Context: an optimization exercise on an open-source flow, tuned for small area, a short achievable clock period and few clock cycles. The choices shown serve that exercise and are no tape-out recipe. Where RTL was checked, it was by simulation tests only, not by an equivalence proof against the original. The series may have gaps, and a smaller design here may also do less where the tests do not look. Only the layout flow was run in runs 3 to 5; the RTL was not checked for function there.

Run 1, critical path on the layout:
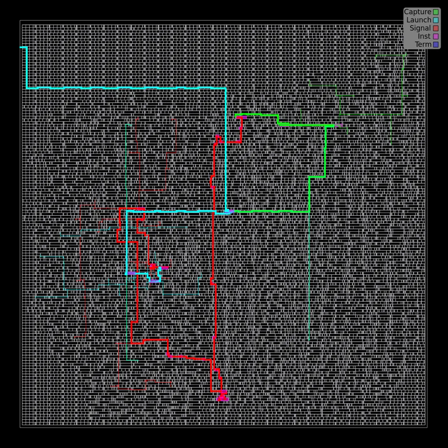
Run 1, signal wires on met2:
Drawn at 1.5 px/um. Cells faint in the background.
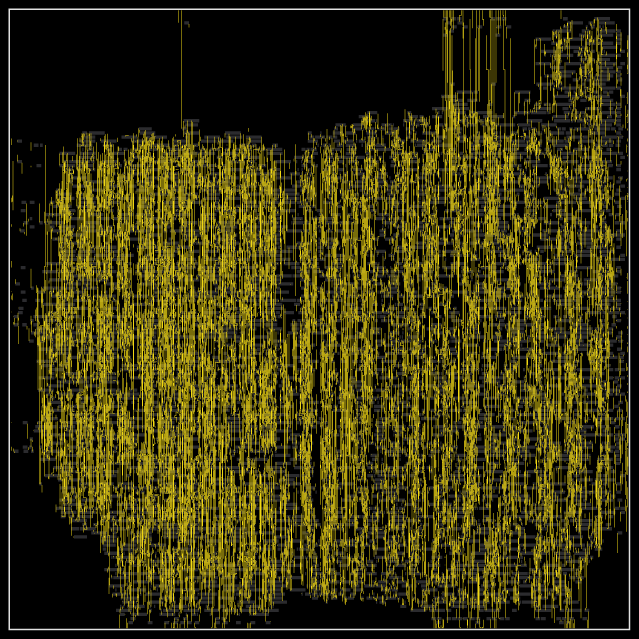
Run 1, PDN straps and rails:
Drawn at 1 px/um. Pins as bars on the die edge. Tap cells in grey.
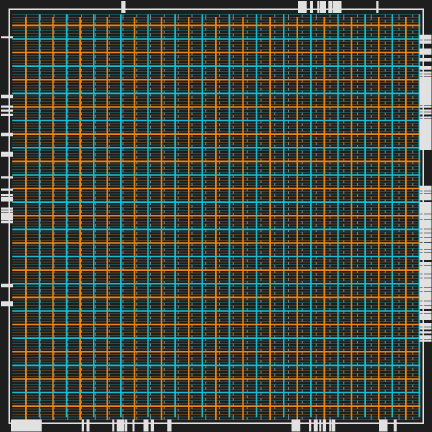
Run 1, where the registers sit:
Drawn at 1 px/um. Other sequential cells in the stronger grey, the rest of the logic in the fainter grey.
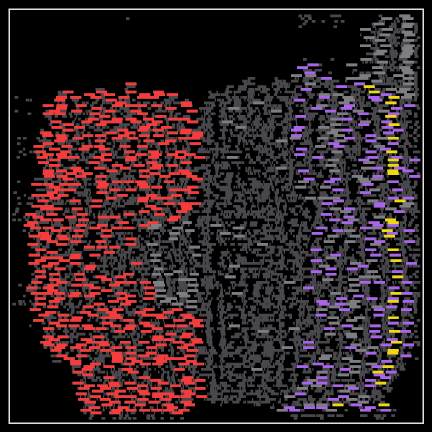
===== design/flow/constraint.sdc =====
create_clock -name core_clock -period 8.0 [get_ports {clk}]
set_input_delay 1.6000 -clock core_clock [delete_from_list [all_inputs] [get_ports {clk}]]
set_output_delay 1.6000 -clock core_clock [all_outputs]
set_load 0.01 [all_outputs]

===== design/flow/design.v =====
module SHA1_hash (       
	clk, 		
	nreset, 	
	start_hash,  
	message_addr,	
	message_size, 	
	hash, 	
	done, 		
        port_A_data_out,
        port_A_addr
	);
input	clk;
input	nreset; 
input	start_hash; 
input 	[31:0] message_addr; 
input	[31:0] message_size; 
output	[159:0] hash; 
input   [31:0] port_A_data_out; 
output  [15:0] port_A_addr;
integer i;  
output	done;  
function [31:0] changeEndian;    
    input [31:0] value;
    changeEndian = {value[7:0], value[15:8], value[23:16], value[31:24]};
endfunction
function [31:0] f1;
	input [31:0] x, y, z;
	f1 = {(x & y) ^ (~x & z)};
endfunction
function [31:0] f2;
	input [31:0] x, y, z;
	f2 = {x ^ y ^ z};
endfunction
function [31:0] f3;
	input [31:0] x, y, z;
	f3 = {(x & y) ^ (x & z) ^ (y & z)};
endfunction
function [31:0] T;
	input [31:0] a, b, c, d;	
	T = {a[30:0],a[31]} ^ {b[30:0],b[31]} ^ {c[30:0],c[31]} ^ {d[30:0],d[31]};
endfunction
reg done;
reg [15:0] port_A_addr;
reg [159:0] hash ;
reg [15:0] addr;
reg [15:0] incr_mess;  
reg [16:0] size;  
reg [3:0] state;  
reg [31:0] A;
reg [31:0] B;
reg [31:0] C; 
reg [31:0] D;
reg [31:0] E;
reg [31:0] w[0:15];  
reg [7:0] count;
reg [1:0] padflag;
wire [31:0] x1,x2,x3,x4;
wire [31:0] hA = hash[159:128] + A;
wire [31:0] hB = hash[127:96] + B;
wire [31:0] hC = hash[95:64] + C;
wire [31:0] hD = hash[63:32] + D;
wire [31:0] hE = hash[31:0] + E;
assign x1 = w[15] + 32'h5a827999;
assign x2 = w[15] + 32'h6ed9eba1;
assign x3 = w[15] + 32'h8f1bbcdc;
assign x4 = w[15] + 32'hca62c1d6;
parameter IDLE=4'b0000, read=4'b0001, buffer=4'b0010, r1=4'b0011;
parameter c1=4'b0100, d1=4'b0101, pad0=4'b0111,pad1=4'b1000;
always @(posedge clk or negedge nreset)
begin
	if(!nreset) begin
		state <= IDLE;
		count <= 0;
		done <= 0;
	end else begin
		case(state)
			IDLE: begin
				if(start_hash) begin  
					incr_mess <= 16'b0;
					addr <= message_addr[15:0];
					port_A_addr <= message_addr[15:0];
					size <= {1'b0, message_size[15:0]};
					done <= 0;
					count <= 0;
					padflag <= 2'b00;
					hash[159:128] <= 32'h67452301;
					hash[127:96] <= 32'hEFCDAB89;
					hash[95:64] <= 32'h98BADCFE;
					hash[63:32] <= 32'h10325476;
					hash[31:0] <= 32'hC3D2E1F0;
					A <= 32'h67452301;
					B <= 32'hEFCDAB89;
					C <= 32'h98BADCFE;
					D <= 32'h10325476;
					E <= 32'hC3D2E1F0;
					state <= read;
				end
			end
			read: begin
				if (size == 0)begin
					count <= 0;
					state <= pad0;
				end	
				else begin	 
					port_A_addr <= addr + (incr_mess);
					incr_mess <= incr_mess + 4;
					count<=0;
					state <= buffer;
				end
			end
			buffer: begin
				state <= r1;
			end
			r1:begin		
				w[count[3:0]] <= changeEndian(port_A_data_out);
				if(count!=15 && ((size>>2) != count))begin
					port_A_addr <= addr + incr_mess;
					incr_mess <= incr_mess + 4;
				end
				if((size>>2) == count)begin
					state <= pad0;
				end else
					state <= c1;				
			end			
		c1:begin
				if (count < 16)
					A <= {A[26:0], A[31:27]} + w[count[3:0]] + f1(B,C,D) + 32'h5a827999 + E; 
				else if (count < 20)
					A <= {A[26:0], A[31:27]} + x1 + f1(B,C,D) + E;
				else if (count < 40)
					A <= {A[26:0], A[31:27]} + x2 + f2(B,C,D) + E; 
				else if (count < 60)
					A <= {A[26:0], A[31:27]} + x3 + f3(B,C,D) + E; 
				else 
					A <= {A[26:0], A[31:27]} + x4 + f2(B,C,D) + E; 
				B <= A;
				C <= {B[1:0], B[31:2]};
				D <= C;
				E <= D;								
				if(count < 15 && padflag==2'b00)begin
					count <= count + 1;
					state <= r1;
				end else if (count < 15 && padflag!=2'b00)begin
					count <= count + 1;
					state <= c1;
				end else if(count==79)begin
					state <= d1;				
				end else begin
					count <= count + 1;
					state <= c1;
					w[15] <= T(w[13],w[8],w[2],w[0]);
					w[14] <= w[15];
					w[13] <= w[14];
					w[12] <= w[13];
					w[11] <= w[12];
					w[10] <= w[11];
					w[9] <= w[10];
					w[8] <= w[9];
					w[7] <= w[8];
					w[6] <= w[7];
					w[5] <= w[6];
					w[4] <= w[5];
					w[3] <= w[4];
					w[2] <= w[3];
					w[1] <= w[2];
					w[0] <= w[1];
				end
			end
			d1:begin
				hash <= {hA, hB, hC, hD, hE};
				A <= hA;
				B <= hB;
				C <= hC;
				D <= hD;
				E <= hE;
				if(padflag == 2'b00)begin
					size <= size - 64;
					state <= read;
				end else if (padflag == 2'b10)begin
					state <= pad1;	
				end else begin
					done <=1;
					state <= IDLE;
				end
			end
			pad0: begin
				if(size[1:0]==1)begin
					w[count[3:0]] <= {w[count[3:0]][31:24] , 24'h800000};
				end else if (size[1:0]==2)begin
					w[count[3:0]] <= {w[count[3:0]][31:16] , 16'h8000};
				end else if (size[1:0]==3)
					w[count[3:0]] <= {w[count[3:0]][31:8] , 8'h80};
				else
					w[count[3:0]] <= 32'h80000000;
				for(i=1;i<14;i=i+1)begin
					if(i > count) 
						w[i] <= 32'h00000000;
				end			
				if(count < 14)begin
					w[14] <= 32'h00000000;
					w[15] <= {13'b0, message_size[15:0], 3'b000};
				end else	if(count == 14) 
					w[15] <= 32'h00000000;					
				if(size > 55)
					padflag <= 2'b10;
				else
					padflag <= 2'b01;
				state<=c1;			
			end	
			pad1: begin
				w[0] <= 32'h00000000;	
				w[1] <= 32'h00000000;
				w[2] <= 32'h00000000;
				w[3] <= 32'h00000000;
				w[4] <= 32'h00000000;
				w[5] <= 32'h00000000;
				w[6] <= 32'h00000000;
				w[7] <= 32'h00000000;
				w[8] <= 32'h00000000;
				w[9] <= 32'h00000000;
				w[10] <= 32'h00000000;
				w[11] <= 32'h00000000;
				w[12] <= 32'h00000000;
				w[13] <= 32'h00000000;
				w[14] <= 32'h00000000;
				w[15] <= {13'b0, message_size[15:0], 3'b000}; 
				count<=0;
				state <= c1;
				padflag <= 2'b11;
			end			
			default: begin
				state <= IDLE;
			end
			endcase
		end
	end
endmodule 

===== design/flow/run.sh =====
#!/bin/bash
# synth_recipe.tcl (not shown) runs the flow's synth.tcl, then flattens the netlist and writes it again
# the make line also repeats each setting of config.mk as NAME=value (left out here)
make -C /OpenROAD-flow-scripts/flow DESIGN_CONFIG=/design/flow/config.mk WORK_HOME=/design/flow/orfs CLKGATE_MAP_FILE= SYNTH_SCRIPT=/design/flow/synth_recipe.tcl finish

===== design/flow/config.mk =====
export PLATFORM = sky130hd
export DESIGN_NAME = SHA1_hash
export DESIGN_NICKNAME = SHA1_hash
export VERILOG_FILES = /design/flow/design.v
export SDC_FILE = /design/flow/constraint.sdc
export NUM_CORES = 4
export LEC_CHECK = 0
export CAP_MARGIN = 50
export CORE_MARGIN = 2
export CORE_UTILIZATION = 40
export SLEW_MARGIN = 50

==> impl_metrics.tcl, run 1 <==
set metrics [dict create \
    port_buffers 243 \
    relSlewSlack_pct 47.1 \
    timing.final.max_slew_violations 0 \
    outcome "finished clean" \
    via_count_of_the_first_global_routing_pass 53400 \
    number_of_antenna_violations_at_the_first_check_in_global_routing 6 \
    dpl-instance-area_sq_um 72600 \
    clock_buffer_count 123 \
    finalWeightedCongestion 0.958 \
    setup.worst_path.class "flip-flop to flip-flop" \
    timing.critical_path.slowest_stage_cell "sky130_fd_sc_hd__and3_1" \
    most_used_cells_in_the_layout_excluding_fill_and_tap_cells "sky130_fd_sc_hd__edfxtp_1 (897), sky130_fd_sc_hd__nand2_1 (585), sky130_fd_sc_hd__inv_1 (577)" \
    worstSkewPairLatency_ns 0.79 \
    drt_pass1_iterations 6 \
    global_route_wire_length_before_repair_um 359000 \
    multiInputGateArea_sq_um 36500 \
    core_area_sq_um 165000 \
    route.detailed.wl_per_inst_um 28.5 \
    ys.flop_type "sky130_fd_sc_hd__edfxtp_1" \
    seq_cells 910 \
    bufAreaShareNonClock_pct 5.30 \
    yosysTopAreaCell "sky130_fd_sc_hd__edfxtp_1" \
    postSynthCellCount 6328 \
    postCtsSetupBuffers 0 \
    fp.dieW_um 412 \
    core.rowCount 149 \
    groute.usage.overall_pct 28.7 \
    total_cts_buffers 106 \
    tightestPinTransition_ns 0.791 \
    synth.top_cells.by_area "sky130_fd_sc_hd__edfxtp_1 (40%), sky130_fd_sc_hd__fa_1 (8.8%), sky130_fd_sc_hd__ha_1 (8.1%), sky130_fd_sc_hd__a221o_1 (5.4%), sky130_fd_sc_hd__nand2_1 (3.3%)" \
    final_cells 8790 \
    crit_path_cell_trace "inv_1, ha_1, and3_1, buf_12, a22o_1, a221oi_1, nand4b_1, o21ai_0, fa_1, inv_1, ha_1, ha_1, inv_1, fa_1, nor2b_1, o31a_1, o311ai_1, nand3_1, o2111ai_1, nand2_1, a41oi_1, xnor2_1, o221ai_1, o311ai_1" \
    drt_drc_violations_left 0 \
    largest_register_ff_count 512 \
    fillers 15300 \
    fmax_mhz 140 \
    layout.nets 7341 \
    cts.path.max_buffers 3 \
    post_route_cells_drive_above_1_share_pct 7.38 \
    synth.cell_area_sq_um 66700 \
    cp.required_ns 8.54 \
    drt-initial-drc-count 7773 \
    critical-path-max-stage-delay_ns 0.69 \
    clk_root_buffer_cell "sky130_fd_sc_hd__clkbuf_16" \
    type_of_the_most_critical_hold_path "flip-flop to flip-flop" \
    fin_worst_skew_ns 0.0840 \
    synth.distinct_cells 93 \
    top_register "w" \
    maxCapViolations 0 \
    crit_path_max_fanout 20 \
    areaGrowthSynthToFinish_pct 14.1 \
    n_tap_cell 2189 \
    layout.comb_gates.multi_input 4502 \
    setup_viol 0 \
    io_pins 276 \
    dp.final_hpwl_um 182000 \
    seq_share_pct 35.8 \
    ys_ff_latch 910 \
]
Testbench counts for the RTL of run 1, summed over its fixed seeds: cycles 59,871.
Notes on 'critical path on the layout' above:
post-layout minimum cycle time: 7.13 ns
final design utilization: 46.1%
crit path setup slack, layout: 0.872 ns
Setup TNS Final: 0 ns

Notes on 'signal wires on met2' above:
main direction: vertical
longest straight run: 199 um
share of all routed wire: 44%
nets with wire on the layer: 6294
fraction of met2 tracks used by global routing: 44.0%
total number of vias: 55500
Routed WL: 251000 um

Notes on 'PDN straps and rails' above:
[cyan] VDD
[orange] VSS
met1 rails: 150
signal pins: 276
vertical die dimension: 412 um

Notes on 'where the registers sit' above:
[yellow] D | placed flops: 32 | where: a vertical strip on the right
[purple] hash | placed flops: 160 | where: a vertical strip on the right
[red] w | placed flops: 512
not coloured: 206

-- run 1: cells in the mapped netlist (all sizes together), types with 27 or more instances --
| library cell | instances |
|---|---|
| nand4 | 47 |
| nor2 | 308 |
| o21ai | 269 |
| a21oi | 361 |
| a221o | 363 |
| nor2b | 30 |
| buf | 89 |
| o211ai | 49 |
| a22o | 46 |
| o31ai | 32 |
| edfxtp | 897 |
| o21a | 60 |
| inv | 578 |
| xor2 | 149 |
| a31oi | 46 |
| nand2 | 590 |
| a211o | 46 |
| mux2 | 27 |
| fa | 293 |
| a22oi | 116 |
| nand3 | 83 |
| nand2b | 53 |
| a21o | 190 |
| or3 | 31 |
| a211oi | 40 |
| xnor2 | 249 |
| ha | 434 |
| a221oi | 59 |
| o21bai | 36 |
| clkbuf | 249 |
| and2 | 83 |
| nor3 | 75 |
| and3 | 52 |
-- run 1: per-layer routing --
layer	vias up	GRT usage (%)	wire, um
met5	-	0	15
met4	4	11.1	10600
met1	27500	39.8	102000
li1	23900	-	-
met2	3449	44.0	110000
met3	549	5.71	27300
-- run 1: cells by family after synthesis --
| logic type | Yosys count | share of synthesized area (%) |
|---|---|---|
| compound gates | 1899 | 21.0 |
| simple gates | 1427 | 9.89 |
| buf+inv | 916 | 5.33 |
| flops | 910 | 40.8 |
| fa+ha+maj | 727 | 16.9 |
| xor+xnor | 398 | 5.22 |
| mux | 51 | 0.815 |
-- run 1: path summary, 6_finish.rpt --
| kind | start | end | slack (ns) | cells after the start |
|---|---|---|---|---|
| min reg2reg | padflag[0]$_SDFFCE_PN0P_ | state[3]$_DFFE_PN0N_ | 0.47 | 1 |
| max | count[1]$_DFFE_PN0P_ | A[29]$_SDFFCE_PN1P_ | 0.87 | 24 |
| max in group asynchronous | nreset | state[0]$_DFFE_PN0N_ | 6.51 | 2 |
| min in group asynchronous | nreset | state[0]$_DFFE_PN0N_ | 1.21 | 2 |
| min | padflag[0]$_SDFFCE_PN0P_ | state[3]$_DFFE_PN0N_ | 0.47 | 1 |
| max reg2reg | count[1]$_DFFE_PN0P_ | A[29]$_SDFFCE_PN1P_ | 0.87 | 24 |
## Run 2: files that changed since run 1, shown whole
==> design/flow/design.v <==
module SHA1_hash (
	clk,
	nreset,
	start_hash,
	message_addr,
	message_size,
	hash,
	done,
	port_A_data_out,
	port_A_addr
	);
input		clk;
input		nreset;
input		start_hash;
input	[31:0]	message_addr;
input	[31:0]	message_size;
output	[159:0]	hash;
output		done;
input	[31:0]	port_A_data_out;
output	[15:0]	port_A_addr;
localparam [31:0] IV0 = 32'h67452301;
localparam [31:0] IV1 = 32'hEFCDAB89;
localparam [31:0] IV2 = 32'h98BADCFE;
localparam [31:0] IV3 = 32'h10325476;
localparam [31:0] IV4 = 32'hC3D2E1F0;
reg		done;
reg		busy;
reg	[6:0]	tc;		 
reg		init;		 
reg		first;		 
reg		last;		 
reg		pad_done;	 
reg		pad14;		 
reg	[13:0]	dw;		 
reg	[13:0]	waddr;		 
reg	[31:0]	a, bq, cq, q, r;
reg	[31:0]	h0, h1, h2, h3, h4;
reg	[31:0]	w [0:15];
assign port_A_addr = {waddr, 2'b00};
assign hash = {h0, h1, h2, h3, h4};
wire	tc_wrap   = (tc == 7'd82);
wire	rd_word   = (tc >= 7'd79) || (tc <= 7'd11);	 
wire	cap_word  = (tc >= 7'd80) || (tc <= 7'd12);	 
wire	ring_add  = (tc >= 7'd76) && (tc <= 7'd80);
wire	ring_rot  = ring_add || (tc >= 7'd81) || (tc <= 7'd2);
wire	inj_b     = (tc >= 7'd79) && (tc <= 7'd81);
wire	inj_a     = (tc >= 7'd81);
wire	[31:0]	mem_be = {port_A_data_out[7:0], port_A_data_out[15:8],
			  port_A_data_out[23:16], port_A_data_out[31:24]};
wire		dw_zero = (dw == 14'd0);
wire		part  = !pad_done && dw_zero;	 
wire		full  = !pad_done && !dw_zero;
wire		lenw  = (tc == 7'd12) && pad14;	 
wire	[1:0]	rb = message_size[1:0];
wire	[3:0]	keep = full ? 4'b1111 :
		       part ? (rb == 2'd0 ? 4'b0000 : rb == 2'd1 ? 4'b1000 :
			       rb == 2'd2 ? 4'b1100 : 4'b1110) : 4'b0000;
wire	[3:0]	p80  = part ? (rb == 2'd0 ? 4'b1000 : rb == 2'd1 ? 4'b0100 :
			       rb == 2'd2 ? 4'b0010 : 4'b0001) : 4'b0000;
wire	[31:0]	kmask = {{8{keep[3]}}, {8{keep[2]}}, {8{keep[1]}}, {8{keep[0]}}};
wire	[31:0]	pbits = {p80[3], 7'd0, p80[2], 7'd0, p80[1], 7'd0, p80[0], 7'd0} |
			(lenw ? {13'd0, message_size[15:0], 3'd0} : 32'd0);
wire	[31:0]	wmem  = (mem_be & kmask) | pbits;
wire	[31:0]	wx    = w[13] ^ w[8] ^ w[2] ^ w[0];
wire	[31:0]	wnew  = cap_word ? wmem : {wx[30:0], wx[31]};
wire	[31:0]	kc = (tc <= 7'd17 || tc >= 7'd81) ? 32'h5A827999 :
		     (tc <= 7'd37) ? 32'h6ED9EBA1 :
		     (tc <= 7'd57) ? 32'h8F1BBCDC : 32'hCA62C1D6;
wire	f_ch  = (tc <= 7'd18) || (tc >= 7'd82);
wire	f_maj = (tc >= 7'd39) && (tc <= 7'd58);
wire	[31:0]	fb = a, fc = bq, fd = cq;
wire	[31:0]	fv = f_ch  ? ((fb & fc) | (~fb & fd)) :
		     f_maj ? ((fb & fc) | (fb & fd) | (fc & fd)) : (fb ^ fc ^ fd);
wire	[31:0]	r_next = cq + kc + w[15];
wire	[31:0]	q_next = fv + r;
wire	[31:0]	a_round = {a[26:0], a[31:27]} + q;
wire	[31:0]	x_ring = (tc == 7'd79 || tc == 7'd80) ? a :
			 ring_add ? {a[1:0], a[31:2]} : 32'd0;
wire	[31:0]	iv_t = (tc == 7'd76) ? IV4 : (tc == 7'd77) ? IV3 :
		       (tc == 7'd78) ? IV2 : (tc == 7'd79) ? IV1 : IV0;
wire	[31:0]	h_in = (first && ring_add) ? iv_t : h4;
wire	[31:0]	h_sum = h_in + x_ring;
wire	[31:0]	tap_b = init ? ((tc == 7'd79) ? IV4 : (tc == 7'd80) ? IV3 : IV2) : h2;
wire	[31:0]	tap_a = init ? ((tc == 7'd81) ? IV1 : IV0) : h1;
integer i;
always @(posedge clk) begin
	for (i = 0; i < 15; i = i + 1)
		w[i] <= w[i+1];
	w[15] <= wnew;
	r  <= r_next;
	q  <= q_next;
	a  <= inj_a ? tap_a : a_round;
	bq <= inj_b ? tap_b : {a[1:0], a[31:2]};
	cq <= bq;
	if (busy && ring_rot) begin
		h0 <= h_sum;
		h1 <= h0;
		h2 <= h1;
		h3 <= h2;
		h4 <= h3;
	end
end
always @(posedge clk or negedge nreset) begin
	if (!nreset) begin
		busy <= 1'b0;
		done <= 1'b0;
	end else if (!busy) begin
		if (start_hash) begin
			busy <= 1'b1;
			done <= 1'b0;
		end
	end else if (tc == 7'd80 && last && !init) begin
		busy <= 1'b0;
		done <= 1'b1;
	end
end
always @(posedge clk) begin
	if (!busy) begin
		if (start_hash) begin
			tc <= 7'd79;
			init <= 1'b1;
			first <= 1'b1;
			pad_done <= 1'b0;
			dw <= message_size[15:2];
			waddr <= message_addr[15:2];
		end
	end else begin
		tc <= tc_wrap ? 7'd0 : tc + 7'd1;
		if (tc_wrap) begin
			if (init)
				init <= 1'b0;
			else
				first <= 1'b0;
		end
		if (rd_word)
			waddr <= waddr + 14'd1;
		if (cap_word) begin
			dw <= dw - 14'd1;
			if (part)
				pad_done <= 1'b1;
		end
		if (tc == 7'd11)
			pad14 <= pad_done;
		if (tc == 7'd12)
			last <= pad14;
	end
end
endmodule
Run 2, where the registers sit:
Drawn at 1 px/um. Other sequential cells in the stronger grey, the rest of the logic in the fainter grey.
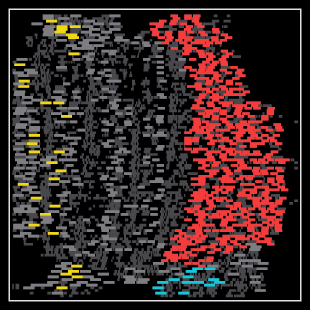
[red] w | placed flops: 512
[yellow] h1 | placed flops: 32 | where: a vertical strip on the left
[cyan] waddr | placed flops: 14

Run 2, signal wires on met2:
Drawn at 2 px/um. Cells faint in the background.
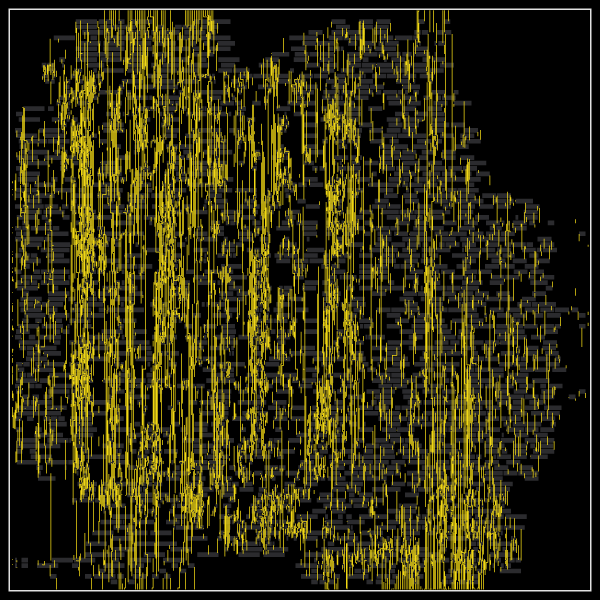
nets with wire on the layer: 2831
longest straight run: 141 um
total number of vias: 21400
fraction of met2 tracks used by global routing: 31.5%
Routed WL: 82700 um

Run 2, gate-type map:
Drawn at 1.5 px/um.
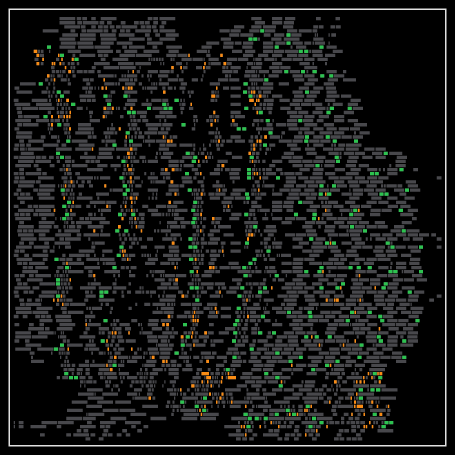
[orange] NOR gates | cells: 259 | most used: nor2_1 | where: widely spread
[green] XOR/XNOR gates | cells: 244 | most used: xnor2_1 | where: widely spread

Run 2, PDN straps and rails:
Drawn at 1.5 px/um. Pins as bars on the die edge. Tap cells in grey.
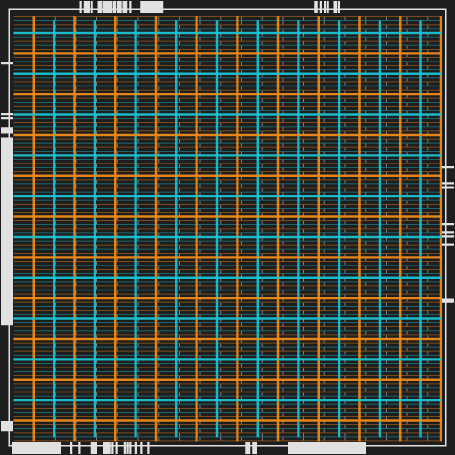
[orange] VSS
[cyan] VDD
met1 rails: 105
met5 straps: 20
x dimension of the die: 290 um
core area: 80800 sq um
vertical die dimension: 290 um

==> run 2 against run 1 <==
Still clean; clock-buffer cell count decreased by 1; core utilization increased by 2.8 points; area after synthesis decreased by 51%; largest cell class is now flip-flops and latches.
==> impl_metrics.tcl, run 2 <==
set metrics [dict create \
    outcome "finished clean" \
    ys.flop_type "sky130_fd_sc_hd__dfxtp_1" \
    timing.critical_path.slowest_stage_cell "sky130_fd_sc_hd__nor2_1" \
    groute.usage.overall_pct 19.3 \
    finalWeightedCongestion 0.903 \
    via_count_of_the_first_global_routing_pass 22000 \
    timing.final.max_slew_violations 0 \
    setup_tns_final_ns 0 \
    critical-path-max-stage-delay_ns 0.63 \
    ys_ff_latch 874 \
    crit_path_cell_trace "nor2_1, nor2_1, a211o_1, nand2_1, and2_1, inv_1, xnor2_1, ha_1, a21o_1, ha_1, a2111oi_4, o21ai_2, a41o_1, a221oi_4, nand3_2, a2111oi_4, nor3_2, o311ai_2" \
    io_pins 276 \
    clk_root_buffer_cell "sky130_fd_sc_hd__clkbuf_16" \
    top_register "w" \
    cp.required_ns 8.56 \
    core.rowCount 104 \
    port_buffers 239 \
    synth.top_cells.by_area "sky130_fd_sc_hd__dfxtp_1 (41%), sky130_fd_sc_hd__edfxtp_1 (18%), sky130_fd_sc_hd__ha_1 (5.8%), sky130_fd_sc_hd__xnor2_1 (4.5%), sky130_fd_sc_hd__a21oi_1 (3.3%)" \
    route.detailed.wl_per_inst_um 19.7 \
    relSlewSlack_pct 48.7 \
    drt-initial-drc-count 1142 \
    most_used_cells_in_the_layout_excluding_fill_and_tap_cells "sky130_fd_sc_hd__dfxtp_1 (672), sky130_fd_sc_hd__clkdlybuf4s50_1 (239), sky130_fd_sc_hd__a21oi_1 (217)" \
    netlist_top_cells_count "sky130_fd_sc_hd__dfxtp_1 (672), sky130_fd_sc_hd__a21oi_1 (218), sky130_fd_sc_hd__edfxtp_1 (200)" \
    type_of_the_most_critical_hold_path "flip-flop to flip-flop" \
    synth.distinct_cells 76 \
    synthMostInstantiatedCell "sky130_fd_sc_hd__dfxtp_1" \
    largest_register_ff_count 512 \
    fin_worst_skew_ns 0.0341 \
    crit_path_max_fanout 12 \
]
Testbench counts for the RTL of run 2, summed over its fixed seeds: cycles 51,953.
-- run 2: final timing paths --
kind                                           from          endpoint  slack, ns  cells past startpoint
worst max-delay path            tc[1]$_SDFFCE_PN1P_     r[30]$_DFF_P_       2.38                     18
worst min-delay path               w[6][13]$_DFF_P_  w[5][13]$_DFF_P_       0.31                      0
worst max register to register  tc[1]$_SDFFCE_PN1P_     r[30]$_DFF_P_       2.38                     18
worst min register to register     w[6][13]$_DFF_P_  w[5][13]$_DFF_P_       0.31                      0
max in group asynchronous                    nreset    busy$_DFF_PN0_       6.77                      1
min in group asynchronous                    nreset  done$_DFFE_PN0P_       1.10                      1
-- run 2: cells by family after synthesis --
logic type               share of synthesized area, %
flip-flops                                       59.6
AO/OA/AOI/OAI                                    13.4
AND/OR/NAND/NOR                                  8.31
XOR/XNOR                                         6.53
adder cells (fa/ha/maj)                          8.95
buffers and inverters                            2.01
multiplexers                                     1.20
other                                          0.0115
-- run 2: layout make-up --
type | count | area (sq um)
clock buffers | 122 | 2560
clock inverters | 40 | 534
fillers | 7140 | 41300
inverters | 85 | 319
multi-input cells | 1757 | 12700
flip-flops and latches | 874 | 19500
well taps | 1060 | 1330
repair buffers | 259 | 2580
-- run 2: per-layer routing --
layer	up-vias	share of wire [%]	wire [um]	track usage (%)
met5	-	0	0	0
met4	0	3.6	2960	7.11
met3	147	5.0	4160	3.61
met2	523	46	37800	31.5
met1	10300	46	37800	25.7
li1	10500	-	-	-
-- run 2: stage by stage --
| stage | cells | utilization [%] | instance area, sq um | setup slack, ns | hold WS (ns) |
|---|---|---|---|---|---|
| 5_1_grt | 4197 | 48.9 | 39500 | 2.09 | 0.300 |
| 2_1_floorplan | 2801 | - | 32700 | 1.12 | 0.310 |
| 4_1_cts | 4197 | 48.9 | 39500 | 2.39 | 0.304 |
| 3_5_place_dp | 4035 | 45.1 | 36400 | 2.41 | 0.312 |
| 3_3_place_gp | 4033 | 45.0 | 36300 | 2.65 | 0.310 |
| 6_report | 4197 | 48.9 | 39500 | 2.38 | 0.305 |
## Run 3: files that changed since run 2, shown whole
==> design/flow/design.v <==
module SHA1_hash (
	clk,
	nreset,
	start_hash,
	message_addr,
	message_size,
	hash,
	done,
	port_A_data_out,
	port_A_addr
	);
input		clk;
input		nreset;
input		start_hash;
input	[31:0]	message_addr;
input	[31:0]	message_size;
output	[159:0]	hash;
output		done;
input	[31:0]	port_A_data_out;
output	[15:0]	port_A_addr;
localparam [31:0] IV0 = 32'h67452301;
localparam [31:0] IV1 = 32'hEFCDAB89;
localparam [31:0] IV2 = 32'h98BADCFE;
localparam [31:0] IV3 = 32'h10325476;
localparam [31:0] IV4 = 32'hC3D2E1F0;
reg		done;
reg		busy;
reg	[6:0]	tc;		 
reg		init;		 
reg		first;		 
reg		last;		 
reg		pad_done;	 
reg	[13:0]	dw;		 
reg	[13:0]	waddr;		 
reg	[31:0]	a, bq, cq, q, r;
reg	[31:0]	h0, h1, h2, h3, h4;
reg	[31:0]	w [0:15];
reg		rd_r, cap_r, lenw_r;
reg		dwz_r;		 
reg		f_ch_r, f_maj_r;
reg	[1:0]	k_r;
reg	[4:0]	st_r;		 
reg		rot_r;		 
reg		xrot_r, xun_r;	 
reg	[4:0]	hiv_r;		 
reg		injb_r, inja_r;
reg	[2:0]	ivb_r;		 
reg	[1:0]	iva_r;		 
assign port_A_addr = {waddr, 2'b00};
assign hash = {h0, h1, h2, h3, h4};
wire	[6:0]	tcn = start_hash ? 7'd78 : (tc == 7'd81) ? 7'd0 : tc + 7'd1;
wire		initn = start_hash ? 1'b1 : (tc == 7'd81) ? 1'b0 : init;
wire		firstn = start_hash ? 1'b1 : (tc == 7'd81 && !init) ? 1'b0 : first;
always @(posedge clk) begin
	tc      <= tcn;
	init    <= initn;
	first   <= firstn;
	rd_r    <= (tcn >= 7'd78) || (tcn <= 7'd11);
	cap_r   <= (tcn >= 7'd79) || (tcn <= 7'd12);
	f_ch_r  <= (tcn <= 7'd18) || (tcn >= 7'd81);
	f_maj_r <= (tcn >= 7'd39) && (tcn <= 7'd58);
	k_r     <= (tcn <= 7'd17 || tcn >= 7'd80) ? 2'd0 :
		   (tcn <= 7'd37) ? 2'd1 : (tcn <= 7'd57) ? 2'd2 : 2'd3;
	st_r    <= {tcn == 7'd80, tcn == 7'd79, tcn == 7'd78, tcn == 7'd77, tcn == 7'd76};
	rot_r   <= (tcn >= 7'd76) || (tcn <= 7'd3);
	xrot_r  <= (tcn >= 7'd76) && (tcn <= 7'd78);
	xun_r   <= (tcn == 7'd79) || (tcn == 7'd80);
	hiv_r   <= firstn ? {tcn == 7'd80, tcn == 7'd79, tcn == 7'd78, tcn == 7'd77, tcn == 7'd76} : 5'd0;
	injb_r  <= (tcn >= 7'd78) && (tcn <= 7'd80);
	inja_r  <= (tcn >= 7'd80);
	ivb_r   <= initn ? {tcn == 7'd78, tcn == 7'd79, tcn == 7'd80} : 3'd0;
	iva_r   <= initn ? {tcn == 7'd80, tcn == 7'd81} : 2'd0;
end
wire	[31:0]	mem_be = {port_A_data_out[7:0], port_A_data_out[15:8],
			  port_A_data_out[23:16], port_A_data_out[31:24]};
wire		part  = !pad_done && dwz_r;	 
wire		full  = !pad_done && !dwz_r;
wire	[1:0]	rb = message_size[1:0];
wire	[3:0]	keep = full ? 4'b1111 :
		       part ? (rb == 2'd0 ? 4'b0000 : rb == 2'd1 ? 4'b1000 :
			       rb == 2'd2 ? 4'b1100 : 4'b1110) : 4'b0000;
wire	[3:0]	p80  = part ? (rb == 2'd0 ? 4'b1000 : rb == 2'd1 ? 4'b0100 :
			       rb == 2'd2 ? 4'b0010 : 4'b0001) : 4'b0000;
wire	[31:0]	kmask = {{8{keep[3]}}, {8{keep[2]}}, {8{keep[1]}}, {8{keep[0]}}};
wire	[31:0]	pbits = {p80[3], 7'd0, p80[2], 7'd0, p80[1], 7'd0, p80[0], 7'd0} |
			(lenw_r ? {13'd0, message_size[15:0], 3'd0} : 32'd0);
wire	[31:0]	wmem  = (mem_be & kmask) | pbits;
wire	[31:0]	wx    = w[13] ^ w[8] ^ w[2] ^ w[0];
wire	[31:0]	wnew  = cap_r ? wmem : {wx[30:0], wx[31]};
wire	[13:0]	dw_dec = dw - 14'd1;
wire	[13:0]	dwn = start_hash ? message_size[15:2] : cap_r ? dw_dec : dw;
always @(posedge clk) begin
	dw <= dwn;
	dwz_r <= (dwn == 14'd0);
	waddr <= start_hash ? message_addr[15:2] : rd_r ? waddr + 14'd1 : waddr;
	if (start_hash)
		pad_done <= 1'b0;
	else if (cap_r && part)
		pad_done <= 1'b1;
	lenw_r <= (tcn == 7'd12) && pad_done;
	if (start_hash)
		last <= 1'b0;
	else if (lenw_r)
		last <= 1'b1;
end
wire	[31:0]	kc = (k_r == 2'd0) ? 32'h5A827999 : (k_r == 2'd1) ? 32'h6ED9EBA1 :
		     (k_r == 2'd2) ? 32'h8F1BBCDC : 32'hCA62C1D6;
wire	[31:0]	fb = a, fc = bq, fd = cq;
wire	[31:0]	fv = f_ch_r  ? ((fb & fc) | (~fb & fd)) :
		     f_maj_r ? ((fb & fc) | (fb & fd) | (fc & fd)) : (fb ^ fc ^ fd);
wire	[31:0]	r_next = cq + kc + w[15];
wire	[31:0]	q_next = fv + r;
wire	[31:0]	a_round = {a[26:0], a[31:27]} + q;
wire	[31:0]	x_ring = ({32{xun_r}} & a) | ({32{xrot_r}} & {a[1:0], a[31:2]});
wire	[31:0]	h_in = hiv_r[0] ? IV4 : hiv_r[1] ? IV3 : hiv_r[2] ? IV2 :
		       hiv_r[3] ? IV1 : hiv_r[4] ? IV0 : h4;
wire	[31:0]	h_sum = h_in + x_ring;
wire	[31:0]	tap_b = ivb_r[2] ? IV4 : ivb_r[1] ? IV3 : ivb_r[0] ? IV2 : h1;
wire	[31:0]	tap_a = iva_r[1] ? IV1 : iva_r[0] ? IV0 : h0;
integer i;
always @(posedge clk) begin
	for (i = 0; i < 15; i = i + 1)
		w[i] <= w[i+1];
	w[15] <= wnew;
	r  <= r_next;
	q  <= q_next;
	a  <= inja_r ? tap_a : a_round;
	bq <= injb_r ? tap_b : {a[1:0], a[31:2]};
	cq <= bq;
	if (busy && rot_r) begin
		h0 <= h_sum;
		h1 <= h0;
		h2 <= h1;
		h3 <= h2;
		h4 <= h3;
	end
end
always @(posedge clk or negedge nreset) begin
	if (!nreset) begin
		busy <= 1'b0;
		done <= 1'b0;
	end else if (!busy) begin
		if (start_hash) begin
			busy <= 1'b1;
			done <= 1'b0;
		end
	end else if (st_r[4] && last && !init) begin
		busy <= 1'b0;
		done <= 1'b1;
	end
end
endmodule
Run 3, where the registers sit:
Drawn at 1 px/um. Other sequential cells in the stronger grey, the rest of the logic in the fainter grey.
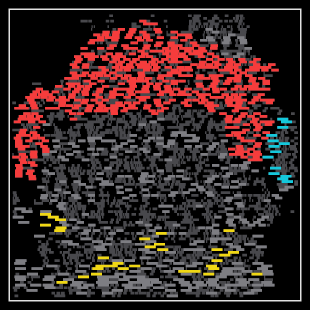
[yellow] h1 | placed flops: 32
[cyan] waddr | placed flops: 14 | where: right middle
[red] w | placed flops: 512
not coloured: 338
Storage cell area: 19700 sq um
register fraction of the total cell area: 50.0%

Run 3, signal wires on met2:
Drawn at 2 px/um. Cells faint in the background.
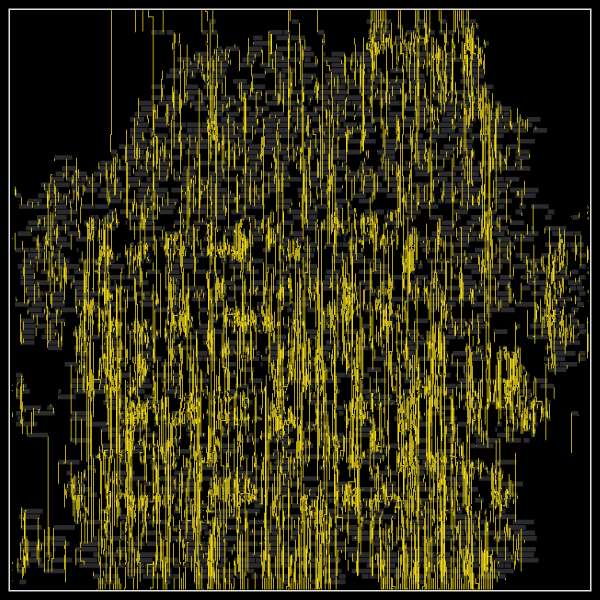
wire length on this layer: 37.6 mm
main direction: vertical
longest straight run: 127 um
nets with wire on the layer: 2888
Routed WL: 79500 um
fraction of met2 tracks used by global routing: 30.5%

Run 3, critical path on the layout:
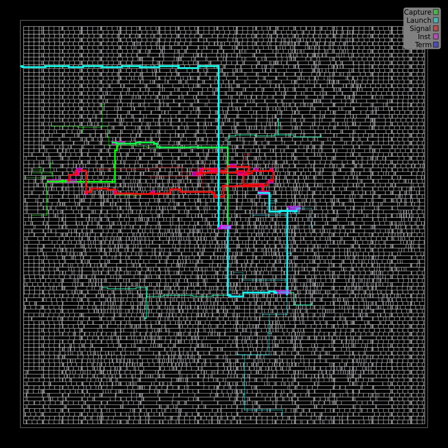
post-route non-filler standard cell count: 4159
final design utilization: 48.7%
post-layout minimum cycle time: 4.74 ns
crit path setup slack, layout: 3.26 ns

Run 3, PDN straps and rails:
Drawn at 1.5 px/um. Pins as bars on the die edge. Tap cells in grey.
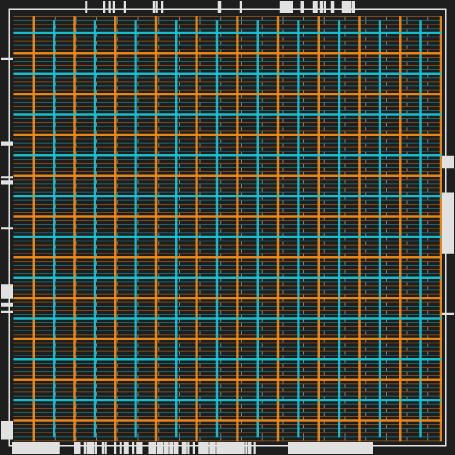
[cyan] VDD
[orange] VSS
met1 rails: 105
met4 straps: 21
tap cells: 1060
signal pins: 276
rows: 104

==> run 3 against run 2 <==
Die area is essentially flat; clock-buffer cell count grew 7; critical path type unchanged; synthesized cell count shrank 1.6%; critical path depth shrank 3; global-route usage shrank 0.72 points; cell area shrank 0.32%; sequential share of layout area grew 0.64 points; first-iteration DRC count grew 12%; worst setup slack gained 0.87 ns; maximum frequency grew 18%; area after synthesis is essentially flat; critical endpoint is now r[31]$_DFF_P_.
==> impl_metrics.tcl, run 3 <==
set metrics [dict create \
    outcome "finished clean" \
    cp.required_ns 8.50 \
    dieHeight_um 290 \
    drt_pass1_iterations 6 \
    fin_worst_skew_ns 0.0174 \
    cts.path.max_buffers 3 \
    total_cts_buffers 91 \
    most_used_cells_in_the_layout_excluding_fill_and_tap_cells "sky130_fd_sc_hd__dfxtp_1 (713), sky130_fd_sc_hd__clkdlybuf4s50_1 (238), sky130_fd_sc_hd__a21oi_1 (206)" \
    route.detailed.wl_per_inst_um 19.1 \
    dpl-instance-area_sq_um 36300 \
    tightestPinTransition_ns 0.693 \
    layout.nets 3336 \
    core_area_sq_um 80800 \
    fin_worst_hold_slack_ns 0.319 \
    worst-path-stages 15 \
    drt_drc_violations_left 0 \
    areaGrowthSynthToFinish_pct 20.4 \
    dp.final_hpwl_um 59100 \
    largest_register_ff_count 512 \
    groute.usage.overall_pct 18.6 \
    io_pins 276 \
    setup_viol 0 \
    port_buffers 239 \
    worstHoldPathCells 0 \
    synth.cell_area_sq_um 32700 \
    ys.flop_type "sky130_fd_sc_hd__dfxtp_1" \
    type_of_the_most_critical_hold_path "flip-flop to flip-flop" \
    relSlewSlack_pct 53.8 \
    worstSkewPairLatency_ns 0.65 \
    synth.distinct_cells 86 \
    yosysTopAreaCell "sky130_fd_sc_hd__dfxtp_1" \
    detailroute.via_count 20900 \
    setup_tns_final_ns 0 \
    final_area_sq_um 39400 \
    synthMostInstantiatedCell "sky130_fd_sc_hd__dfxtp_1" \
    setup.worst_path.class "flip-flop to flip-flop" \
    fp.dieW_um 290 \
    crit_path_max_fanout 7 \
    post_route_cells_drive_above_1_share_pct 6.91 \
    global_route_wire_length_before_repair_um 122000 \
    number_of_antenna_violations_at_the_first_check_in_global_routing 1 \
    fillers 7161 \
    top_register "w" \
    core.rowCount 104 \
    timing.critical_path.slowest_stage_cell "sky130_fd_sc_hd__dfxtp_1" \
    synth.top_cells.by_area "sky130_fd_sc_hd__dfxtp_1 (44%), sky130_fd_sc_hd__edfxtp_1 (16%), sky130_fd_sc_hd__ha_1 (5.7%), sky130_fd_sc_hd__xnor2_1 (4.7%), sky130_fd_sc_hd__fa_1 (3.7%)" \
    netlist_top_cells_count "sky130_fd_sc_hd__dfxtp_1 (720), sky130_fd_sc_hd__a21oi_1 (207), sky130_fd_sc_hd__xnor2_1 (176)" \
]
==> run 3: cell count changes in the layout (fill, tap and decap cells not counted), moves of 15 or more <==
cell | before | now
sky130_fd_sc_hd__o21a_1 | 32 | 14
sky130_fd_sc_hd__nand2_1 | 178 | 147
sky130_fd_sc_hd__nor3_1 | 50 | 29
sky130_fd_sc_hd__o22a_1 | 0 | 16
sky130_fd_sc_hd__nand3_1 | 63 | 35
sky130_fd_sc_hd__o21ai_0 | 140 | 120
sky130_fd_sc_hd__inv_1 | 83 | 126
sky130_fd_sc_hd__edfxtp_1 | 200 | 174
sky130_fd_sc_hd__dfxtp_1 | 672 | 713
sky130_fd_sc_hd__nand2b_1 | 16 | 31
==> run 3: metal layers <==
| metal | vias to the layer above | GRT usage, % | part of all wire [%] |
|---|---|---|---|
| met5 | - | 0 | 0.0088 |
| met4 | 2 | 5.59 | 2.6 |
| met3 | 126 | 3.21 | 4.6 |
| met2 | 501 | 30.5 | 47 |
| met1 | 10100 | 25.2 | 46 |
| li1 | 10200 | - | - |
==> run 3: layout make-up <==
class	instances	area [sq um]	area share [%]
Timing Repair Buffer	253	2520	6.40
Clock inverter	36	432	1.10
Tap cell	1060	1330	3.37
Sequential cell	896	19700	50.0
Multi-Input combinational cell	1659	12300	31.2
Inverter	126	473	1.20
Clock buffer	129	2640	6.70
==> run 3: cells by family after synthesis <==
group	count (synthesis)	share of synthesized area, %
compound gates	634	12.5
simple gates	534	7.95
mux	39	1.22
buf+inv	201	2.35
other cells	1	0.0115
flops	896	60.2
fa+ha+maj	210	9.41
xor+xnor	240	6.42
==> run 3: worst paths after layout <==
path / startpoint / to / slack (ns)
setup reg to reg: k_r[0]$_SDFF_PP0_ / r[31]$_DFF_P_ / 3.26
hold reg to reg: w[14][31]$_DFF_P_ / w[13][31]$_DFF_P_ / 0.32
max in group asynchronous: nreset / busy$_DFF_PN0_ / 6.76
hold / removal: w[14][31]$_DFF_P_ / w[13][31]$_DFF_P_ / 0.32
setup / recovery: k_r[0]$_SDFF_PP0_ / r[31]$_DFF_P_ / 3.26
min in group asynchronous: nreset / done$_DFFE_PN0P_ / 1.12
==> run 4: changes to the inputs <==
--- a/design/flow/config.mk
+++ b/design/flow/config.mk
@@ -9,3 +9,4 @@
 export CORE_MARGIN = 2
 export CORE_UTILIZATION = 40
+export SETUP_SLACK_MARGIN = 5
 export SLEW_MARGIN = 50
Run 4, gate-type map:
Drawn at 1.5 px/um.
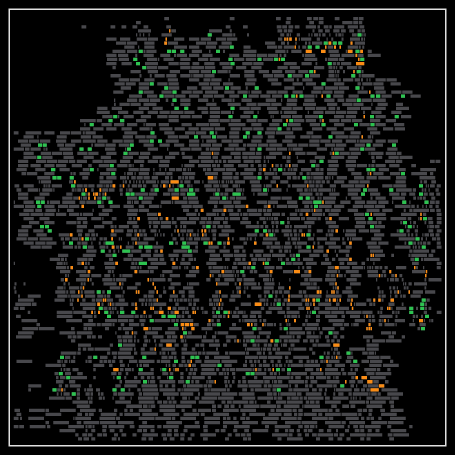
[orange] NOR gates | cells: 236 | most used: nor2_1
[green] XOR/XNOR gates | cells: 240 | most used: xnor2_1 | where: widely spread
most frequent standard cell in the layout excluding fill and tap cells: sky130_fd_sc_hd__dfxtp_1
post-route non-filler standard cell count: 4440
share of the final layout cell area in multi-input gates: 31.9%

Run 4, critical path on the layout:
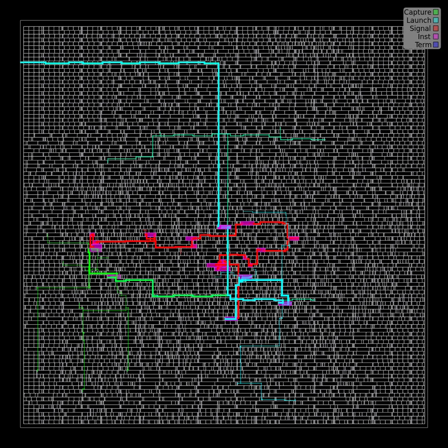
final design utilization: 53.8%
crit path setup slack, layout: 4.32 ns
post-layout minimum cycle time: 3.68 ns

Run 4, where the registers sit:
Drawn at 1 px/um. Other sequential cells in the stronger grey, the rest of the logic in the fainter grey.
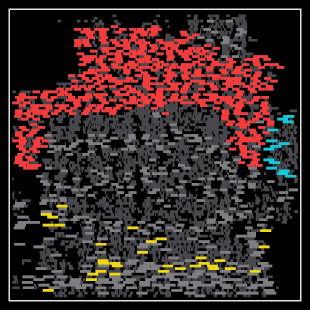
[cyan] waddr | placed flops: 14 | where: right middle
[red] w | placed flops: 512
[yellow] h1 | placed flops: 32 | where: a band across the bottom
not coloured: 338
register fraction of the total cell area: 45.5%

Run 4, signal wires on met2:
Drawn at 2 px/um. Cells faint in the background.
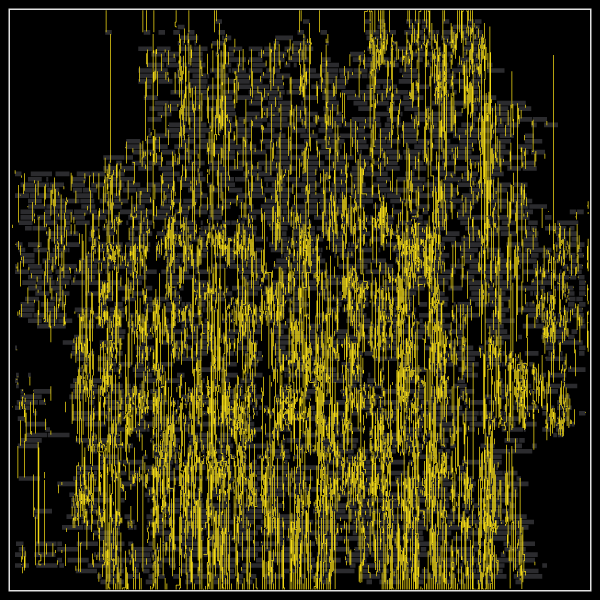
longest straight run: 106 um
main direction: vertical
wire length on this layer: 43.2 mm
nets with wire on the layer: 3227
fraction of met2 tracks used by global routing: 34.2%
total number of vias: 22300

==> run 4 against run 3 <==
Non-clock buffer count rose by 273; critical endpoint is now q[30]$_DFF_P_; hold slack barely moved; still clean; first-iteration DRC count rose by 15%; critical path type unchanged; cell area rose by 10%.
==> impl_metrics.tcl, run 4 <==
set metrics [dict create \
    outcome "finished clean" \
    crit_path_max_fanout 4 \
    crit_path_cell_trace "fa_1, nor2b_1, a211oi_1, a21oi_1, ha_2, inv_2, fa_2, nor2b_1, o21a_1, o21ai_4, a211oi_4, a221oi_4, o31ai_4, buf_6, a31oi_4, o31ai_2, xor2_1" \
    drt_drc_violations_left 0 \
    cp.required_ns 8.59 \
    place_inst 3996 \
    post_route_cells_drive_above_1_share_pct 22.7 \
    setup.worst_path.class "flip-flop to flip-flop" \
    synth.distinct_cells 86 \
    number_of_antenna_violations_at_the_first_check_in_global_routing 0 \
    via_count_of_the_first_global_routing_pass 22600 \
    critical-path-max-stage-delay_ns 0.52 \
    timing.final.max_slew_violations 0 \
    dp.final_hpwl_um 59100 \
    dieHeight_um 290 \
    groute.usage.overall_pct 20.0 \
    clk_root_buffer_cell "sky130_fd_sc_hd__clkbuf_16" \
    areaGrowthSynthToFinish_pct 33.0 \
    finalWeightedCongestion 0.883 \
    fillers 6858 \
    synth.top_cells.by_area "sky130_fd_sc_hd__dfxtp_1 (44%), sky130_fd_sc_hd__edfxtp_1 (16%), sky130_fd_sc_hd__ha_1 (5.7%), sky130_fd_sc_hd__xnor2_1 (4.7%), sky130_fd_sc_hd__fa_1 (3.7%)" \
    setup_viol 0 \
    synthMostInstantiatedCell "sky130_fd_sc_hd__dfxtp_1" \
    io_pins 276 \
    cts.path.max_buffers 3 \
    port_buffers 239 \
    postSynthCellCount 2755 \
    ys.flop_type "sky130_fd_sc_hd__dfxtp_1" \
    layout.nets 3611 \
    type_of_the_most_critical_hold_path "flip-flop to flip-flop" \
    core_area_sq_um 80800 \
    grt-busiest-layer "met2" \
    netlist_top_cells_count "sky130_fd_sc_hd__dfxtp_1 (720), sky130_fd_sc_hd__a21oi_1 (207), sky130_fd_sc_hd__xnor2_1 (176)" \
    timing.critical_path.slowest_stage_cell "sky130_fd_sc_hd__fa_1" \
    route.detailed.wl_per_inst_um 19.7 \
    most_used_cells_in_the_layout_excluding_fill_and_tap_cells "sky130_fd_sc_hd__dfxtp_1 (673), sky130_fd_sc_hd__buf_4 (223), sky130_fd_sc_hd__edfxtp_1 (174)" \
    gr-usage-met1_pct 26.3 \
    largest_register_ff_count 512 \
    wirelength_met1_um 38700 \
    route.top_layer_used "met4" \
    drt_pass1_iterations 5 \
    postCtsSetupBuffers 194 \
    total_cts_buffers 93 \
    multiInputGateArea_sq_um 13900 \
    ys_ff_latch 896 \
    met2RoutedLength_um 43200 \
    synth.cell_area_sq_um 32700 \
    worstSkewPairLatency_ns 0.67 \
]
run 4: changes by cell type in the layout (fill, tap and decap cells not counted), moves of 42 or more:
cell | before | now
sky130_fd_sc_hd__buf_4 | 9 | 223
sky130_fd_sc_hd__clkdlybuf4s50_1 | 238 | 60
sky130_fd_sc_hd__clkdlybuf4s15_1 | 0 | 80
sky130_fd_sc_hd__dlygate4sd2_1 | 0 | 74
sky130_fd_sc_hd__a21oi_1 | 206 | 157
sky130_fd_sc_hd__ha_1 | 150 | 107
sky130_fd_sc_hd__buf_6 | 4 | 46
run 4: worst register-to-register path, delay by kind of cell, from the launching register on:
kind                     cells  cell delay (ns)
AO/OA/AOI/OAI                9             1.54
adder cells (fa/ha/maj)      3             1.08
flip-flops                   1             0.36
AND/OR/NAND/NOR              2             0.26
buffers and inverters        2             0.20
XOR/XNOR                     1             0.17
run 4: final timing paths:
path | startpoint | endpoint | slack (ns) | cells past startpoint
min in group asynchronous | nreset | busy$_DFF_PN0_ | 1.12 | 1
max | a[0]$_DFF_P_ | q[30]$_DFF_P_ | 4.32 | 17
max reg2reg | a[0]$_DFF_P_ | q[30]$_DFF_P_ | 4.32 | 17
max in group asynchronous | nreset | done$_DFFE_PN0P_ | 6.76 | 1
min | w[11][29]$_DFF_P_ | w[10][29]$_DFF_P_ | 0.32 | 0
min reg2reg | w[11][29]$_DFF_P_ | w[10][29]$_DFF_P_ | 0.32 | 0
run 4: final cells by class:
cell class                      instances  area share [%]
Sequential cell                       896            45.5
Clock inverter                         45            1.29
Clock buffer                          128            6.08
Inverter                              126            1.12
Tap cell                             1060            3.05
Timing Repair Buffer                  526            11.1
Multi-Input combinational cell       1659            31.9
run 4: cell families (layout without fill, tap and decap cells):
family,count (synthesis),after routing,synth area share (%)
compound gates,634,634,12.5
xor+xnor,240,240,6.42
fa+ha+maj,210,210,9.41
buf+inv,201,825,2.35
flops,896,896,60.2
mux,39,39,1.22
other cells,1,2,0.0115
simple gates,534,534,7.95
==> run 5: changes to the inputs <==
--- a/design/flow/config.mk
+++ b/design/flow/config.mk
@@ -8,5 +8,5 @@
 export CAP_MARGIN = 50
 export CORE_MARGIN = 2
-export CORE_UTILIZATION = 40
+export CORE_UTILIZATION = 65
 export SETUP_SLACK_MARGIN = 5
 export SLEW_MARGIN = 50
Run 5, where the registers sit:
Drawn at 1.5 px/um. Other sequential cells in the stronger grey, the rest of the logic in the fainter grey.
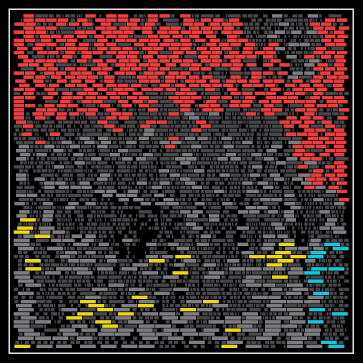
[cyan] waddr | placed flops: 14 | where: bottom right
[yellow] h1 | placed flops: 32
[red] w | placed flops: 512
register fraction of the total cell area: 46.4%
final design utilization: 85.4%
Storage cell area: 19800 sq um

Run 5, PDN straps and rails:
Drawn at 2 px/um. Pins as bars on the die edge. Tap cells in grey.
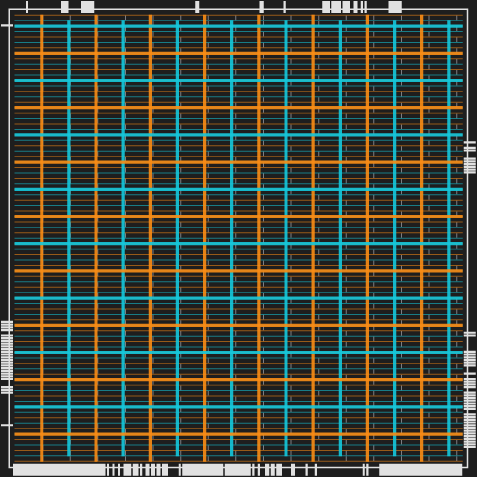
[orange] VSS
[cyan] VDD
tap cells: 672
met4 straps: 16
rows: 82
core area: 50000 sq um
vertical die dimension: 228 um
x dimension of the die: 228 um

Run 5, gate-type map:
Drawn at 2 px/um.
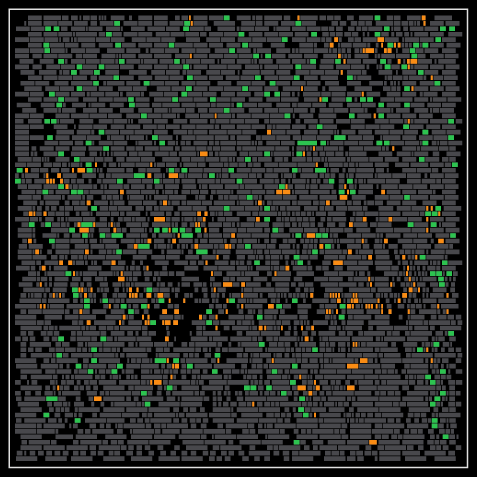
[green] XOR/XNOR gates | cells: 240 | most used: xnor2_1 | where: widely spread
[orange] NOR gates | cells: 236 | most used: nor2_1

Run 5, critical path on the layout:
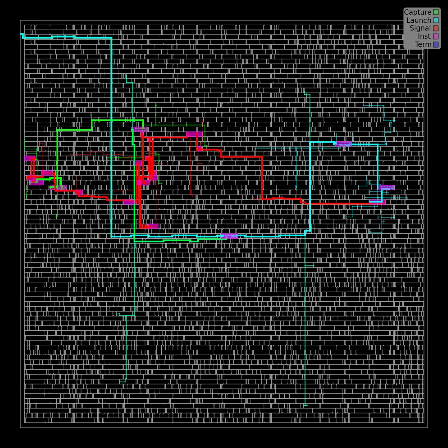
post-route non-filler standard cell count: 4021
crit path setup slack, layout: 4.10 ns
post-layout minimum cycle time: 3.90 ns

==> run 5 against run 4 <==
Still clean on timing, DRC and antenna; area after synthesis unchanged; worst setup slack got worse by 0.21 ns; non-clock buffer count decreased by 19; maximum frequency decreased by 5.4%; via count increased by 6.9%; critical path depth decreased by 2; synthesized cell count unchanged; sequential cell count unchanged; clock-buffer cell count decreased by 19; global-route usage increased by 14 points; critical path type unchanged.
==> impl_metrics.tcl, run 5 <==
set metrics [dict create \
    outcome "finished clean" \
    worst_r2r_endpoint "r[31]$_DFF_P_" \
    critical-path-max-stage-delay_ns 0.50 \
    reg2reg_from "k_r[0]$_SDFF_PP0_" \
    synth.top_cells.by_area "sky130_fd_sc_hd__dfxtp_1 (44%), sky130_fd_sc_hd__edfxtp_1 (16%), sky130_fd_sc_hd__ha_1 (5.7%), sky130_fd_sc_hd__xnor2_1 (4.7%), sky130_fd_sc_hd__fa_1 (3.7%)" \
    setup_tns_final_ns 0 \
    worstHoldPathCells 0 \
    relSlewSlack_pct 56.5 \
    fillers 2529 \
    cp-startpoint "k_r[0]$_SDFF_PP0_" \
    timing.reg2reg.worst_path_depth 15 \
    largest_register_ff_count 512 \
    postSynthCellCount 2755 \
    number_of_antenna_violations_at_the_first_check_in_global_routing 1 \
    worst-path-stages 15 \
    drt_drc_violations_left 0 \
    multiInputGateArea_sq_um 13800 \
    drt_pass1_iterations 6 \
    crit_path_cell_trace "inv_4, ha_4, inv_1, fa_1, inv_1, ha_1, nand2_1, nor2_1, a221oi_2, o21bai_2, a211oi_4, or3_4, a21oi_4, mux2i_2, o311ai_2" \
    core.rowCount 82 \
    drt-initial-drc-count 2115 \
    tightestPinTransition_ns 0.652 \
    port_buffers 239 \
    cts.path.max_buffers 3 \
    detailroute.via_count 23900 \
    timing.final.max_slew_violations 0 \
    finalWeightedCongestion 0.964 \
    ys.flop_type "sky130_fd_sc_hd__dfxtp_1" \
    worstSkewPairLatency_ns 0.67 \
    type_of_the_most_critical_hold_path "flip-flop to flip-flop" \
    global_route_wire_length_before_repair_um 136000 \
    synthMostInstantiatedCell "sky130_fd_sc_hd__dfxtp_1" \
    crit_path_max_fanout 5 \
    cp.required_ns 8.53 \
    netlist_top_cells_count "sky130_fd_sc_hd__dfxtp_1 (720), sky130_fd_sc_hd__a21oi_1 (207), sky130_fd_sc_hd__xnor2_1 (176)" \
    synth.distinct_cells 86 \
    most_used_cells_in_the_layout_excluding_fill_and_tap_cells "sky130_fd_sc_hd__dfxtp_1 (675), sky130_fd_sc_hd__buf_4 (216), sky130_fd_sc_hd__edfxtp_1 (174)" \
    setup.worst_path.class "flip-flop to flip-flop" \
    detail_route.wirelength_um 94700 \
    setup_viol 0 \
    areaGrowthSynthToFinish_pct 30.4 \
    hold_path.startpoint "w[10][8]$_DFF_P_" \
]
==> run 5: cell counts after synthesis <==
Identical to the previous run, type by type.
==> run 5: final cells by class <==
| class | count | share of cell area, % |
|---|---|---|
| Timing Repair Buffer | 507 | 10.7 |
| Multi-Input combinational cell | 1659 | 32.4 |
| Tap cell | 672 | 1.97 |
| Inverter | 126 | 1.13 |
| Sequential cell | 896 | 46.4 |
| Clock buffer | 109 | 5.50 |
| Clock inverter | 52 | 1.92 |
==> run 5: kinds of logic (layout without fill, tap and decap cells) <==
| family | Yosys count | after routing | share of synthesized area (%) |
|---|---|---|---|
| AOI/OAI and AO/OA | 634 | 634 | 12.5 |
| xor gates and xnor gates | 240 | 240 | 6.42 |
| adders and majority gates | 210 | 210 | 9.41 |
| buffers and inverters | 201 | 794 | 2.35 |
| DFF | 896 | 896 | 60.2 |
| muxes | 39 | 39 | 1.22 |
| other | 1 | 2 | 0.0115 |
| and+or+nand+nor | 534 | 534 | 7.95 |
==> run 5: routing by layer <==
metal	wire (um)	vias to the layer above	global-route usage, %
met5	0	-	0
met2	47300	1163	58.7
met4	4510	0	14.1
li1	-	10600	-
met3	6870	341	5.81
met1	36100	11700	42.3
==> run 5: what timing repair did <==
action / in CTS / in global routing
endpoints found under the hold margin: 0 / 0
resized for setup: 418 / 159
buffers inserted: 182 / 72
hold buffers: 0 / 0
pin swaps: 131 / 91
cloned: 1 / 2
setup endpoints to repair: 256 / 114
==> run 5: through the flow <==
step	area, sq um	setup WS [ns]	std cells	hold slack, ns	util, %
finish	42700	4.10	4021	0.311	85.4
global route	42700	4.02	4021	0.322	85.4
CTS	41400	4.30	3946	0.312	82.8
detailed placement	36000	4.05	3602	0.312	72.1
global placement	36000	3.93	3602	0.310	72.1
floorplan	33000	4.67	2756	0.310	-
==> run 6: changes to the inputs <==
--- a/design/flow/design.v
+++ b/design/flow/design.v
@@ -47,4 +47,20 @@
 reg	[2:0]	ivb_r;		 
 reg	[1:0]	iva_r;		 
+function [31:0] add32;
+	input [31:0] x, y;
+	reg [31:0] g, p, p0;
+	integer l, j;
+	begin
+		g = x & y;
+		p = x ^ y;
+		p0 = p;
+		for (l = 1; l < 32; l = l * 2)
+			for (j = 31; j >= l; j = j - 1) begin
+				g[j] = g[j] | (p[j] & g[j-l]);
+				p[j] = p[j] & p[j-l];
+			end
+		add32 = p0 ^ {g[30:0], 1'b0};
+	end
+endfunction
 assign port_A_addr = {waddr, 2'b00};
 assign hash = {h0, h1, h2, h3, h4};
@@ -109,11 +125,13 @@
 wire	[31:0]	fv = f_ch_r  ? ((fb & fc) | (~fb & fd)) :
 		     f_maj_r ? ((fb & fc) | (fb & fd) | (fc & fd)) : (fb ^ fc ^ fd);
-wire	[31:0]	r_next = cq + kc + w[15];
-wire	[31:0]	q_next = fv + r;
-wire	[31:0]	a_round = {a[26:0], a[31:27]} + q;
+wire	[31:0]	r_s = cq ^ kc ^ w[15];
+wire	[31:0]	r_c = (cq & kc) | (cq & w[15]) | (kc & w[15]);
+wire	[31:0]	r_next = add32(r_s, {r_c[30:0], 1'b0});
+wire	[31:0]	q_next = add32(fv, r);
+wire	[31:0]	a_round = add32({a[26:0], a[31:27]}, q);
 wire	[31:0]	x_ring = ({32{xun_r}} & a) | ({32{xrot_r}} & {a[1:0], a[31:2]});
 wire	[31:0]	h_in = hiv_r[0] ? IV4 : hiv_r[1] ? IV3 : hiv_r[2] ? IV2 :
 		       hiv_r[3] ? IV1 : hiv_r[4] ? IV0 : h4;
-wire	[31:0]	h_sum = h_in + x_ring;
+wire	[31:0]	h_sum = add32(h_in, x_ring);
 wire	[31:0]	tap_b = ivb_r[2] ? IV4 : ivb_r[1] ? IV3 : ivb_r[0] ? IV2 : h1;
 wire	[31:0]	tap_a = iva_r[1] ? IV1 : iva_r[0] ? IV0 : h0;
--- a/design/flow/config.mk
+++ b/design/flow/config.mk
@@ -8,5 +8,7 @@
 export CAP_MARGIN = 50
 export CORE_MARGIN = 2
-export CORE_UTILIZATION = 65
+export CORE_UTILIZATION = 40
+export CTS_CLUSTER_DIAMETER = 100
+export CTS_CLUSTER_SIZE = 30
 export SETUP_SLACK_MARGIN = 5
 export SLEW_MARGIN = 50
Run 6, signal wires on met2:
Drawn at 2 px/um. Cells faint in the background.
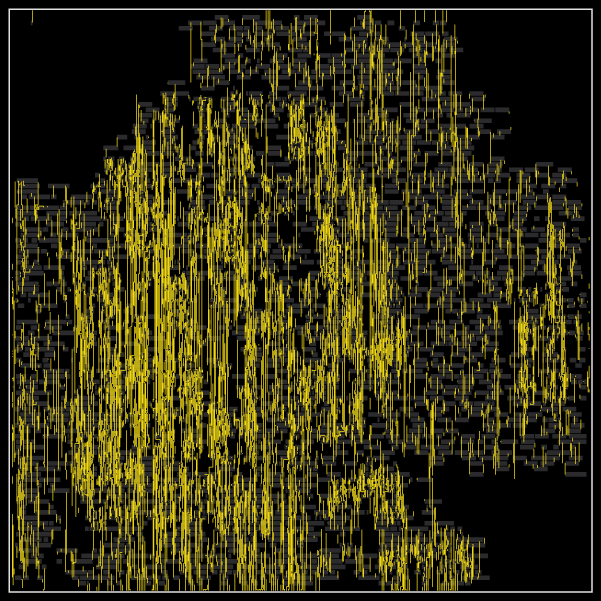
main direction: vertical
wire length on this layer: 40.9 mm
share of all routed wire: 47%
nets with wire on the layer: 3068
longest straight run: 103 um

Run 6, where the registers sit:
Drawn at 1 px/um. Other sequential cells in the stronger grey, the rest of the logic in the fainter grey.
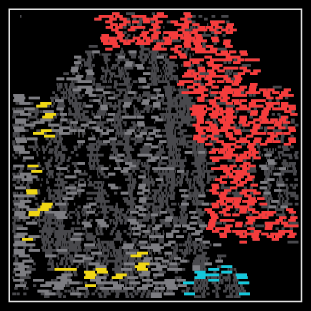
[cyan] waddr | placed flops: 14
[yellow] h1 | placed flops: 32
[red] w | placed flops: 512
final design utilization: 50.3%

Run 6, critical path on the layout:
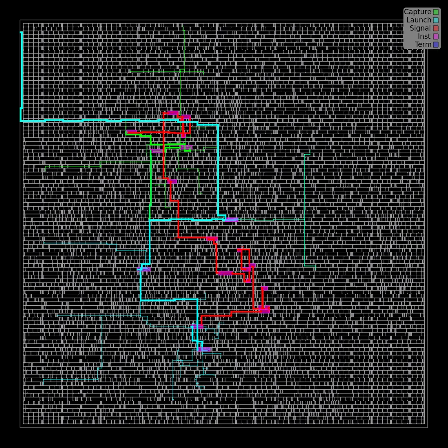
post-route non-filler standard cell count: 4351
post-layout minimum cycle time: 3.71 ns
crit path setup slack, layout: 4.29 ns

Run 6, PDN straps and rails:
Drawn at 1.5 px/um. Pins as bars on the die edge. Tap cells in grey.
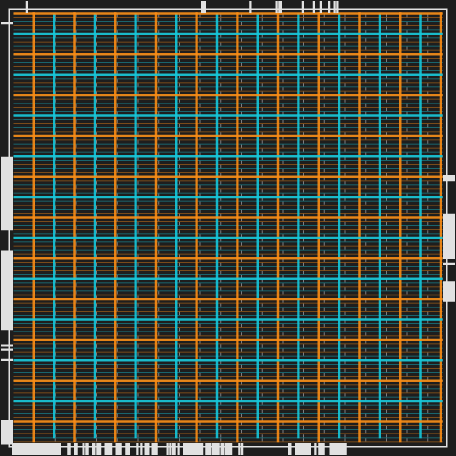
[cyan] VDD
[orange] VSS
met1 rails: 106
met5 straps: 21
tap cells: 1070
core area: 81700 sq um
vertical die dimension: 291 um

==> run 6 against run 5 <==
Still clean on timing, DRC and antenna; register-to-register slack gained 0.19 ns; cell count increased by 8.2%; largest cell class unchanged.
==> impl_metrics.tcl, run 6 <==
set metrics [dict create \
    outcome "finished clean" \
    postSynthCellCount 2803 \
    detail_route.wirelength_um 86700 \
    whs_endpoint "w[5][27]$_DFF_P_" \
    cp.required_ns 8.50 \
    groute.usage.overall_pct 19.9 \
    critical-path-max-stage-delay_ns 0.47 \
    maxCapViolations 0 \
    drt_drc_violations_left 0 \
    cp-startpoint "a[2]$_DFF_P_" \
    setup_tns_final_ns 0 \
    setup.worst_path.class "flip-flop to flip-flop" \
    layout.nets 3568 \
    layout.cells.most_common "sky130_fd_sc_hd__dfxtp_1" \
    drt-initial-drc-count 1408 \
    core.rowCount 105 \
    global_route_wire_length_before_repair_um 132000 \
    tightestPinTransition_ns 0.679 \
    fin_worst_hold_slack_ns 0.318 \
    setup_slack_of_the_worst_register_to_register_path_ns 4.29 \
    largest_register_ff_count 512 \
    final_area_sq_um 41100 \
    worstSkewPairLatency_ns 0.64 \
    crit_path_cell_trace "fa_1, nor2b_2, a211oi_2, a21oi_2, ha_1, buf_4, o21ai_4, o21ai_2, a2111oi_4, o31ai_4, a22o_4, a211oi_4, buf_4, o21ai_2, xnor2_2" \
    fmax_mhz 270 \
    ys_ff_latch 896 \
    timing.critical_path.slowest_stage_cell "sky130_fd_sc_hd__a2111oi_4" \
    dp.final_hpwl_um 60200 \
    setup_viol 0 \
    io_pins 276 \
    drt_pass1_iterations 5 \
    top_register "w" \
    total_cts_buffers 40 \
    timing.final.max_slew_violations 0 \
    cts_hold_buf 0 \
    fp.dieW_um 291 \
    clk_root_buffer_cell "sky130_fd_sc_hd__clkbuf_16" \
    yosysTopAreaCell "sky130_fd_sc_hd__dfxtp_1" \
    worst_r2r_endpoint "q[29]$_DFF_P_" \
    synth.cell_area_sq_um 32900 \
    dp_slack_ns 3.97 \
    synthMostInstantiatedCell "sky130_fd_sc_hd__dfxtp_1" \
    synth.distinct_cells 80 \
]
Testbench counts for the RTL of run 6, summed over its fixed seeds: cycles 51,526.
==> run 6: cell count changes in the layout (fill, tap and decap cells not counted), moves of 11 or more <==
cell and change:
sky130_fd_sc_hd__a21o_1 -17, sky130_fd_sc_hd__a21oi_1 +17, sky130_fd_sc_hd__bufinv_16 -14, sky130_fd_sc_hd__clkbuf_1 -11, sky130_fd_sc_hd__clkbuf_16 -48, sky130_fd_sc_hd__clkbuf_8 -12
sky130_fd_sc_hd__clkdlybuf4s15_1 +27, sky130_fd_sc_hd__clkinv_2 -13, sky130_fd_sc_hd__dlygate4sd2_1 -33, sky130_fd_sc_hd__inv_1 +16, sky130_fd_sc_hd__nor2_1 +11
==> run 6: metal layers <==
layer | vias up | track usage [%] | routed length [um]
li1 | 10600 | - | -
met1 | 10800 | 27.2 | 39600
met2 | 606 | 33.5 | 40900
met3 | 115 | 2.65 | 4010
met4 | 0 | 5.07 | 2230
met5 | - | 0 | 0
==> run 6: worst max path at each step <==
| stage | slack, ns | cells after the start | end |
|---|---|---|---|
| 2_1_floorplan | 4.60 | 15 | h0[30]$_DFFE_PP_ |
| 3_3_place_gp | 3.78 | 13 | h0[30]$_DFFE_PP_ |
| 3_5_place_dp | 3.97 | 17 | r[29]$_DFF_P_ |
| 4_1_cts | 4.17 | 17 | q[24]$_DFF_P_ |
| 5_1_grt | 4.14 | 15 | q[31]$_DFF_P_ |
| 6_report | 4.29 | 15 | q[29]$_DFF_P_ |
==> run 6: logic make-up (layout without fill, tap and decap cells) <==
group	after synthesis	count (layout)	synth area share (%)
mux	34	34	1.05
flops	896	896	59.9
buf+inv	227	704	2.65
compound gates	634	634	12.4
simple gates	550	550	8.03
fa+ha+maj	212	212	9.33
other cells	1	2	0.0114
xor+xnor	249	249	6.64
==> run 6: repair_timing <==
action                                  in CTS  in global routing
resized for setup                          420                178
setup buffers                              169                 72
pin swaps                                   78                109
endpoints found under the setup margin     255                104
==> run 6: final cells by class <==
type | count | area [sq um]
Fill cell | 7225 | 40600
Sequential cell | 896 | 19800
Multi-Input combinational cell | 1681 | 13700
Timing Repair Buffer | 499 | 4470
Tap cell | 1070 | 1340
Clock buffer | 41 | 1000
Inverter | 145 | 557
Clock inverter | 19 | 278
==> run 7: changes to the inputs <==
--- a/design/flow/config.mk
+++ b/design/flow/config.mk
@@ -9,4 +9,5 @@
 export CORE_MARGIN = 2
 export CORE_UTILIZATION = 40
+export CTS_BUF_LIST = sky130_fd_sc_hd__clkbuf_8 sky130_fd_sc_hd__clkbuf_16
 export CTS_CLUSTER_DIAMETER = 100
 export CTS_CLUSTER_SIZE = 30
Run 7, gate-type map:
Drawn at 1.5 px/um.
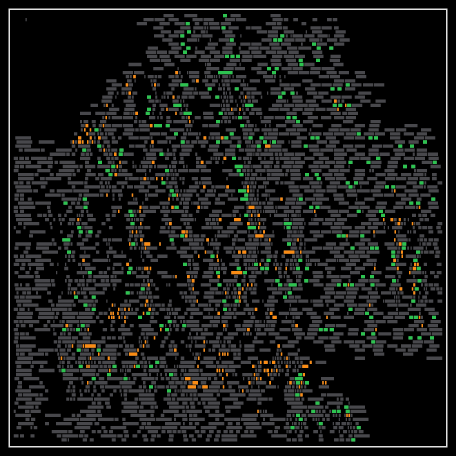
[orange] NOR gates | cells: 247 | most used: nor2_1
[green] XOR/XNOR gates | cells: 249 | most used: xnor2_1 | where: widely spread
share of the final layout cell area in multi-input gates: 33.3%

Run 7, signal wires on met2:
Drawn at 2 px/um. Cells faint in the background.
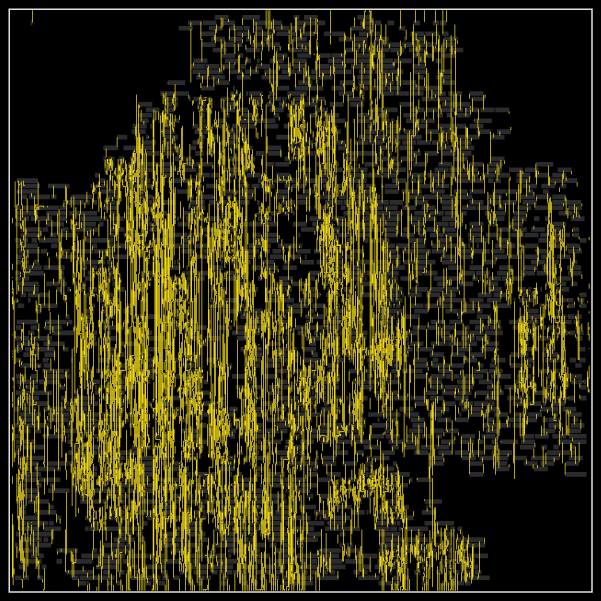
share of all routed wire: 47%
main direction: vertical
total number of vias: 22200
fraction of met2 tracks used by global routing: 33.5%
Routed WL: 86700 um

==> run 7 against run 6 <==
Still clean; global-route usage unchanged; sequential share of layout area unchanged; register-to-register slack about the same; area after synthesis is the same.
==> impl_metrics.tcl, run 7 <==
set metrics [dict create \
    outcome "finished clean" \
    layout.cells.most_common "sky130_fd_sc_hd__dfxtp_1" \
    ys.flop_type "sky130_fd_sc_hd__dfxtp_1" \
    crit_path_cell_trace "fa_1, nor2b_2, a211oi_2, a21oi_2, ha_1, buf_4, o21ai_4, o21ai_2, a2111oi_4, o31ai_4, a22o_4, a211oi_4, buf_4, o21ai_2, xnor2_2" \
    fin_worst_skew_ns 0.0375 \
    global_route_wire_length_before_repair_um 132000 \
    setup.worst_path.class "flip-flop to flip-flop" \
    post_route_cells_drive_above_1_share_pct 18.4 \
    synth.top_cells.by_area "sky130_fd_sc_hd__dfxtp_1 (44%), sky130_fd_sc_hd__edfxtp_1 (16%), sky130_fd_sc_hd__ha_1 (5.7%), sky130_fd_sc_hd__xnor2_1 (4.9%), sky130_fd_sc_hd__fa_1 (3.5%)" \
    fmax_mhz 270 \
    tightestPinTransition_ns 0.679 \
    ys_ff_latch 896 \
    relSlewSlack_pct 54.5 \
    fillers 7225 \
    setup_slack_of_the_worst_register_to_register_path_ns 4.29 \
    final_cells 4351 \
    top_register "w" \
    cp-startpoint "a[2]$_DFF_P_" \
    dp_slack_ns 3.97 \
    route.detailed.wl_per_inst_um 19.9 \
    place_inst 4050 \
    critical-path-max-stage-delay_ns 0.47 \
    synthMostInstantiatedCell "sky130_fd_sc_hd__dfxtp_1" \
    postCtsSetupBuffers 169 \
    synth.cell_area_sq_um 32900 \
    yosysTopAreaCell "sky130_fd_sc_hd__dfxtp_1" \
    worst_r2r_endpoint "q[29]$_DFF_P_" \
    netlist_top_cells_count "sky130_fd_sc_hd__dfxtp_1 (720), sky130_fd_sc_hd__a21oi_1 (210), sky130_fd_sc_hd__xnor2_1 (185)" \
    dieHeight_um 291 \
    fin_worst_hold_slack_ns 0.318 \
    finalWeightedCongestion 0.904 \
    drt_pass1_iterations 5 \
    core_area_sq_um 81700 \
    setup_tns_final_ns 0 \
]
-- run 7: cell count changes in the layout (fill, tap and decap cells not counted) --
cell / delta
sky130_fd_sc_hd__clkbuf_1: -1
sky130_fd_sc_hd__inv_1: +1
-- run 7: routing by layer --
layer / GRT usage, % / part of all wire, %
met2: 33.5 / 47
met4: 5.07 / 2.6
met5: 0 / 0
met1: 27.2 / 46
met3: 2.65 / 4.6
-- run 7: how the worst min path moves through the flow --
stage / start / end / cells after the start / slack [ns]
2_1_floorplan: w[1][0]$_DFF_P_ / w[0][0]$_DFF_P_ / 0 / 0.31
3_3_place_gp: w[14][10]$_DFF_P_ / w[13][10]$_DFF_P_ / 0 / 0.31
3_5_place_dp: w[1][3]$_DFF_P_ / w[0][3]$_DFF_P_ / 0 / 0.31
4_1_cts: w[6][27]$_DFF_P_ / w[5][27]$_DFF_P_ / 0 / 0.32
5_1_grt: w[6][27]$_DFF_P_ / w[5][27]$_DFF_P_ / 0 / 0.31
6_report: w[6][27]$_DFF_P_ / w[5][27]$_DFF_P_ / 0 / 0.32
-- run 7: kinds of logic (layout without fill, tap and decap cells) --
logic type / count (synthesis) / in the layout / share of synthesized area, %
other: 1 / 2 / 0.0114
and+or+nand+nor: 550 / 550 / 8.03
buffers and inverters: 227 / 704 / 2.65
xor gates and xnor gates: 249 / 249 / 6.64
AOI/OAI and AO/OA: 634 / 634 / 12.4
adders and majority gates: 212 / 212 / 9.33
muxes: 34 / 34 / 1.05
DFF: 896 / 896 / 59.9
-- run 7: worst max-delay path, delay by kind of cell (launching register included) --
family	cells	cell delay (ns)
XOR/XNOR	1	0.16
AO/OA/AOI/OAI	9	1.77
buffers and inverters	2	0.32
AND/OR/NAND/NOR	1	0.17
flip-flops	1	0.38
adder cells (fa/ha/maj)	2	0.78
-- run 7: layout make-up --
type                            count  area (sq um)  area share (%)
Timing Repair Buffer              499          4470            10.9
Clock inverter                     20           282           0.684
Multi-Input combinational cell   1681         13700            33.3
Tap cell                         1070          1340            3.25
Inverter                          145           557            1.35
Clock buffer                       40          1000            2.43
Sequential cell                   896         19800            48.1
==> run 8: changes to the inputs <==
--- a/design/flow/config.mk
+++ b/design/flow/config.mk
@@ -9,7 +9,4 @@
 export CORE_MARGIN = 2
 export CORE_UTILIZATION = 40
-export CTS_BUF_LIST = sky130_fd_sc_hd__clkbuf_8 sky130_fd_sc_hd__clkbuf_16
-export CTS_CLUSTER_DIAMETER = 100
-export CTS_CLUSTER_SIZE = 30
 export SETUP_SLACK_MARGIN = 5
 export SLEW_MARGIN = 50
Run 8, signal wires on met2:
Drawn at 2 px/um. Cells faint in the background.
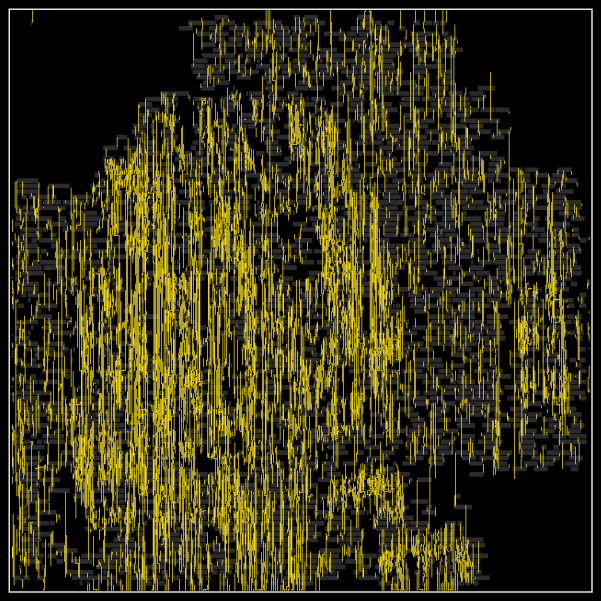
main direction: vertical
longest straight run: 88.4 um
nets with wire on the layer: 3127
wire length on this layer: 41.4 mm
share of all routed wire: 47%
Routed WL: 88500 um
total number of vias: 22600

Run 8, where the registers sit:
Drawn at 1 px/um. Other sequential cells in the stronger grey, the rest of the logic in the fainter grey.
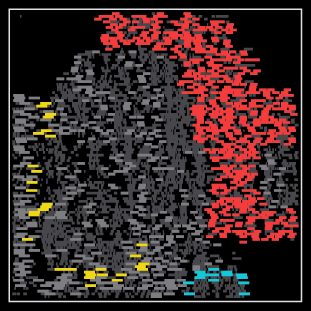
[cyan] waddr | placed flops: 14
[yellow] h1 | placed flops: 32
[red] w | placed flops: 512
not coloured: 338

Run 8, critical path on the layout:
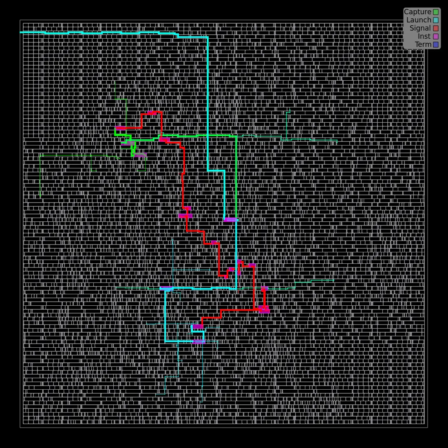
final design utilization: 52.7%
crit path setup slack, layout: 4.32 ns
post-layout minimum cycle time: 3.68 ns
post-route non-filler standard cell count: 4460

Run 8, gate-type map:
Drawn at 1.5 px/um.
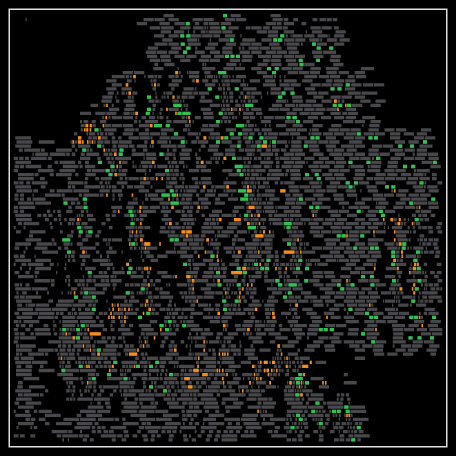
[green] XOR/XNOR gates | cells: 249 | most used: xnor2_1 | where: widely spread
[orange] NOR gates | cells: 247 | most used: nor2_1

==> run 8 against run 7 <==
Synthesized cell count stayed put; non-clock buffer count increased by 2; sequential share of layout area is 2.2 points lower; register-to-register slack better by 0.03 ns; via count increased by 2.0%; global-route usage is 0.55 points higher; highest routed layer is now met5.
==> impl_metrics.tcl, run 8 <==
set metrics [dict create \
    outcome "finished clean" \
    dpl-instance-area_sq_um 36700 \
    crit_path_max_fanout 4 \
    maxCapViolations 0 \
    hold_path.startpoint "w[10][2]$_DFF_P_" \
    type_of_the_most_critical_hold_path "flip-flop to flip-flop" \
    timing.final.max_slew_violations 0 \
    critical_path.endpoint "q[24]$_DFF_P_" \
    ys_ff_latch 896 \
    largest_register_ff_count 512 \
    drt_drc_violations_left 0 \
    synth_top_family_by_area "compound AO/OA/AOI/OAI gates" \
    groute.usage.overall_pct 20.5 \
    areaGrowthSynthToFinish_pct 31.1 \
    multiInputGateArea_sq_um 13800 \
    setup_tns_final_ns 0 \
    synth.top_cells.by_area "sky130_fd_sc_hd__dfxtp_1 (44%), sky130_fd_sc_hd__edfxtp_1 (16%), sky130_fd_sc_hd__ha_1 (5.7%), sky130_fd_sc_hd__xnor2_1 (4.9%), sky130_fd_sc_hd__fa_1 (3.5%)" \
    tightestPinTransition_ns 0.655 \
    global_route_wire_length_before_repair_um 135000 \
    synth-compound-area-share_pct 12.4 \
    post_synth_xor_area_fraction_pct 6.64 \
    netlist_top_cells_count "sky130_fd_sc_hd__dfxtp_1 (720), sky130_fd_sc_hd__a21oi_1 (210), sky130_fd_sc_hd__xnor2_1 (185)" \
    cp.required_ns 8.52 \
    synth.area.mux_share_pct 1.05 \
    most_used_cells_in_the_layout_excluding_fill_and_tap_cells "sky130_fd_sc_hd__dfxtp_1 (675), sky130_fd_sc_hd__buf_4 (211), sky130_fd_sc_hd__a21oi_1 (177)" \
    cts.path.max_buffers 3 \
    fmax_mhz 272 \
    fin_worst_skew_ns 0.0619 \
    post_route_cells_drive_above_1_share_pct 21.7 \
    timing.reg2reg.worst_path_depth 15 \
    number_of_antenna_violations_at_the_first_check_in_global_routing 2 \
    cts_hold_buf 0 \
    synth-adder-area-share_pct 9.33 \
    cp-startpoint "a[2]$_DFF_P_" \
    drt-initial-drc-count 1407 \
    worstSkewPairLatency_ns 0.67 \
    port_buffers 239 \
    total_cts_buffers 91 \
]
[run 8: cell counts after synthesis]
No cell type changed its count.
[run 8: layout make-up]
type                            count  area share [%]
Clock inverter                     41            1.18
Tap cell                         1070            3.11
Sequential cell                   896            46.0
Inverter                          145            1.29
Timing Repair Buffer              501            10.3
Clock buffer                      126            6.13
Multi-Input combinational cell   1681            32.1
[run 8: worst max-delay path, stage by stage (launching register included)]
cell	delay, ns
sky130_fd_sc_hd__dfxtp_4	0.36
sky130_fd_sc_hd__fa_1	0.52
sky130_fd_sc_hd__nor2b_1	0.19
sky130_fd_sc_hd__a211oi_2	0.06
sky130_fd_sc_hd__a21oi_2	0.16
sky130_fd_sc_hd__ha_1	0.27
sky130_fd_sc_hd__nor2b_2	0.16
sky130_fd_sc_hd__o31a_1	0.26
sky130_fd_sc_hd__o2111ai_1	0.19
sky130_fd_sc_hd__nand3_1	0.15
sky130_fd_sc_hd__o31a_1	0.33
sky130_fd_sc_hd__a221oi_4	0.25
sky130_fd_sc_hd__buf_6	0.17
sky130_fd_sc_hd__a211oi_4	0.07
sky130_fd_sc_hd__a31oi_1	0.23
sky130_fd_sc_hd__xnor2_1	0.17
[run 8: through the flow]
step | hold WS (ns) | worst slack [ns] | std cells
after floorplan | 0.310 | 4.60 | 2804
after global placement | 0.310 | 3.78 | 4047
after detailed placement | 0.312 | 3.97 | 4050
after CTS | 0.317 | 4.15 | 4393
after global routing | 0.325 | 4.15 | 4460
final | 0.314 | 4.32 | 4460
[run 8: per-layer routing]
| metal | global-route usage, % | share of wire [%] | wire length [um] | up-vias |
|---|---|---|---|---|
| li1 | - | - | - | 10800 |
| met1 | 27.5 | 45 | 39400 | 11000 |
| met2 | 33.9 | 47 | 41400 | 686 |
| met3 | 3.39 | 5.5 | 4830 | 157 |
| met4 | 6.28 | 3.1 | 2770 | 2 |
| met5 | 0 | 0.014 | 12 | - |
[run 8: what timing repair did]
action,in CTS,in global routing
resized for setup,445,227
hold endpoints to repair,0,0
setup endpoints to repair,255,120
buffers inserted,176,67
pin swaps,90,109
==> run 9: changes to the inputs <==
--- a/design/flow/config.mk
+++ b/design/flow/config.mk
@@ -9,4 +9,7 @@
 export CORE_MARGIN = 2
 export CORE_UTILIZATION = 40
+export CTS_BUF_LIST = sky130_fd_sc_hd__clkbuf_8
+export CTS_CLUSTER_DIAMETER = 60
+export CTS_CLUSTER_SIZE = 20
 export SETUP_SLACK_MARGIN = 5
 export SLEW_MARGIN = 50
Run 9, signal wires on met2:
Drawn at 2 px/um. Cells faint in the background.
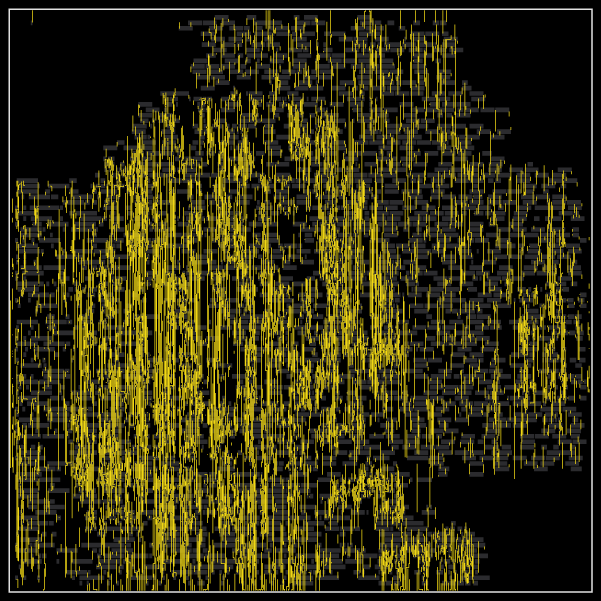
main direction: vertical
nets with wire on the layer: 3128
longest straight run: 97.9 um

Run 9, gate-type map:
Drawn at 1.5 px/um.
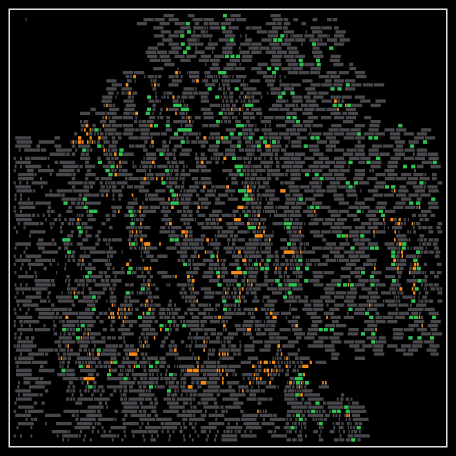
[green] XOR/XNOR gates | cells: 249 | most used: xnor2_1 | where: widely spread
[orange] NOR gates | cells: 247 | most used: nor2_1

Run 9, where the registers sit:
Drawn at 1 px/um. Other sequential cells in the stronger grey, the rest of the logic in the fainter grey.
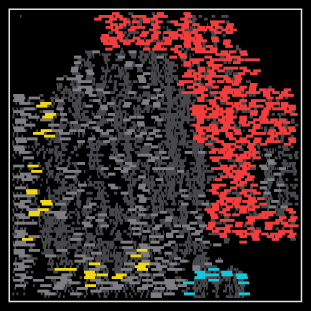
[cyan] waddr | placed flops: 14
[yellow] h1 | placed flops: 32
[red] w | placed flops: 512
not coloured: 338

Run 9, critical path on the layout:
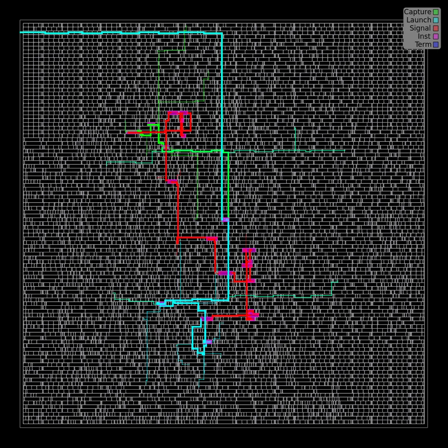
crit path setup slack, layout: 4.30 ns
final design utilization: 50.3%
post-route non-filler standard cell count: 4441
post-layout minimum cycle time: 3.70 ns

==> run 9 against run 8 <==
Sequential share of layout area is 2.3 points higher; core utilization down 2.5 points; critical endpoint is now q[29]$_DFF_P_.
==> impl_metrics.tcl, run 9 <==
set metrics [dict create \
    dieHeight_um 291 \
    postSynthCellCount 2803 \
    io_pins 276 \
    tightestPinTransition_ns 0.663 \
    outcome "finished clean" \
    ys.flop_type "sky130_fd_sc_hd__dfxtp_1" \
    worstHoldPathCells 0 \
    timing.final.max_slew_violations 0 \
    synth.distinct_cells 80 \
    finalWeightedCongestion 0.904 \
    hold_path.startpoint "w[4][23]$_DFF_P_" \
    setup_slack_of_the_worst_register_to_register_path_ns 4.30 \
    cts.path.max_buffers 3 \
    fin_worst_skew_ns 0.0554 \
    core_area_sq_um 81700 \
    fp.dieW_um 291 \
    relSlewSlack_pct 55.7 \
    core.rowCount 105 \
    netlist_top_cells_count "sky130_fd_sc_hd__dfxtp_1 (720), sky130_fd_sc_hd__a21oi_1 (210), sky130_fd_sc_hd__xnor2_1 (185)" \
    timing.critical_path.slowest_stage_cell "sky130_fd_sc_hd__fa_1" \
    total_cts_buffers 73 \
    via_count_of_the_first_global_routing_pass 23100 \
    synth.top_cells.by_area "sky130_fd_sc_hd__dfxtp_1 (44%), sky130_fd_sc_hd__edfxtp_1 (16%), sky130_fd_sc_hd__ha_1 (5.7%), sky130_fd_sc_hd__xnor2_1 (4.9%), sky130_fd_sc_hd__fa_1 (3.5%)" \
    synthMostInstantiatedCell "sky130_fd_sc_hd__dfxtp_1" \
]
## run 9: cells by family after synthesis
logic type	synth area share, %
fa+ha+maj	9.33
xor+xnor	6.64
compound gates	12.4
flops	59.9
other cells	0.0114
mux	1.05
simple gates	8.03
buf+inv	2.65
## run 9: layer usage
layer  up-vias  GRT usage, %
met4         0          6.76
met5         -             0
met3       165          3.17
met1     10900          27.4
li1      10800             -
met2       651          33.6
## run 9: how the worst max path moves through the flow
stage,start,end,slack [ns],cells past startpoint
2_1_floorplan,hiv_r[4]$_SDFF_PN0_,h0[30]$_DFFE_PP_,4.60,15
3_3_place_gp,hiv_r[4]$_SDFF_PN0_,h0[30]$_DFFE_PP_,3.78,13
3_5_place_dp,k_r[0]$_SDFF_PP0_,r[29]$_DFF_P_,3.97,17
4_1_cts,cq[0]$_DFF_P_,q[24]$_DFF_P_,4.15,17
5_1_grt,cq[0]$_DFF_P_,q[30]$_DFF_P_,4.11,17
6_report,a[1]$_DFF_P_,q[29]$_DFF_P_,4.30,14
## run 9: timing repair
item                                    CTS  global route
endpoints found under the setup margin  255           121
setup buffers                           216            52
hold buffers                              0             0
gates resized for setup                 872           135
pin swaps                                99            89
## run 9: through the flow
step	setup slack, ns	utilization (%)	cell area (sq um)	cells	hold slack [ns]
after CTS	4.15	49.2	40200	4387	0.303
after global routing	4.11	50.3	41100	4440	0.307
after global placement	3.78	44.9	36700	4047	0.310
after floorplan	4.60	-	33200	2804	0.310
after detailed placement	3.97	45.0	36700	4050	0.312
final	4.30	50.3	41100	4441	0.308
## run 9: layout make-up
| type | instances | area share [%] |
|---|---|---|
| Inverter | 145 | 1.35 |
| Clock inverter | 46 | 1.58 |
| Tap cell | 1070 | 3.26 |
| Clock buffer | 75 | 2.51 |
| Multi-Input combinational cell | 1681 | 33.5 |
| Antenna cell | 2 | 0.0122 |
| Sequential cell | 896 | 48.2 |
| Timing Repair Buffer | 526 | 9.59 |
==> run 10: changes to the inputs <==
--- a/design/flow/config.mk
+++ b/design/flow/config.mk
@@ -11,5 +11,6 @@
 export CTS_BUF_LIST = sky130_fd_sc_hd__clkbuf_8
 export CTS_CLUSTER_DIAMETER = 60
-export CTS_CLUSTER_SIZE = 20
+export CTS_CLUSTER_SIZE = 16
+export PLACE_DENSITY = 0.75
 export SETUP_SLACK_MARGIN = 5
 export SLEW_MARGIN = 50
Run 10, PDN straps and rails:
Drawn at 1.5 px/um. Pins as bars on the die edge. Tap cells in grey.
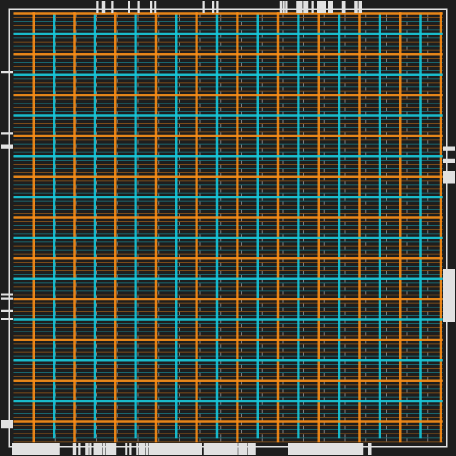
[cyan] VDD
[orange] VSS
tap cells: 1070
rows: 105
met4 straps: 21
x dimension of the die: 291 um

Run 10, gate-type map:
Drawn at 1.5 px/um.
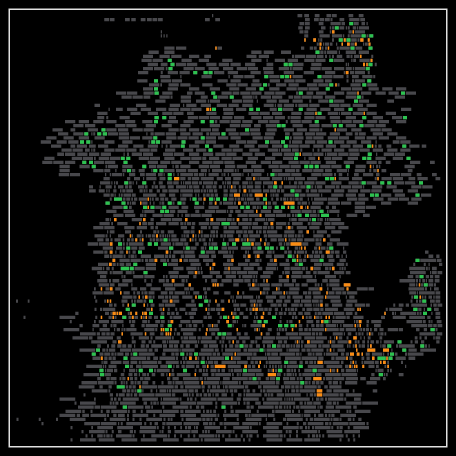
[orange] NOR gates | cells: 247 | most used: nor2_1
[green] XOR/XNOR gates | cells: 249 | most used: xnor2_1
post-route non-filler standard cell count: 4394
share of the final layout cell area in multi-input gates: 33.6%

Run 10, critical path on the layout:
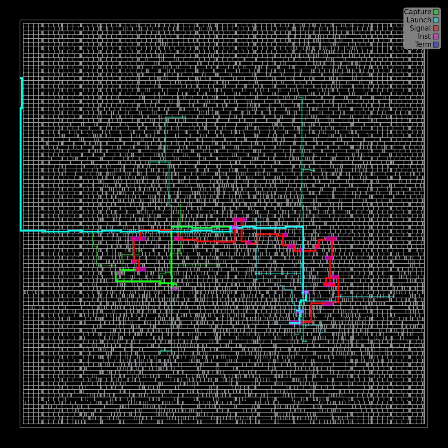
final design utilization: 49.2%
crit path setup slack, layout: 4.33 ns
post-layout minimum cycle time: 3.67 ns

Run 10, where the registers sit:
Drawn at 1 px/um. Other sequential cells in the stronger grey, the rest of the logic in the fainter grey.
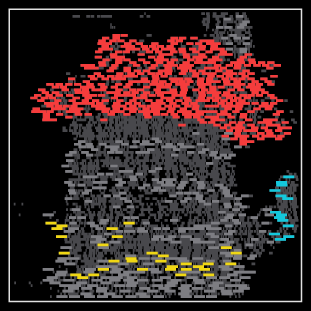
[red] w | placed flops: 512
[yellow] h1 | placed flops: 32
[cyan] waddr | placed flops: 14
Storage cell area: 19800 sq um
register fraction of the total cell area: 49.2%

==> run 10 against run 9 <==
Worst setup slack improved by 0.029 ns; clock-buffer cell count fell by 1; first-iteration DRC count rose by 18%; die area did not move; largest cell class unchanged; highest routed layer is now met5.
==> impl_metrics.tcl, run 10 <==
set metrics [dict create \
    synth.top_cells.by_area "sky130_fd_sc_hd__dfxtp_1 (44%), sky130_fd_sc_hd__edfxtp_1 (16%), sky130_fd_sc_hd__ha_1 (5.7%), sky130_fd_sc_hd__xnor2_1 (4.9%), sky130_fd_sc_hd__fa_1 (3.5%)" \
    postSynthCellCount 2803 \
    type_of_the_most_critical_hold_path "flip-flop to flip-flop" \
    outcome "finished clean" \
    clk_root_buffer_cell "sky130_fd_sc_hd__clkbuf_8" \
    global_route_wire_length_before_repair_um 123000 \
    inverters 145 \
    cts.path.max_buffers 3 \
    most_used_cells_in_the_layout_excluding_fill_and_tap_cells "sky130_fd_sc_hd__dfxtp_1 (677), sky130_fd_sc_hd__buf_4 (215), sky130_fd_sc_hd__a21oi_1 (184)" \
    worstHoldPathCells 0 \
    relSlewSlack_pct 52.5 \
    timing.critical_path.slowest_stage_cell "sky130_fd_sc_hd__fa_1" \
    route.detailed.wl_per_inst_um 18.9 \
    critical-path-max-stage-delay_ns 0.49 \
    final-clk-cell-share_pct 3.20 \
    core.rowCount 105 \
    bufAreaShareNonClock_pct 9.16 \
    worstSkewPairLatency_ns 0.74 \
    crit_path_max_fanout 4 \
    synth.distinct_cells 80 \
    setup_viol 0 \
    drt_drc_violations_left 0 \
    cell_seen_most_often_among_critical_path_stages "sky130_fd_sc_hd__o31a_1" \
    setup.worst_path.class "flip-flop to flip-flop" \
    timing.reg2reg.worst_path_depth 16 \
    drt_pass1_iterations 5 \
    layout.comb_gates.multi_input 1681 \
    areaGrowthSynthToFinish_pct 22.3 \
    layout.cells.most_common "sky130_fd_sc_hd__dfxtp_1" \
    synth.cell_area_sq_um 32900 \
    cp.required_ns 8.57 \
    post_route_cells_drive_above_1_share_pct 23.0 \
    detailroute.via_count 22400 \
    total_cts_buffers 72 \
    largest_register_ff_count 512 \
]
==> run 10: critical path: cells and delay by family, from the launching register on <==
kind	cells	cell delay, ns
AO/OA/AOI/OAI	8	1.75
adder cells (fa/ha/maj)	3	0.91
flip-flops	1	0.36
AND/OR/NAND/NOR	3	0.30
XOR/XNOR	1	0.15
buffers and inverters	1	0.06
==> run 10: cell families after synthesis <==
family                   count (synthesis)  share of synthesized area (%)
other                                    1                         0.0114
buffers and inverters                  227                           2.65
flip-flops                             896                           59.9
XOR/XNOR                               249                           6.64
AO/OA/AOI/OAI                          634                           12.4
AND/OR/NAND/NOR                        550                           8.03
multiplexers                            34                           1.05
adder cells (fa/ha/maj)                212                           9.33
==> run 10: routing by layer <==
layer  up-vias  global-route usage [%]  share of wire (%)
met5         -                       0              0.016
met4         2                    7.78                3.7
met3       185                    3.37                6.0
met2       711                    31.6                 49
met1     10800                    23.4                 41
li1      10700                       -                  -
==> run 10: path summary, 6_finish.rpt <==
path / endpoint / from / slack, ns
worst min-delay path: w[6][29]$_DFF_P_ / w[7][29]$_DFF_P_ / 0.29
max in group asynchronous: done$_DFFE_PN0P_ / nreset / 6.84
min in group asynchronous: busy$_DFF_PN0_ / nreset / 1.04
worst min register to register: w[6][29]$_DFF_P_ / w[7][29]$_DFF_P_ / 0.29
worst max-delay path: q[30]$_DFF_P_ / a[0]$_DFF_P_ / 4.33
worst max register to register: q[30]$_DFF_P_ / a[0]$_DFF_P_ / 4.33
==> run 10: what timing repair did <==
action / CTS / global route
hold buffers: 0 / 0
setup buffers: 196 / 47
setup endpoints to repair: 253 / 89
pin swaps: 79 / 67
gates resized for setup: 839 / 121
==> run 10: through the flow <==
step                      instances  hold WS [ns]  utilization, %  instance area (sq um)
after floorplan                2804         0.310               -                  33200
after global placement         4042         0.310            44.8                  36600
after detailed placement       4042         0.312            44.9                  36700
after CTS                      4346         0.296            48.1                  39300
after global routing           4394         0.311            49.2                  40200
final                          4394         0.293            49.2                  40200
==> run 11: changes to the inputs <==
==> design/flow/flow/run.sh (new file) <==
#!/bin/bash
# Layout flow: the standard ORFS layout (standard.sh), unchanged except
# that the ports are buffered with sky130_fd_sc_hd__buf_1 cells (the repair
# steps may still resize them) instead of the buffer the flow picks itself.
# Each step's full output goes to a log file in the work folder.
set -euo pipefail
export BUFFER_PORTS_ARGS="-buffer_cell sky130_fd_sc_hd__buf_1"
bash standard.sh synth > synth.log 2>&1
bash standard.sh finish > layout.log 2>&1
test -f out/final.def
==> design/flow/standard.sh (new file) <==
#!/bin/bash
# synth_recipe.tcl (not shown) runs the flow's synth.tcl, then flattens the netlist and writes it again
# the make line also repeats each setting of config.mk as NAME=value (left out here)
make -C /OpenROAD-flow-scripts/flow DESIGN_CONFIG=/design/flow/config.mk WORK_HOME=/design/flow/orfs CLKGATE_MAP_FILE= SYNTH_SCRIPT=/design/flow/synth_recipe.tcl "${@:-finish}"
removed: design/flow/run.sh
Run 11, signal wires on met2:
Drawn at 2 px/um. Cells faint in the background.
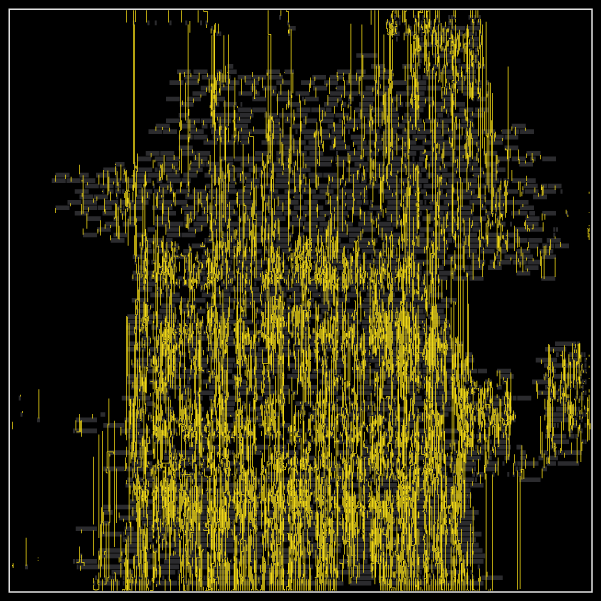
wire length on this layer: 39.3 mm
nets with wire on the layer: 3060
main direction: vertical
share of all routed wire: 49%

Run 11, critical path on the layout:
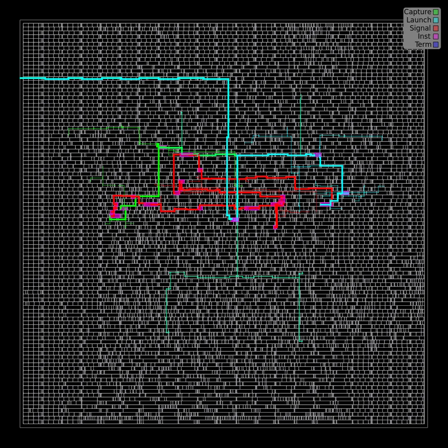
post-route non-filler standard cell count: 4319
crit path setup slack, layout: 4.35 ns
post-layout minimum cycle time: 3.65 ns

Run 11, where the registers sit:
Drawn at 1 px/um. Other sequential cells in the stronger grey, the rest of the logic in the fainter grey.
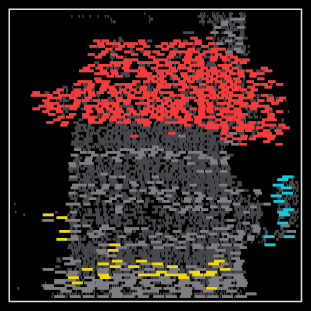
[red] w | placed flops: 512
[yellow] h1 | placed flops: 32
[cyan] waddr | placed flops: 14
final design utilization: 47.8%
Storage cell area: 19800 sq um

Run 11, gate-type map:
Drawn at 1.5 px/um.
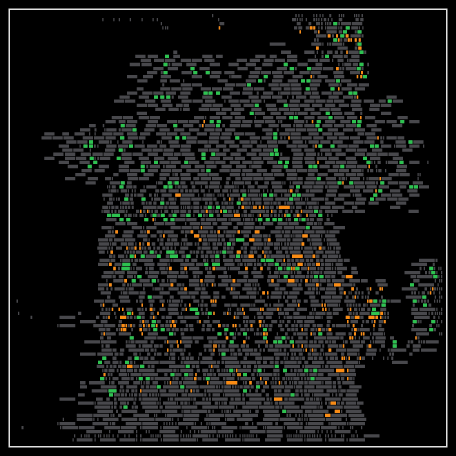
[orange] NOR gates | cells: 247 | most used: nor2_1
[green] XOR/XNOR gates | cells: 249 | most used: xnor2_1
share of the final layout cell area in multi-input gates: 34.8%

==> run 11 against run 10 <==
Synthesized cell count unchanged; sequential share of layout area grew 1.4 points; cell area fell by 2.8%; clock skew decreased by 0.020 ns; hold slack better by 0.010 ns; first-iteration DRC count shrank 9.9%; maximum frequency up 0.47%; non-clock buffer count is 71 lower; largest cell class unchanged; critical path depth up 1; critical endpoint is now r[27]$_DFF_P_.
==> impl_metrics.tcl, run 11 <==
set metrics [dict create \
    postCtsSetupBuffers 120 \
    n_tap_cell 1070 \
    dpl-instance-area_sq_um 35200 \
    antenna_cells_inserted 0 \
    core_area_sq_um 81700 \
    finalWeightedCongestion 0.914 \
    fmax_mhz 274 \
    relSlewSlack_pct 51.2 \
    gr-usage-met1_pct 23.2 \
    postSynthCellCount 2803 \
    detail_route.wirelength_um 80200 \
    inverters 145 \
    areaGrowthSynthToFinish_pct 18.9 \
    timing.final.max_slew_violations 0 \
    ys.flop_type "sky130_fd_sc_hd__dfxtp_1" \
    multiInputGateArea_sq_um 13600 \
    type_of_the_most_critical_hold_path "flip-flop to flip-flop" \
    met2RoutedLength_um 39300 \
    cts.path.max_buffers 3 \
    critical-path-max-stage-delay_ns 0.46 \
    total_cts_buffers 71 \
    outcome "finished clean" \
    grt-busiest-layer "met2" \
    timing.reg2reg.worst_path_depth 17 \
    dieHeight_um 291 \
    yosysTopAreaCell "sky130_fd_sc_hd__dfxtp_1" \
    crit_path_max_fanout 6 \
    reg2reg_from "k_r[0]$_SDFF_PP0_" \
    place_inst 4042 \
    synth.distinct_cells 80 \
    fp.dieW_um 291 \
    synthMostInstantiatedCell "sky130_fd_sc_hd__dfxtp_1" \
    bufAreaShareNonClock_pct 6.31 \
    via_count_of_the_first_global_routing_pass 21200 \
    groute.usage.overall_pct 18.1 \
    synth.cell_area_sq_um 32900 \
    wirelength_met1_um 33900 \
    timing.critical_path.slowest_stage_cell "sky130_fd_sc_hd__dfxtp_4" \
]
-- run 11: how the worst max path moves through the flow --
stage | start | end | slack [ns] | cells past startpoint
after floorplan | hiv_r[4]$_SDFF_PN0_ | h0[30]$_DFFE_PP_ | 4.60 | 15
after global placement | hiv_r[0]$_SDFF_PN0_ | h0[30]$_DFFE_PP_ | 3.81 | 12
after detailed placement | hiv_r[0]$_SDFF_PN0_ | h0[30]$_DFFE_PP_ | 3.97 | 12
after CTS | a[0]$_DFF_P_ | q[30]$_DFF_P_ | 4.29 | 17
after global routing | k_r[0]$_SDFF_PP0_ | r[27]$_DFF_P_ | 4.23 | 17
final | k_r[0]$_SDFF_PP0_ | r[27]$_DFF_P_ | 4.35 | 17
-- run 11: worst register-to-register path: stages (launching register included) --
cell	delay [ns]
sky130_fd_sc_hd__dfxtp_4	0.46
sky130_fd_sc_hd__inv_6	0.07
sky130_fd_sc_hd__ha_4	0.18
sky130_fd_sc_hd__nor2_4	0.22
sky130_fd_sc_hd__buf_6	0.16
sky130_fd_sc_hd__buf_4	0.16
sky130_fd_sc_hd__xnor2_1	0.13
sky130_fd_sc_hd__ha_1	0.29
sky130_fd_sc_hd__nand2_1	0.12
sky130_fd_sc_hd__nand2b_1	0.12
sky130_fd_sc_hd__nor4_4	0.34
sky130_fd_sc_hd__o41ai_4	0.12
sky130_fd_sc_hd__a211o_1	0.39
sky130_fd_sc_hd__a221oi_4	0.31
sky130_fd_sc_hd__buf_4	0.17
sky130_fd_sc_hd__o21bai_1	0.06
sky130_fd_sc_hd__a21oi_1	0.17
sky130_fd_sc_hd__xnor2_1	0.09
-- run 11: logic make-up (layout without fill, tap and decap cells) --
group,count (synthesis),after routing,share of synthesized area [%]
buffers and inverters,227,672,2.65
AND/OR/NAND/NOR,550,550,8.03
multiplexers,34,34,1.05
flip-flops,896,896,59.9
AO/OA/AOI/OAI,634,634,12.4
XOR/XNOR,249,249,6.64
adder cells (fa/ha/maj),212,212,9.33
other,1,2,0.0114
==> run 12: changes to the inputs <==
--- a/design/flow/design.v
+++ b/design/flow/design.v
@@ -56,8 +56,9 @@
 		p0 = p;
 		for (l = 1; l < 32; l = l * 2)
-			for (j = 31; j >= l; j = j - 1) begin
-				g[j] = g[j] | (p[j] & g[j-l]);
-				p[j] = p[j] & p[j-l];
-			end
+			for (j = 0; j < 32; j = j + 1)
+				if (j & l) begin
+					g[j] = g[j] | (p[j] & g[(j & ~(2*l-1)) + l - 1]);
+					p[j] = p[j] & p[(j & ~(2*l-1)) + l - 1];
+				end
 		add32 = p0 ^ {g[30:0], 1'b0};
 	end
Run 12, gate-type map:
Drawn at 1.5 px/um.
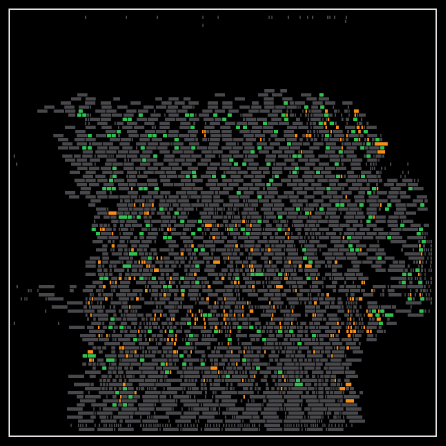
[orange] NOR gates | cells: 239 | most used: nor2_1
[green] XOR/XNOR gates | cells: 211 | most used: xnor2_1

Run 12, signal wires on met2:
Drawn at 2 px/um. Cells faint in the background.
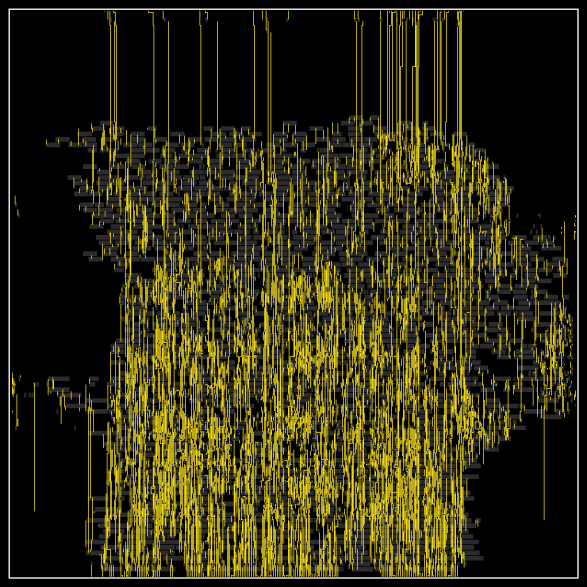
wire length on this layer: 35.5 mm
share of all routed wire: 49%

Run 12, PDN straps and rails:
Drawn at 1.5 px/um. Pins as bars on the die edge. Tap cells in grey.
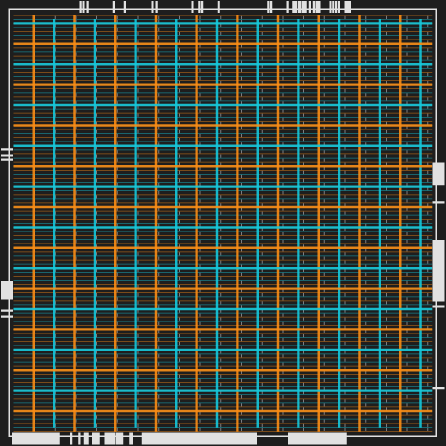
[cyan] VDD
[orange] VSS
tap cells: 1040
met1 rails: 103
met4 straps: 20
signal pins: 276
core area: 77500 sq um
x dimension of the die: 284 um

Run 12, where the registers sit:
Drawn at 1.5 px/um. Other sequential cells in the stronger grey, the rest of the logic in the fainter grey.
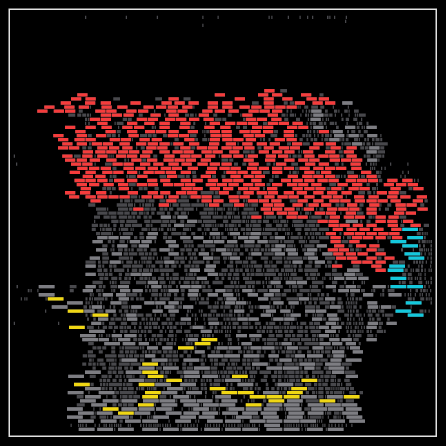
[red] w | placed flops: 512
[yellow] h1 | placed flops: 32
[cyan] waddr | placed flops: 14 | where: right middle
not coloured: 338
final design utilization: 47.3%
register fraction of the total cell area: 53.9%
Storage cell area: 19800 sq um

==> run 12 against run 11 <==
Still clean; maximum frequency grew 2.3%; worst setup slack improved by 0.084 ns; non-clock buffer count decreased by 44; cell count is 7.7% lower; clock-buffer cell count fell by 2; first-iteration DRC count fell by 9.4%; via count shrank 11%; highest routed layer unchanged.
==> impl_metrics.tcl, run 12 <==
set metrics [dict create \
    outcome "finished clean" \
    relSlewSlack_pct 50.3 \
    drt_pass1_iterations 6 \
    crit_path_max_fanout 7 \
    port_buffers 239 \
    detail_route.wirelength_um 72200 \
    synth.cell_area_sq_um 31300 \
    core.rowCount 102 \
    fin_worst_hold_slack_ns 0.320 \
    total_cts_buffers 70 \
    cp.required_ns 8.62 \
    maxCapViolations 0 \
    tightestPinTransition_ns 0.742 \
    areaGrowthSynthToFinish_pct 17.2 \
    setup_tns_final_ns 0 \
    cts_hold_buf 0 \
    timing.reg2reg.worst_path_depth 12 \
    min_period_ns 3.57 \
    route.detailed.wl_per_inst_um 18.1 \
    ys_ff_latch 896 \
    postSynthCellCount 2529 \
    setup_slack_of_the_worst_register_to_register_path_ns 4.43 \
    netlist_top_cells_count "sky130_fd_sc_hd__dfxtp_1 (720), sky130_fd_sc_hd__edfxtp_1 (174), sky130_fd_sc_hd__a21oi_1 (163)" \
    via_count_of_the_first_global_routing_pass 19000 \
    fin_worst_skew_ns 0.0383 \
    worst_r2r_endpoint "q[22]$_DFF_P_" \
    timing.final.max_slew_violations 0 \
    largest_register_ff_count 512 \
    finalWeightedCongestion 0.918 \
    dpl-instance-area_sq_um 33600 \
    layout.nets 3234 \
    ys.flop_type "sky130_fd_sc_hd__dfxtp_1" \
    setup.worst_path.class "flip-flop to flip-flop" \
    synthMostInstantiatedCell "sky130_fd_sc_hd__dfxtp_1" \
    clk_root_buffer_cell "sky130_fd_sc_hd__clkbuf_8" \
    place_inst 3765 \
    dp_slack_ns 4.20 \
    detailroute.via_count 19700 \
    post_route_cells_drive_above_1_share_pct 14.6 \
    setup_viol 0 \
    io_pins 276 \
    top_register "w" \
    worstSkewPairLatency_ns 0.71 \
    cts.path.max_buffers 3 \
    worstHoldPathCells 0 \
    number_of_antenna_violations_at_the_first_check_in_global_routing 5 \
    most_used_cells_in_the_layout_excluding_fill_and_tap_cells "sky130_fd_sc_hd__dfxtp_1 (686), sky130_fd_sc_hd__buf_1 (237), sky130_fd_sc_hd__edfxtp_1 (174)" \
    synth.distinct_cells 68 \
    setup_ws_ns 4.43 \
    layout.cells.most_common "sky130_fd_sc_hd__dfxtp_1" \
]
Testbench counts for the RTL of run 12, summed over its fixed seeds: cycles 51,526.
run 12: critical path, stage by stage, from the launching register on:
cell and delay [ns]:
sky130_fd_sc_hd__dfxtp_1 0.63, sky130_fd_sc_hd__fa_1 0.47, sky130_fd_sc_hd__nor2b_1 0.14, sky130_fd_sc_hd__a211oi_1 0.27, sky130_fd_sc_hd__a21oi_1 0.10, sky130_fd_sc_hd__ha_1 0.37
sky130_fd_sc_hd__a21o_1 0.24, sky130_fd_sc_hd__o21ai_4 0.28, sky130_fd_sc_hd__buf_6 0.14, sky130_fd_sc_hd__a21oi_2 0.05, sky130_fd_sc_hd__or4_4 0.47, sky130_fd_sc_hd__a31oi_4 0.21
sky130_fd_sc_hd__xnor2_2 0.13
run 12: area by class of cell:
class,count,area (sq um)
multi-input cells,1435,11700
inverters,136,520
clock buffers,72,991
clock inverters,28,209
repair buffers,378,2150
flip-flops and latches,896,19800
fillers,6803,40800
well taps,1040,1300
diodes,3,7.51
run 12: worst max path at each step:
stage,endpoint,from
floorplan,q[31]$_DFF_P_,a[0]$_DFF_P_
global placement,h0[31]$_DFFE_PP_,hiv_r[0]$_SDFF_PN0_
detailed placement,rot_r$_DFF_P_,start_hash
CTS,q[31]$_DFF_P_,a[0]$_DFF_P_
global route,q[31]$_DFF_P_,a[0]$_DFF_P_
finish,q[22]$_DFF_P_,a[7]$_DFF_P_
run 12: cells by family after synthesis:
logic type | synth area share [%]
DFF | 62.9
other | 0.0120
buffers and inverters | 2.41
AOI/OAI and AO/OA | 9.73
muxes | 1.18
adders and majority gates | 10.6
and+or+nand+nor | 7.23
xor gates and xnor gates | 5.91
run 12: what timing repair did:
| action | in CTS | in global routing |
|---|---|---|
| buffers inserted | 81 | 38 |
| pin swaps | 72 | 56 |
| resized for setup | 130 | 97 |
| endpoints found under the setup margin | 106 | 111 |
| gates cloned | 1 | 0 |
| endpoints found under the hold margin | 0 | 0 |
run 12: per-layer routing:
layer	global-route usage, %	share of wire, %
met5	0	0.0097
met4	5.45	3.1
met3	3.26	6.0
met2	29.0	49
met1	22.0	42
==> run 13: changes to the inputs <==
--- a/design/flow/config.mk
+++ b/design/flow/config.mk
@@ -10,6 +10,6 @@
 export CORE_UTILIZATION = 40
 export CTS_BUF_LIST = sky130_fd_sc_hd__clkbuf_8
-export CTS_CLUSTER_DIAMETER = 60
-export CTS_CLUSTER_SIZE = 16
+export CTS_CLUSTER_DIAMETER = 45
+export CTS_CLUSTER_SIZE = 12
 export PLACE_DENSITY = 0.75
 export SETUP_SLACK_MARGIN = 5
Run 13, signal wires on met2:
Drawn at 2 px/um. Cells faint in the background.
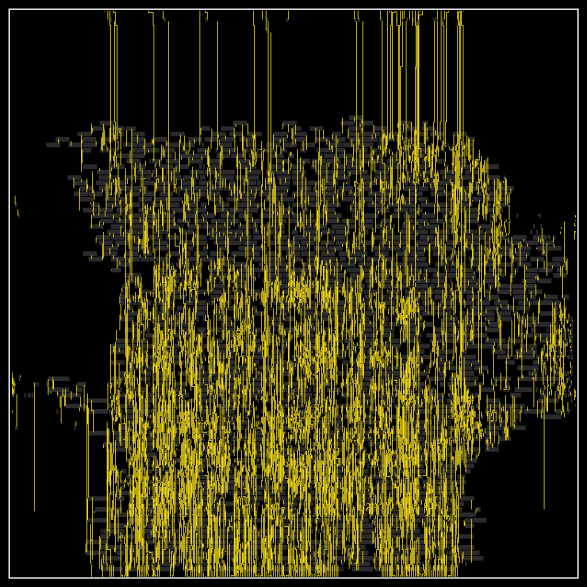
wire length on this layer: 36.0 mm
longest straight run: 94.5 um
nets with wire on the layer: 2837
share of all routed wire: 50%
Routed WL: 72700 um
fraction of met2 tracks used by global routing: 28.7%
total number of vias: 19900

Run 13, where the registers sit:
Drawn at 1.5 px/um. Other sequential cells in the stronger grey, the rest of the logic in the fainter grey.
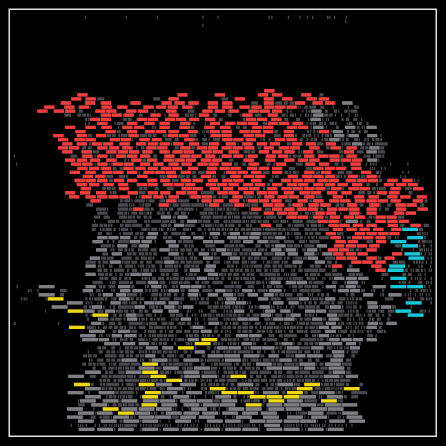
[yellow] h1 | placed flops: 32
[cyan] waddr | placed flops: 14 | where: right middle
[red] w | placed flops: 512
not coloured: 338
register fraction of the total cell area: 53.0%
Storage cell area: 19800 sq um

Run 13, gate-type map:
Drawn at 1.5 px/um.
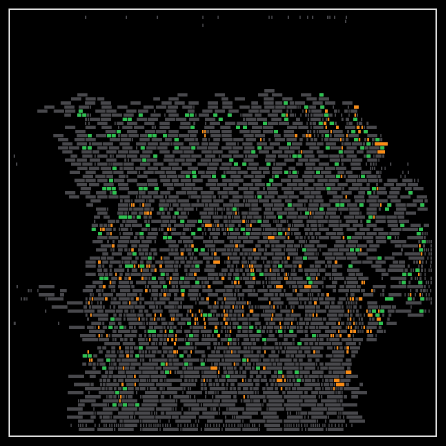
[orange] NOR gates | cells: 240 | most used: nor2_1
[green] XOR/XNOR gates | cells: 211 | most used: xnor2_1

Run 13, critical path on the layout:
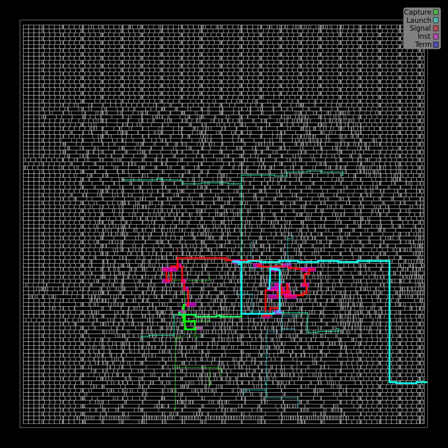
final design utilization: 48.2%
post-layout minimum cycle time: 3.63 ns
crit path setup slack, layout: 4.37 ns

==> run 13 against run 12 <==
Still clean on timing, DRC and antenna; cell area increased by 1.8%; non-clock buffer count increased by 2; wire length increased by 0.81%; core utilization increased by 0.87 points; first-iteration DRC count increased by 5.8%; synthesized cell count unchanged; worst setup slack got worse by 0.062 ns; die area unchanged; area after synthesis unchanged; sequential cell count unchanged; highest routed layer unchanged.
==> impl_metrics.tcl, run 13 <==
set metrics [dict create \
    timing.final.max_slew_violations 0 \
    setup_slack_of_the_worst_register_to_register_path_ns 4.37 \
    cp.required_ns 8.57 \
    yosysTopAreaCell "sky130_fd_sc_hd__dfxtp_1" \
    dieHeight_um 284 \
    number_of_antenna_violations_at_the_first_check_in_global_routing 4 \
    synth.distinct_cells 68 \
    groute.usage.overall_pct 17.0 \
    most_used_cells_in_the_layout_excluding_fill_and_tap_cells "sky130_fd_sc_hd__dfxtp_1 (681), sky130_fd_sc_hd__buf_1 (234), sky130_fd_sc_hd__edfxtp_1 (174)" \
    synthMostInstantiatedCell "sky130_fd_sc_hd__dfxtp_1" \
    met2RoutedLength_um 36000 \
    ys_ff_latch 896 \
    post_route_cells_drive_above_1_share_pct 16.7 \
    synth-simple-area-share_pct 7.23 \
    critical-path-max-stage-delay_ns 0.54 \
    synth.top_cells.by_area "sky130_fd_sc_hd__dfxtp_1 (46%), sky130_fd_sc_hd__edfxtp_1 (17%), sky130_fd_sc_hd__ha_1 (5.6%), sky130_fd_sc_hd__fa_1 (5.0%), sky130_fd_sc_hd__xnor2_1 (4.4%)" \
    critical_path.endpoint "q[31]$_DFF_P_" \
    outcome "finished clean" \
    fin_worst_hold_slack_ns 0.321 \
    top_register "w" \
    crit_path_cell_trace "fa_1, nor2b_4, a211oi_2, a21oi_1, ha_2, inv_2, fa_2, nor2b_4, o2111ai_4, a21oi_4, o21ai_4, a2111oi_4, o31ai_2, a21oi_2, a21oi_2, xnor2_1" \
    postSynthCellCount 2529 \
    fillers 6666 \
    timing.critical_path.buf_inv 1 \
    synth.cell_area_sq_um 31300 \
    ys.flop_type "sky130_fd_sc_hd__dfxtp_1" \
    setup.worst_path.class "flip-flop to flip-flop" \
    drt_drc_violations_left 0 \
    cts.path.max_buffers 3 \
    post_synth_xor_area_fraction_pct 5.91 \
    maxCapViolations 0 \
    worstSkewPairLatency_ns 0.71 \
    core_area_sq_um 77500 \
    finalWeightedCongestion 0.918 \
    drt-initial-drc-count 1503 \
    route.top_layer_used "met5" \
    reg2reg_from "cq[0]$_DFF_P_" \
    fmax_mhz 275 \
    via_count_of_the_first_global_routing_pass 19100 \
    timing.reg2reg.worst_path_depth 16 \
    port_buffers 239 \
    wirelength_met1_um 30400 \
    layout.cells.most_common "sky130_fd_sc_hd__dfxtp_1" \
    fin_worst_skew_ns 0.0352 \
    dp.final_hpwl_um 50600 \
    io_pins 276 \
    worst_path_dominant_cell_family "compound AO/OA/AOI/OAI gates" \
]
run 13: layer usage:
metal / track usage [%] / vias up
li1: - / 9476
met2: 28.7 / 623
met5: 0 / -
met4: 5.33 / 2
met3: 3.38 / 167
met1: 21.9 / 9626
run 13: worst register-to-register path: cells and delay by family, from the launching register on:
kind | cells | cell delay [ns]
AND/OR/NAND/NOR | 2 | 0.31
adder cells (fa/ha/maj) | 3 | 1.16
XOR/XNOR | 1 | 0.13
flip-flops | 1 | 0.36
AO/OA/AOI/OAI | 9 | 1.51
buffers and inverters | 1 | 0.04
run 13: per-stage QoR:
stage | std cells | area, sq um | utilization, % | worst slack [ns]
finish | 4031 | 37300 | 48.2 | 4.37
global route | 4031 | 37300 | 48.2 | 4.16
CTS | 3965 | 36200 | 46.7 | 4.44
detailed placement | 3765 | 33600 | 43.4 | 4.20
global placement | 3763 | 33500 | 43.3 | 4.03
floorplan | 2530 | 31500 | - | 4.66
run 13: worst min path at each step:
stage                     slack (ns)              from  cells after the start                to
after floorplan                 0.31   w[1][0]$_DFF_P_                      0   w[0][0]$_DFF_P_
after global placement          0.31  w[1][27]$_DFF_P_                      0  w[0][27]$_DFF_P_
after detailed placement        0.31  w[5][23]$_DFF_P_                      0  w[4][23]$_DFF_P_
after CTS                       0.32  w[14][2]$_DFF_P_                      0  w[13][2]$_DFF_P_
after global routing            0.33  w[1][17]$_DFF_P_                      0  w[0][17]$_DFF_P_
final                           0.32  w[7][16]$_DFF_P_                      0  w[6][16]$_DFF_P_
run 13: layout make-up:
cell class | count | area [sq um] | share of cell area [%]
sequential | 896 | 19800 | 53.0
multi-input combinational | 1436 | 11900 | 31.8
timing repair buffer | 380 | 2130 | 5.70
clock buffer | 100 | 1380 | 3.69
tap | 1040 | 1300 | 3.48
inverter | 136 | 520 | 1.39
clock inverter | 41 | 348 | 0.931
antenna | 2 | 5.00 | 0.0134
run 13: what timing repair did:
item                       4_1_cts  5_1_grt
pin swaps                       68      109
setup endpoints to repair      105       90
resized for setup              112      145
buffers inserted                58       64
cloned                           1        0

separate check: timing with driven ports:
No port has a modelled driver above. Below, the same layouts with a new extraction and two added sets of constraints.
Step 1, drivers: a clkbuf_16 drives clk and a buf_2 each remaining input, both assumed.
Step 2 moves the port delays by t, midway between the first and last clock arrival at a register: inputs arrive t later, outputs are due t later. That takes back most of the time a late clock gives input paths.
a / b / c = ideal / step 1 / step 2; a / b = the first two.
| run | t (ns) | slack for setup (ns) | hold slack, ns | worst setup path at the end |
|---|---|---|---|---|
| run 1 | 0.823 | 0.872 / 0.872 / 0.872 | 0.473 / 0.473 / 0.473 | register to register |
| run 2 | 0.708 | 2.384 / 2.384 / 2.384 | 0.305 / 0.305 / 0.305 | register to register |
| run 3 | 0.698 | 3.256 / 3.256 / 3.256 | 0.319 / 0.319 / 0.319 | register to register |
| run 4 | 0.717 | 4.315 / 4.315 / 4.315 | 0.319 / 0.319 / 0.319 | register to register |
| run 5 | 0.718 | 4.103 / 4.103 / 4.103 | 0.311 / 0.311 / 0.311 | register to register |
| run 6 | 0.672 | 4.293 / 4.293 / 4.293 | 0.318 / 0.318 / 0.318 | register to register |
| run 7 | 0.672 | 4.293 / 4.293 / 4.293 | 0.318 / 0.318 / 0.318 | register to register |
| run 8 | 0.702 | 4.319 / 4.319 / 4.319 | 0.314 / 0.314 / 0.314 | register to register |
| run 9 | 0.761 | 4.302 / 4.302 / 4.302 | 0.308 / 0.308 / 0.308 | register to register |
| run 10 | 0.762 | 4.332 / 4.332 / 4.332 | 0.293 / 0.293 / 0.293 | register to register |
| run 11 | 0.746 | 4.349 / 4.349 / 4.349 | 0.303 / 0.303 / 0.303 | register to register |
| run 12 | 0.736 | 4.432 / 4.432 / 4.399 | 0.320 / 0.320 / 0.320 | input to register |
| run 13 | 0.748 | 4.370 / 4.370 / 4.370 | 0.321 / 0.321 / 0.321 | register to register |
After both steps setup and hold are still met in every run listed. For run 12, which loses most, drivers alone change the setup slack by 0.000 ns; drivers and shift together by -0.033 ns.
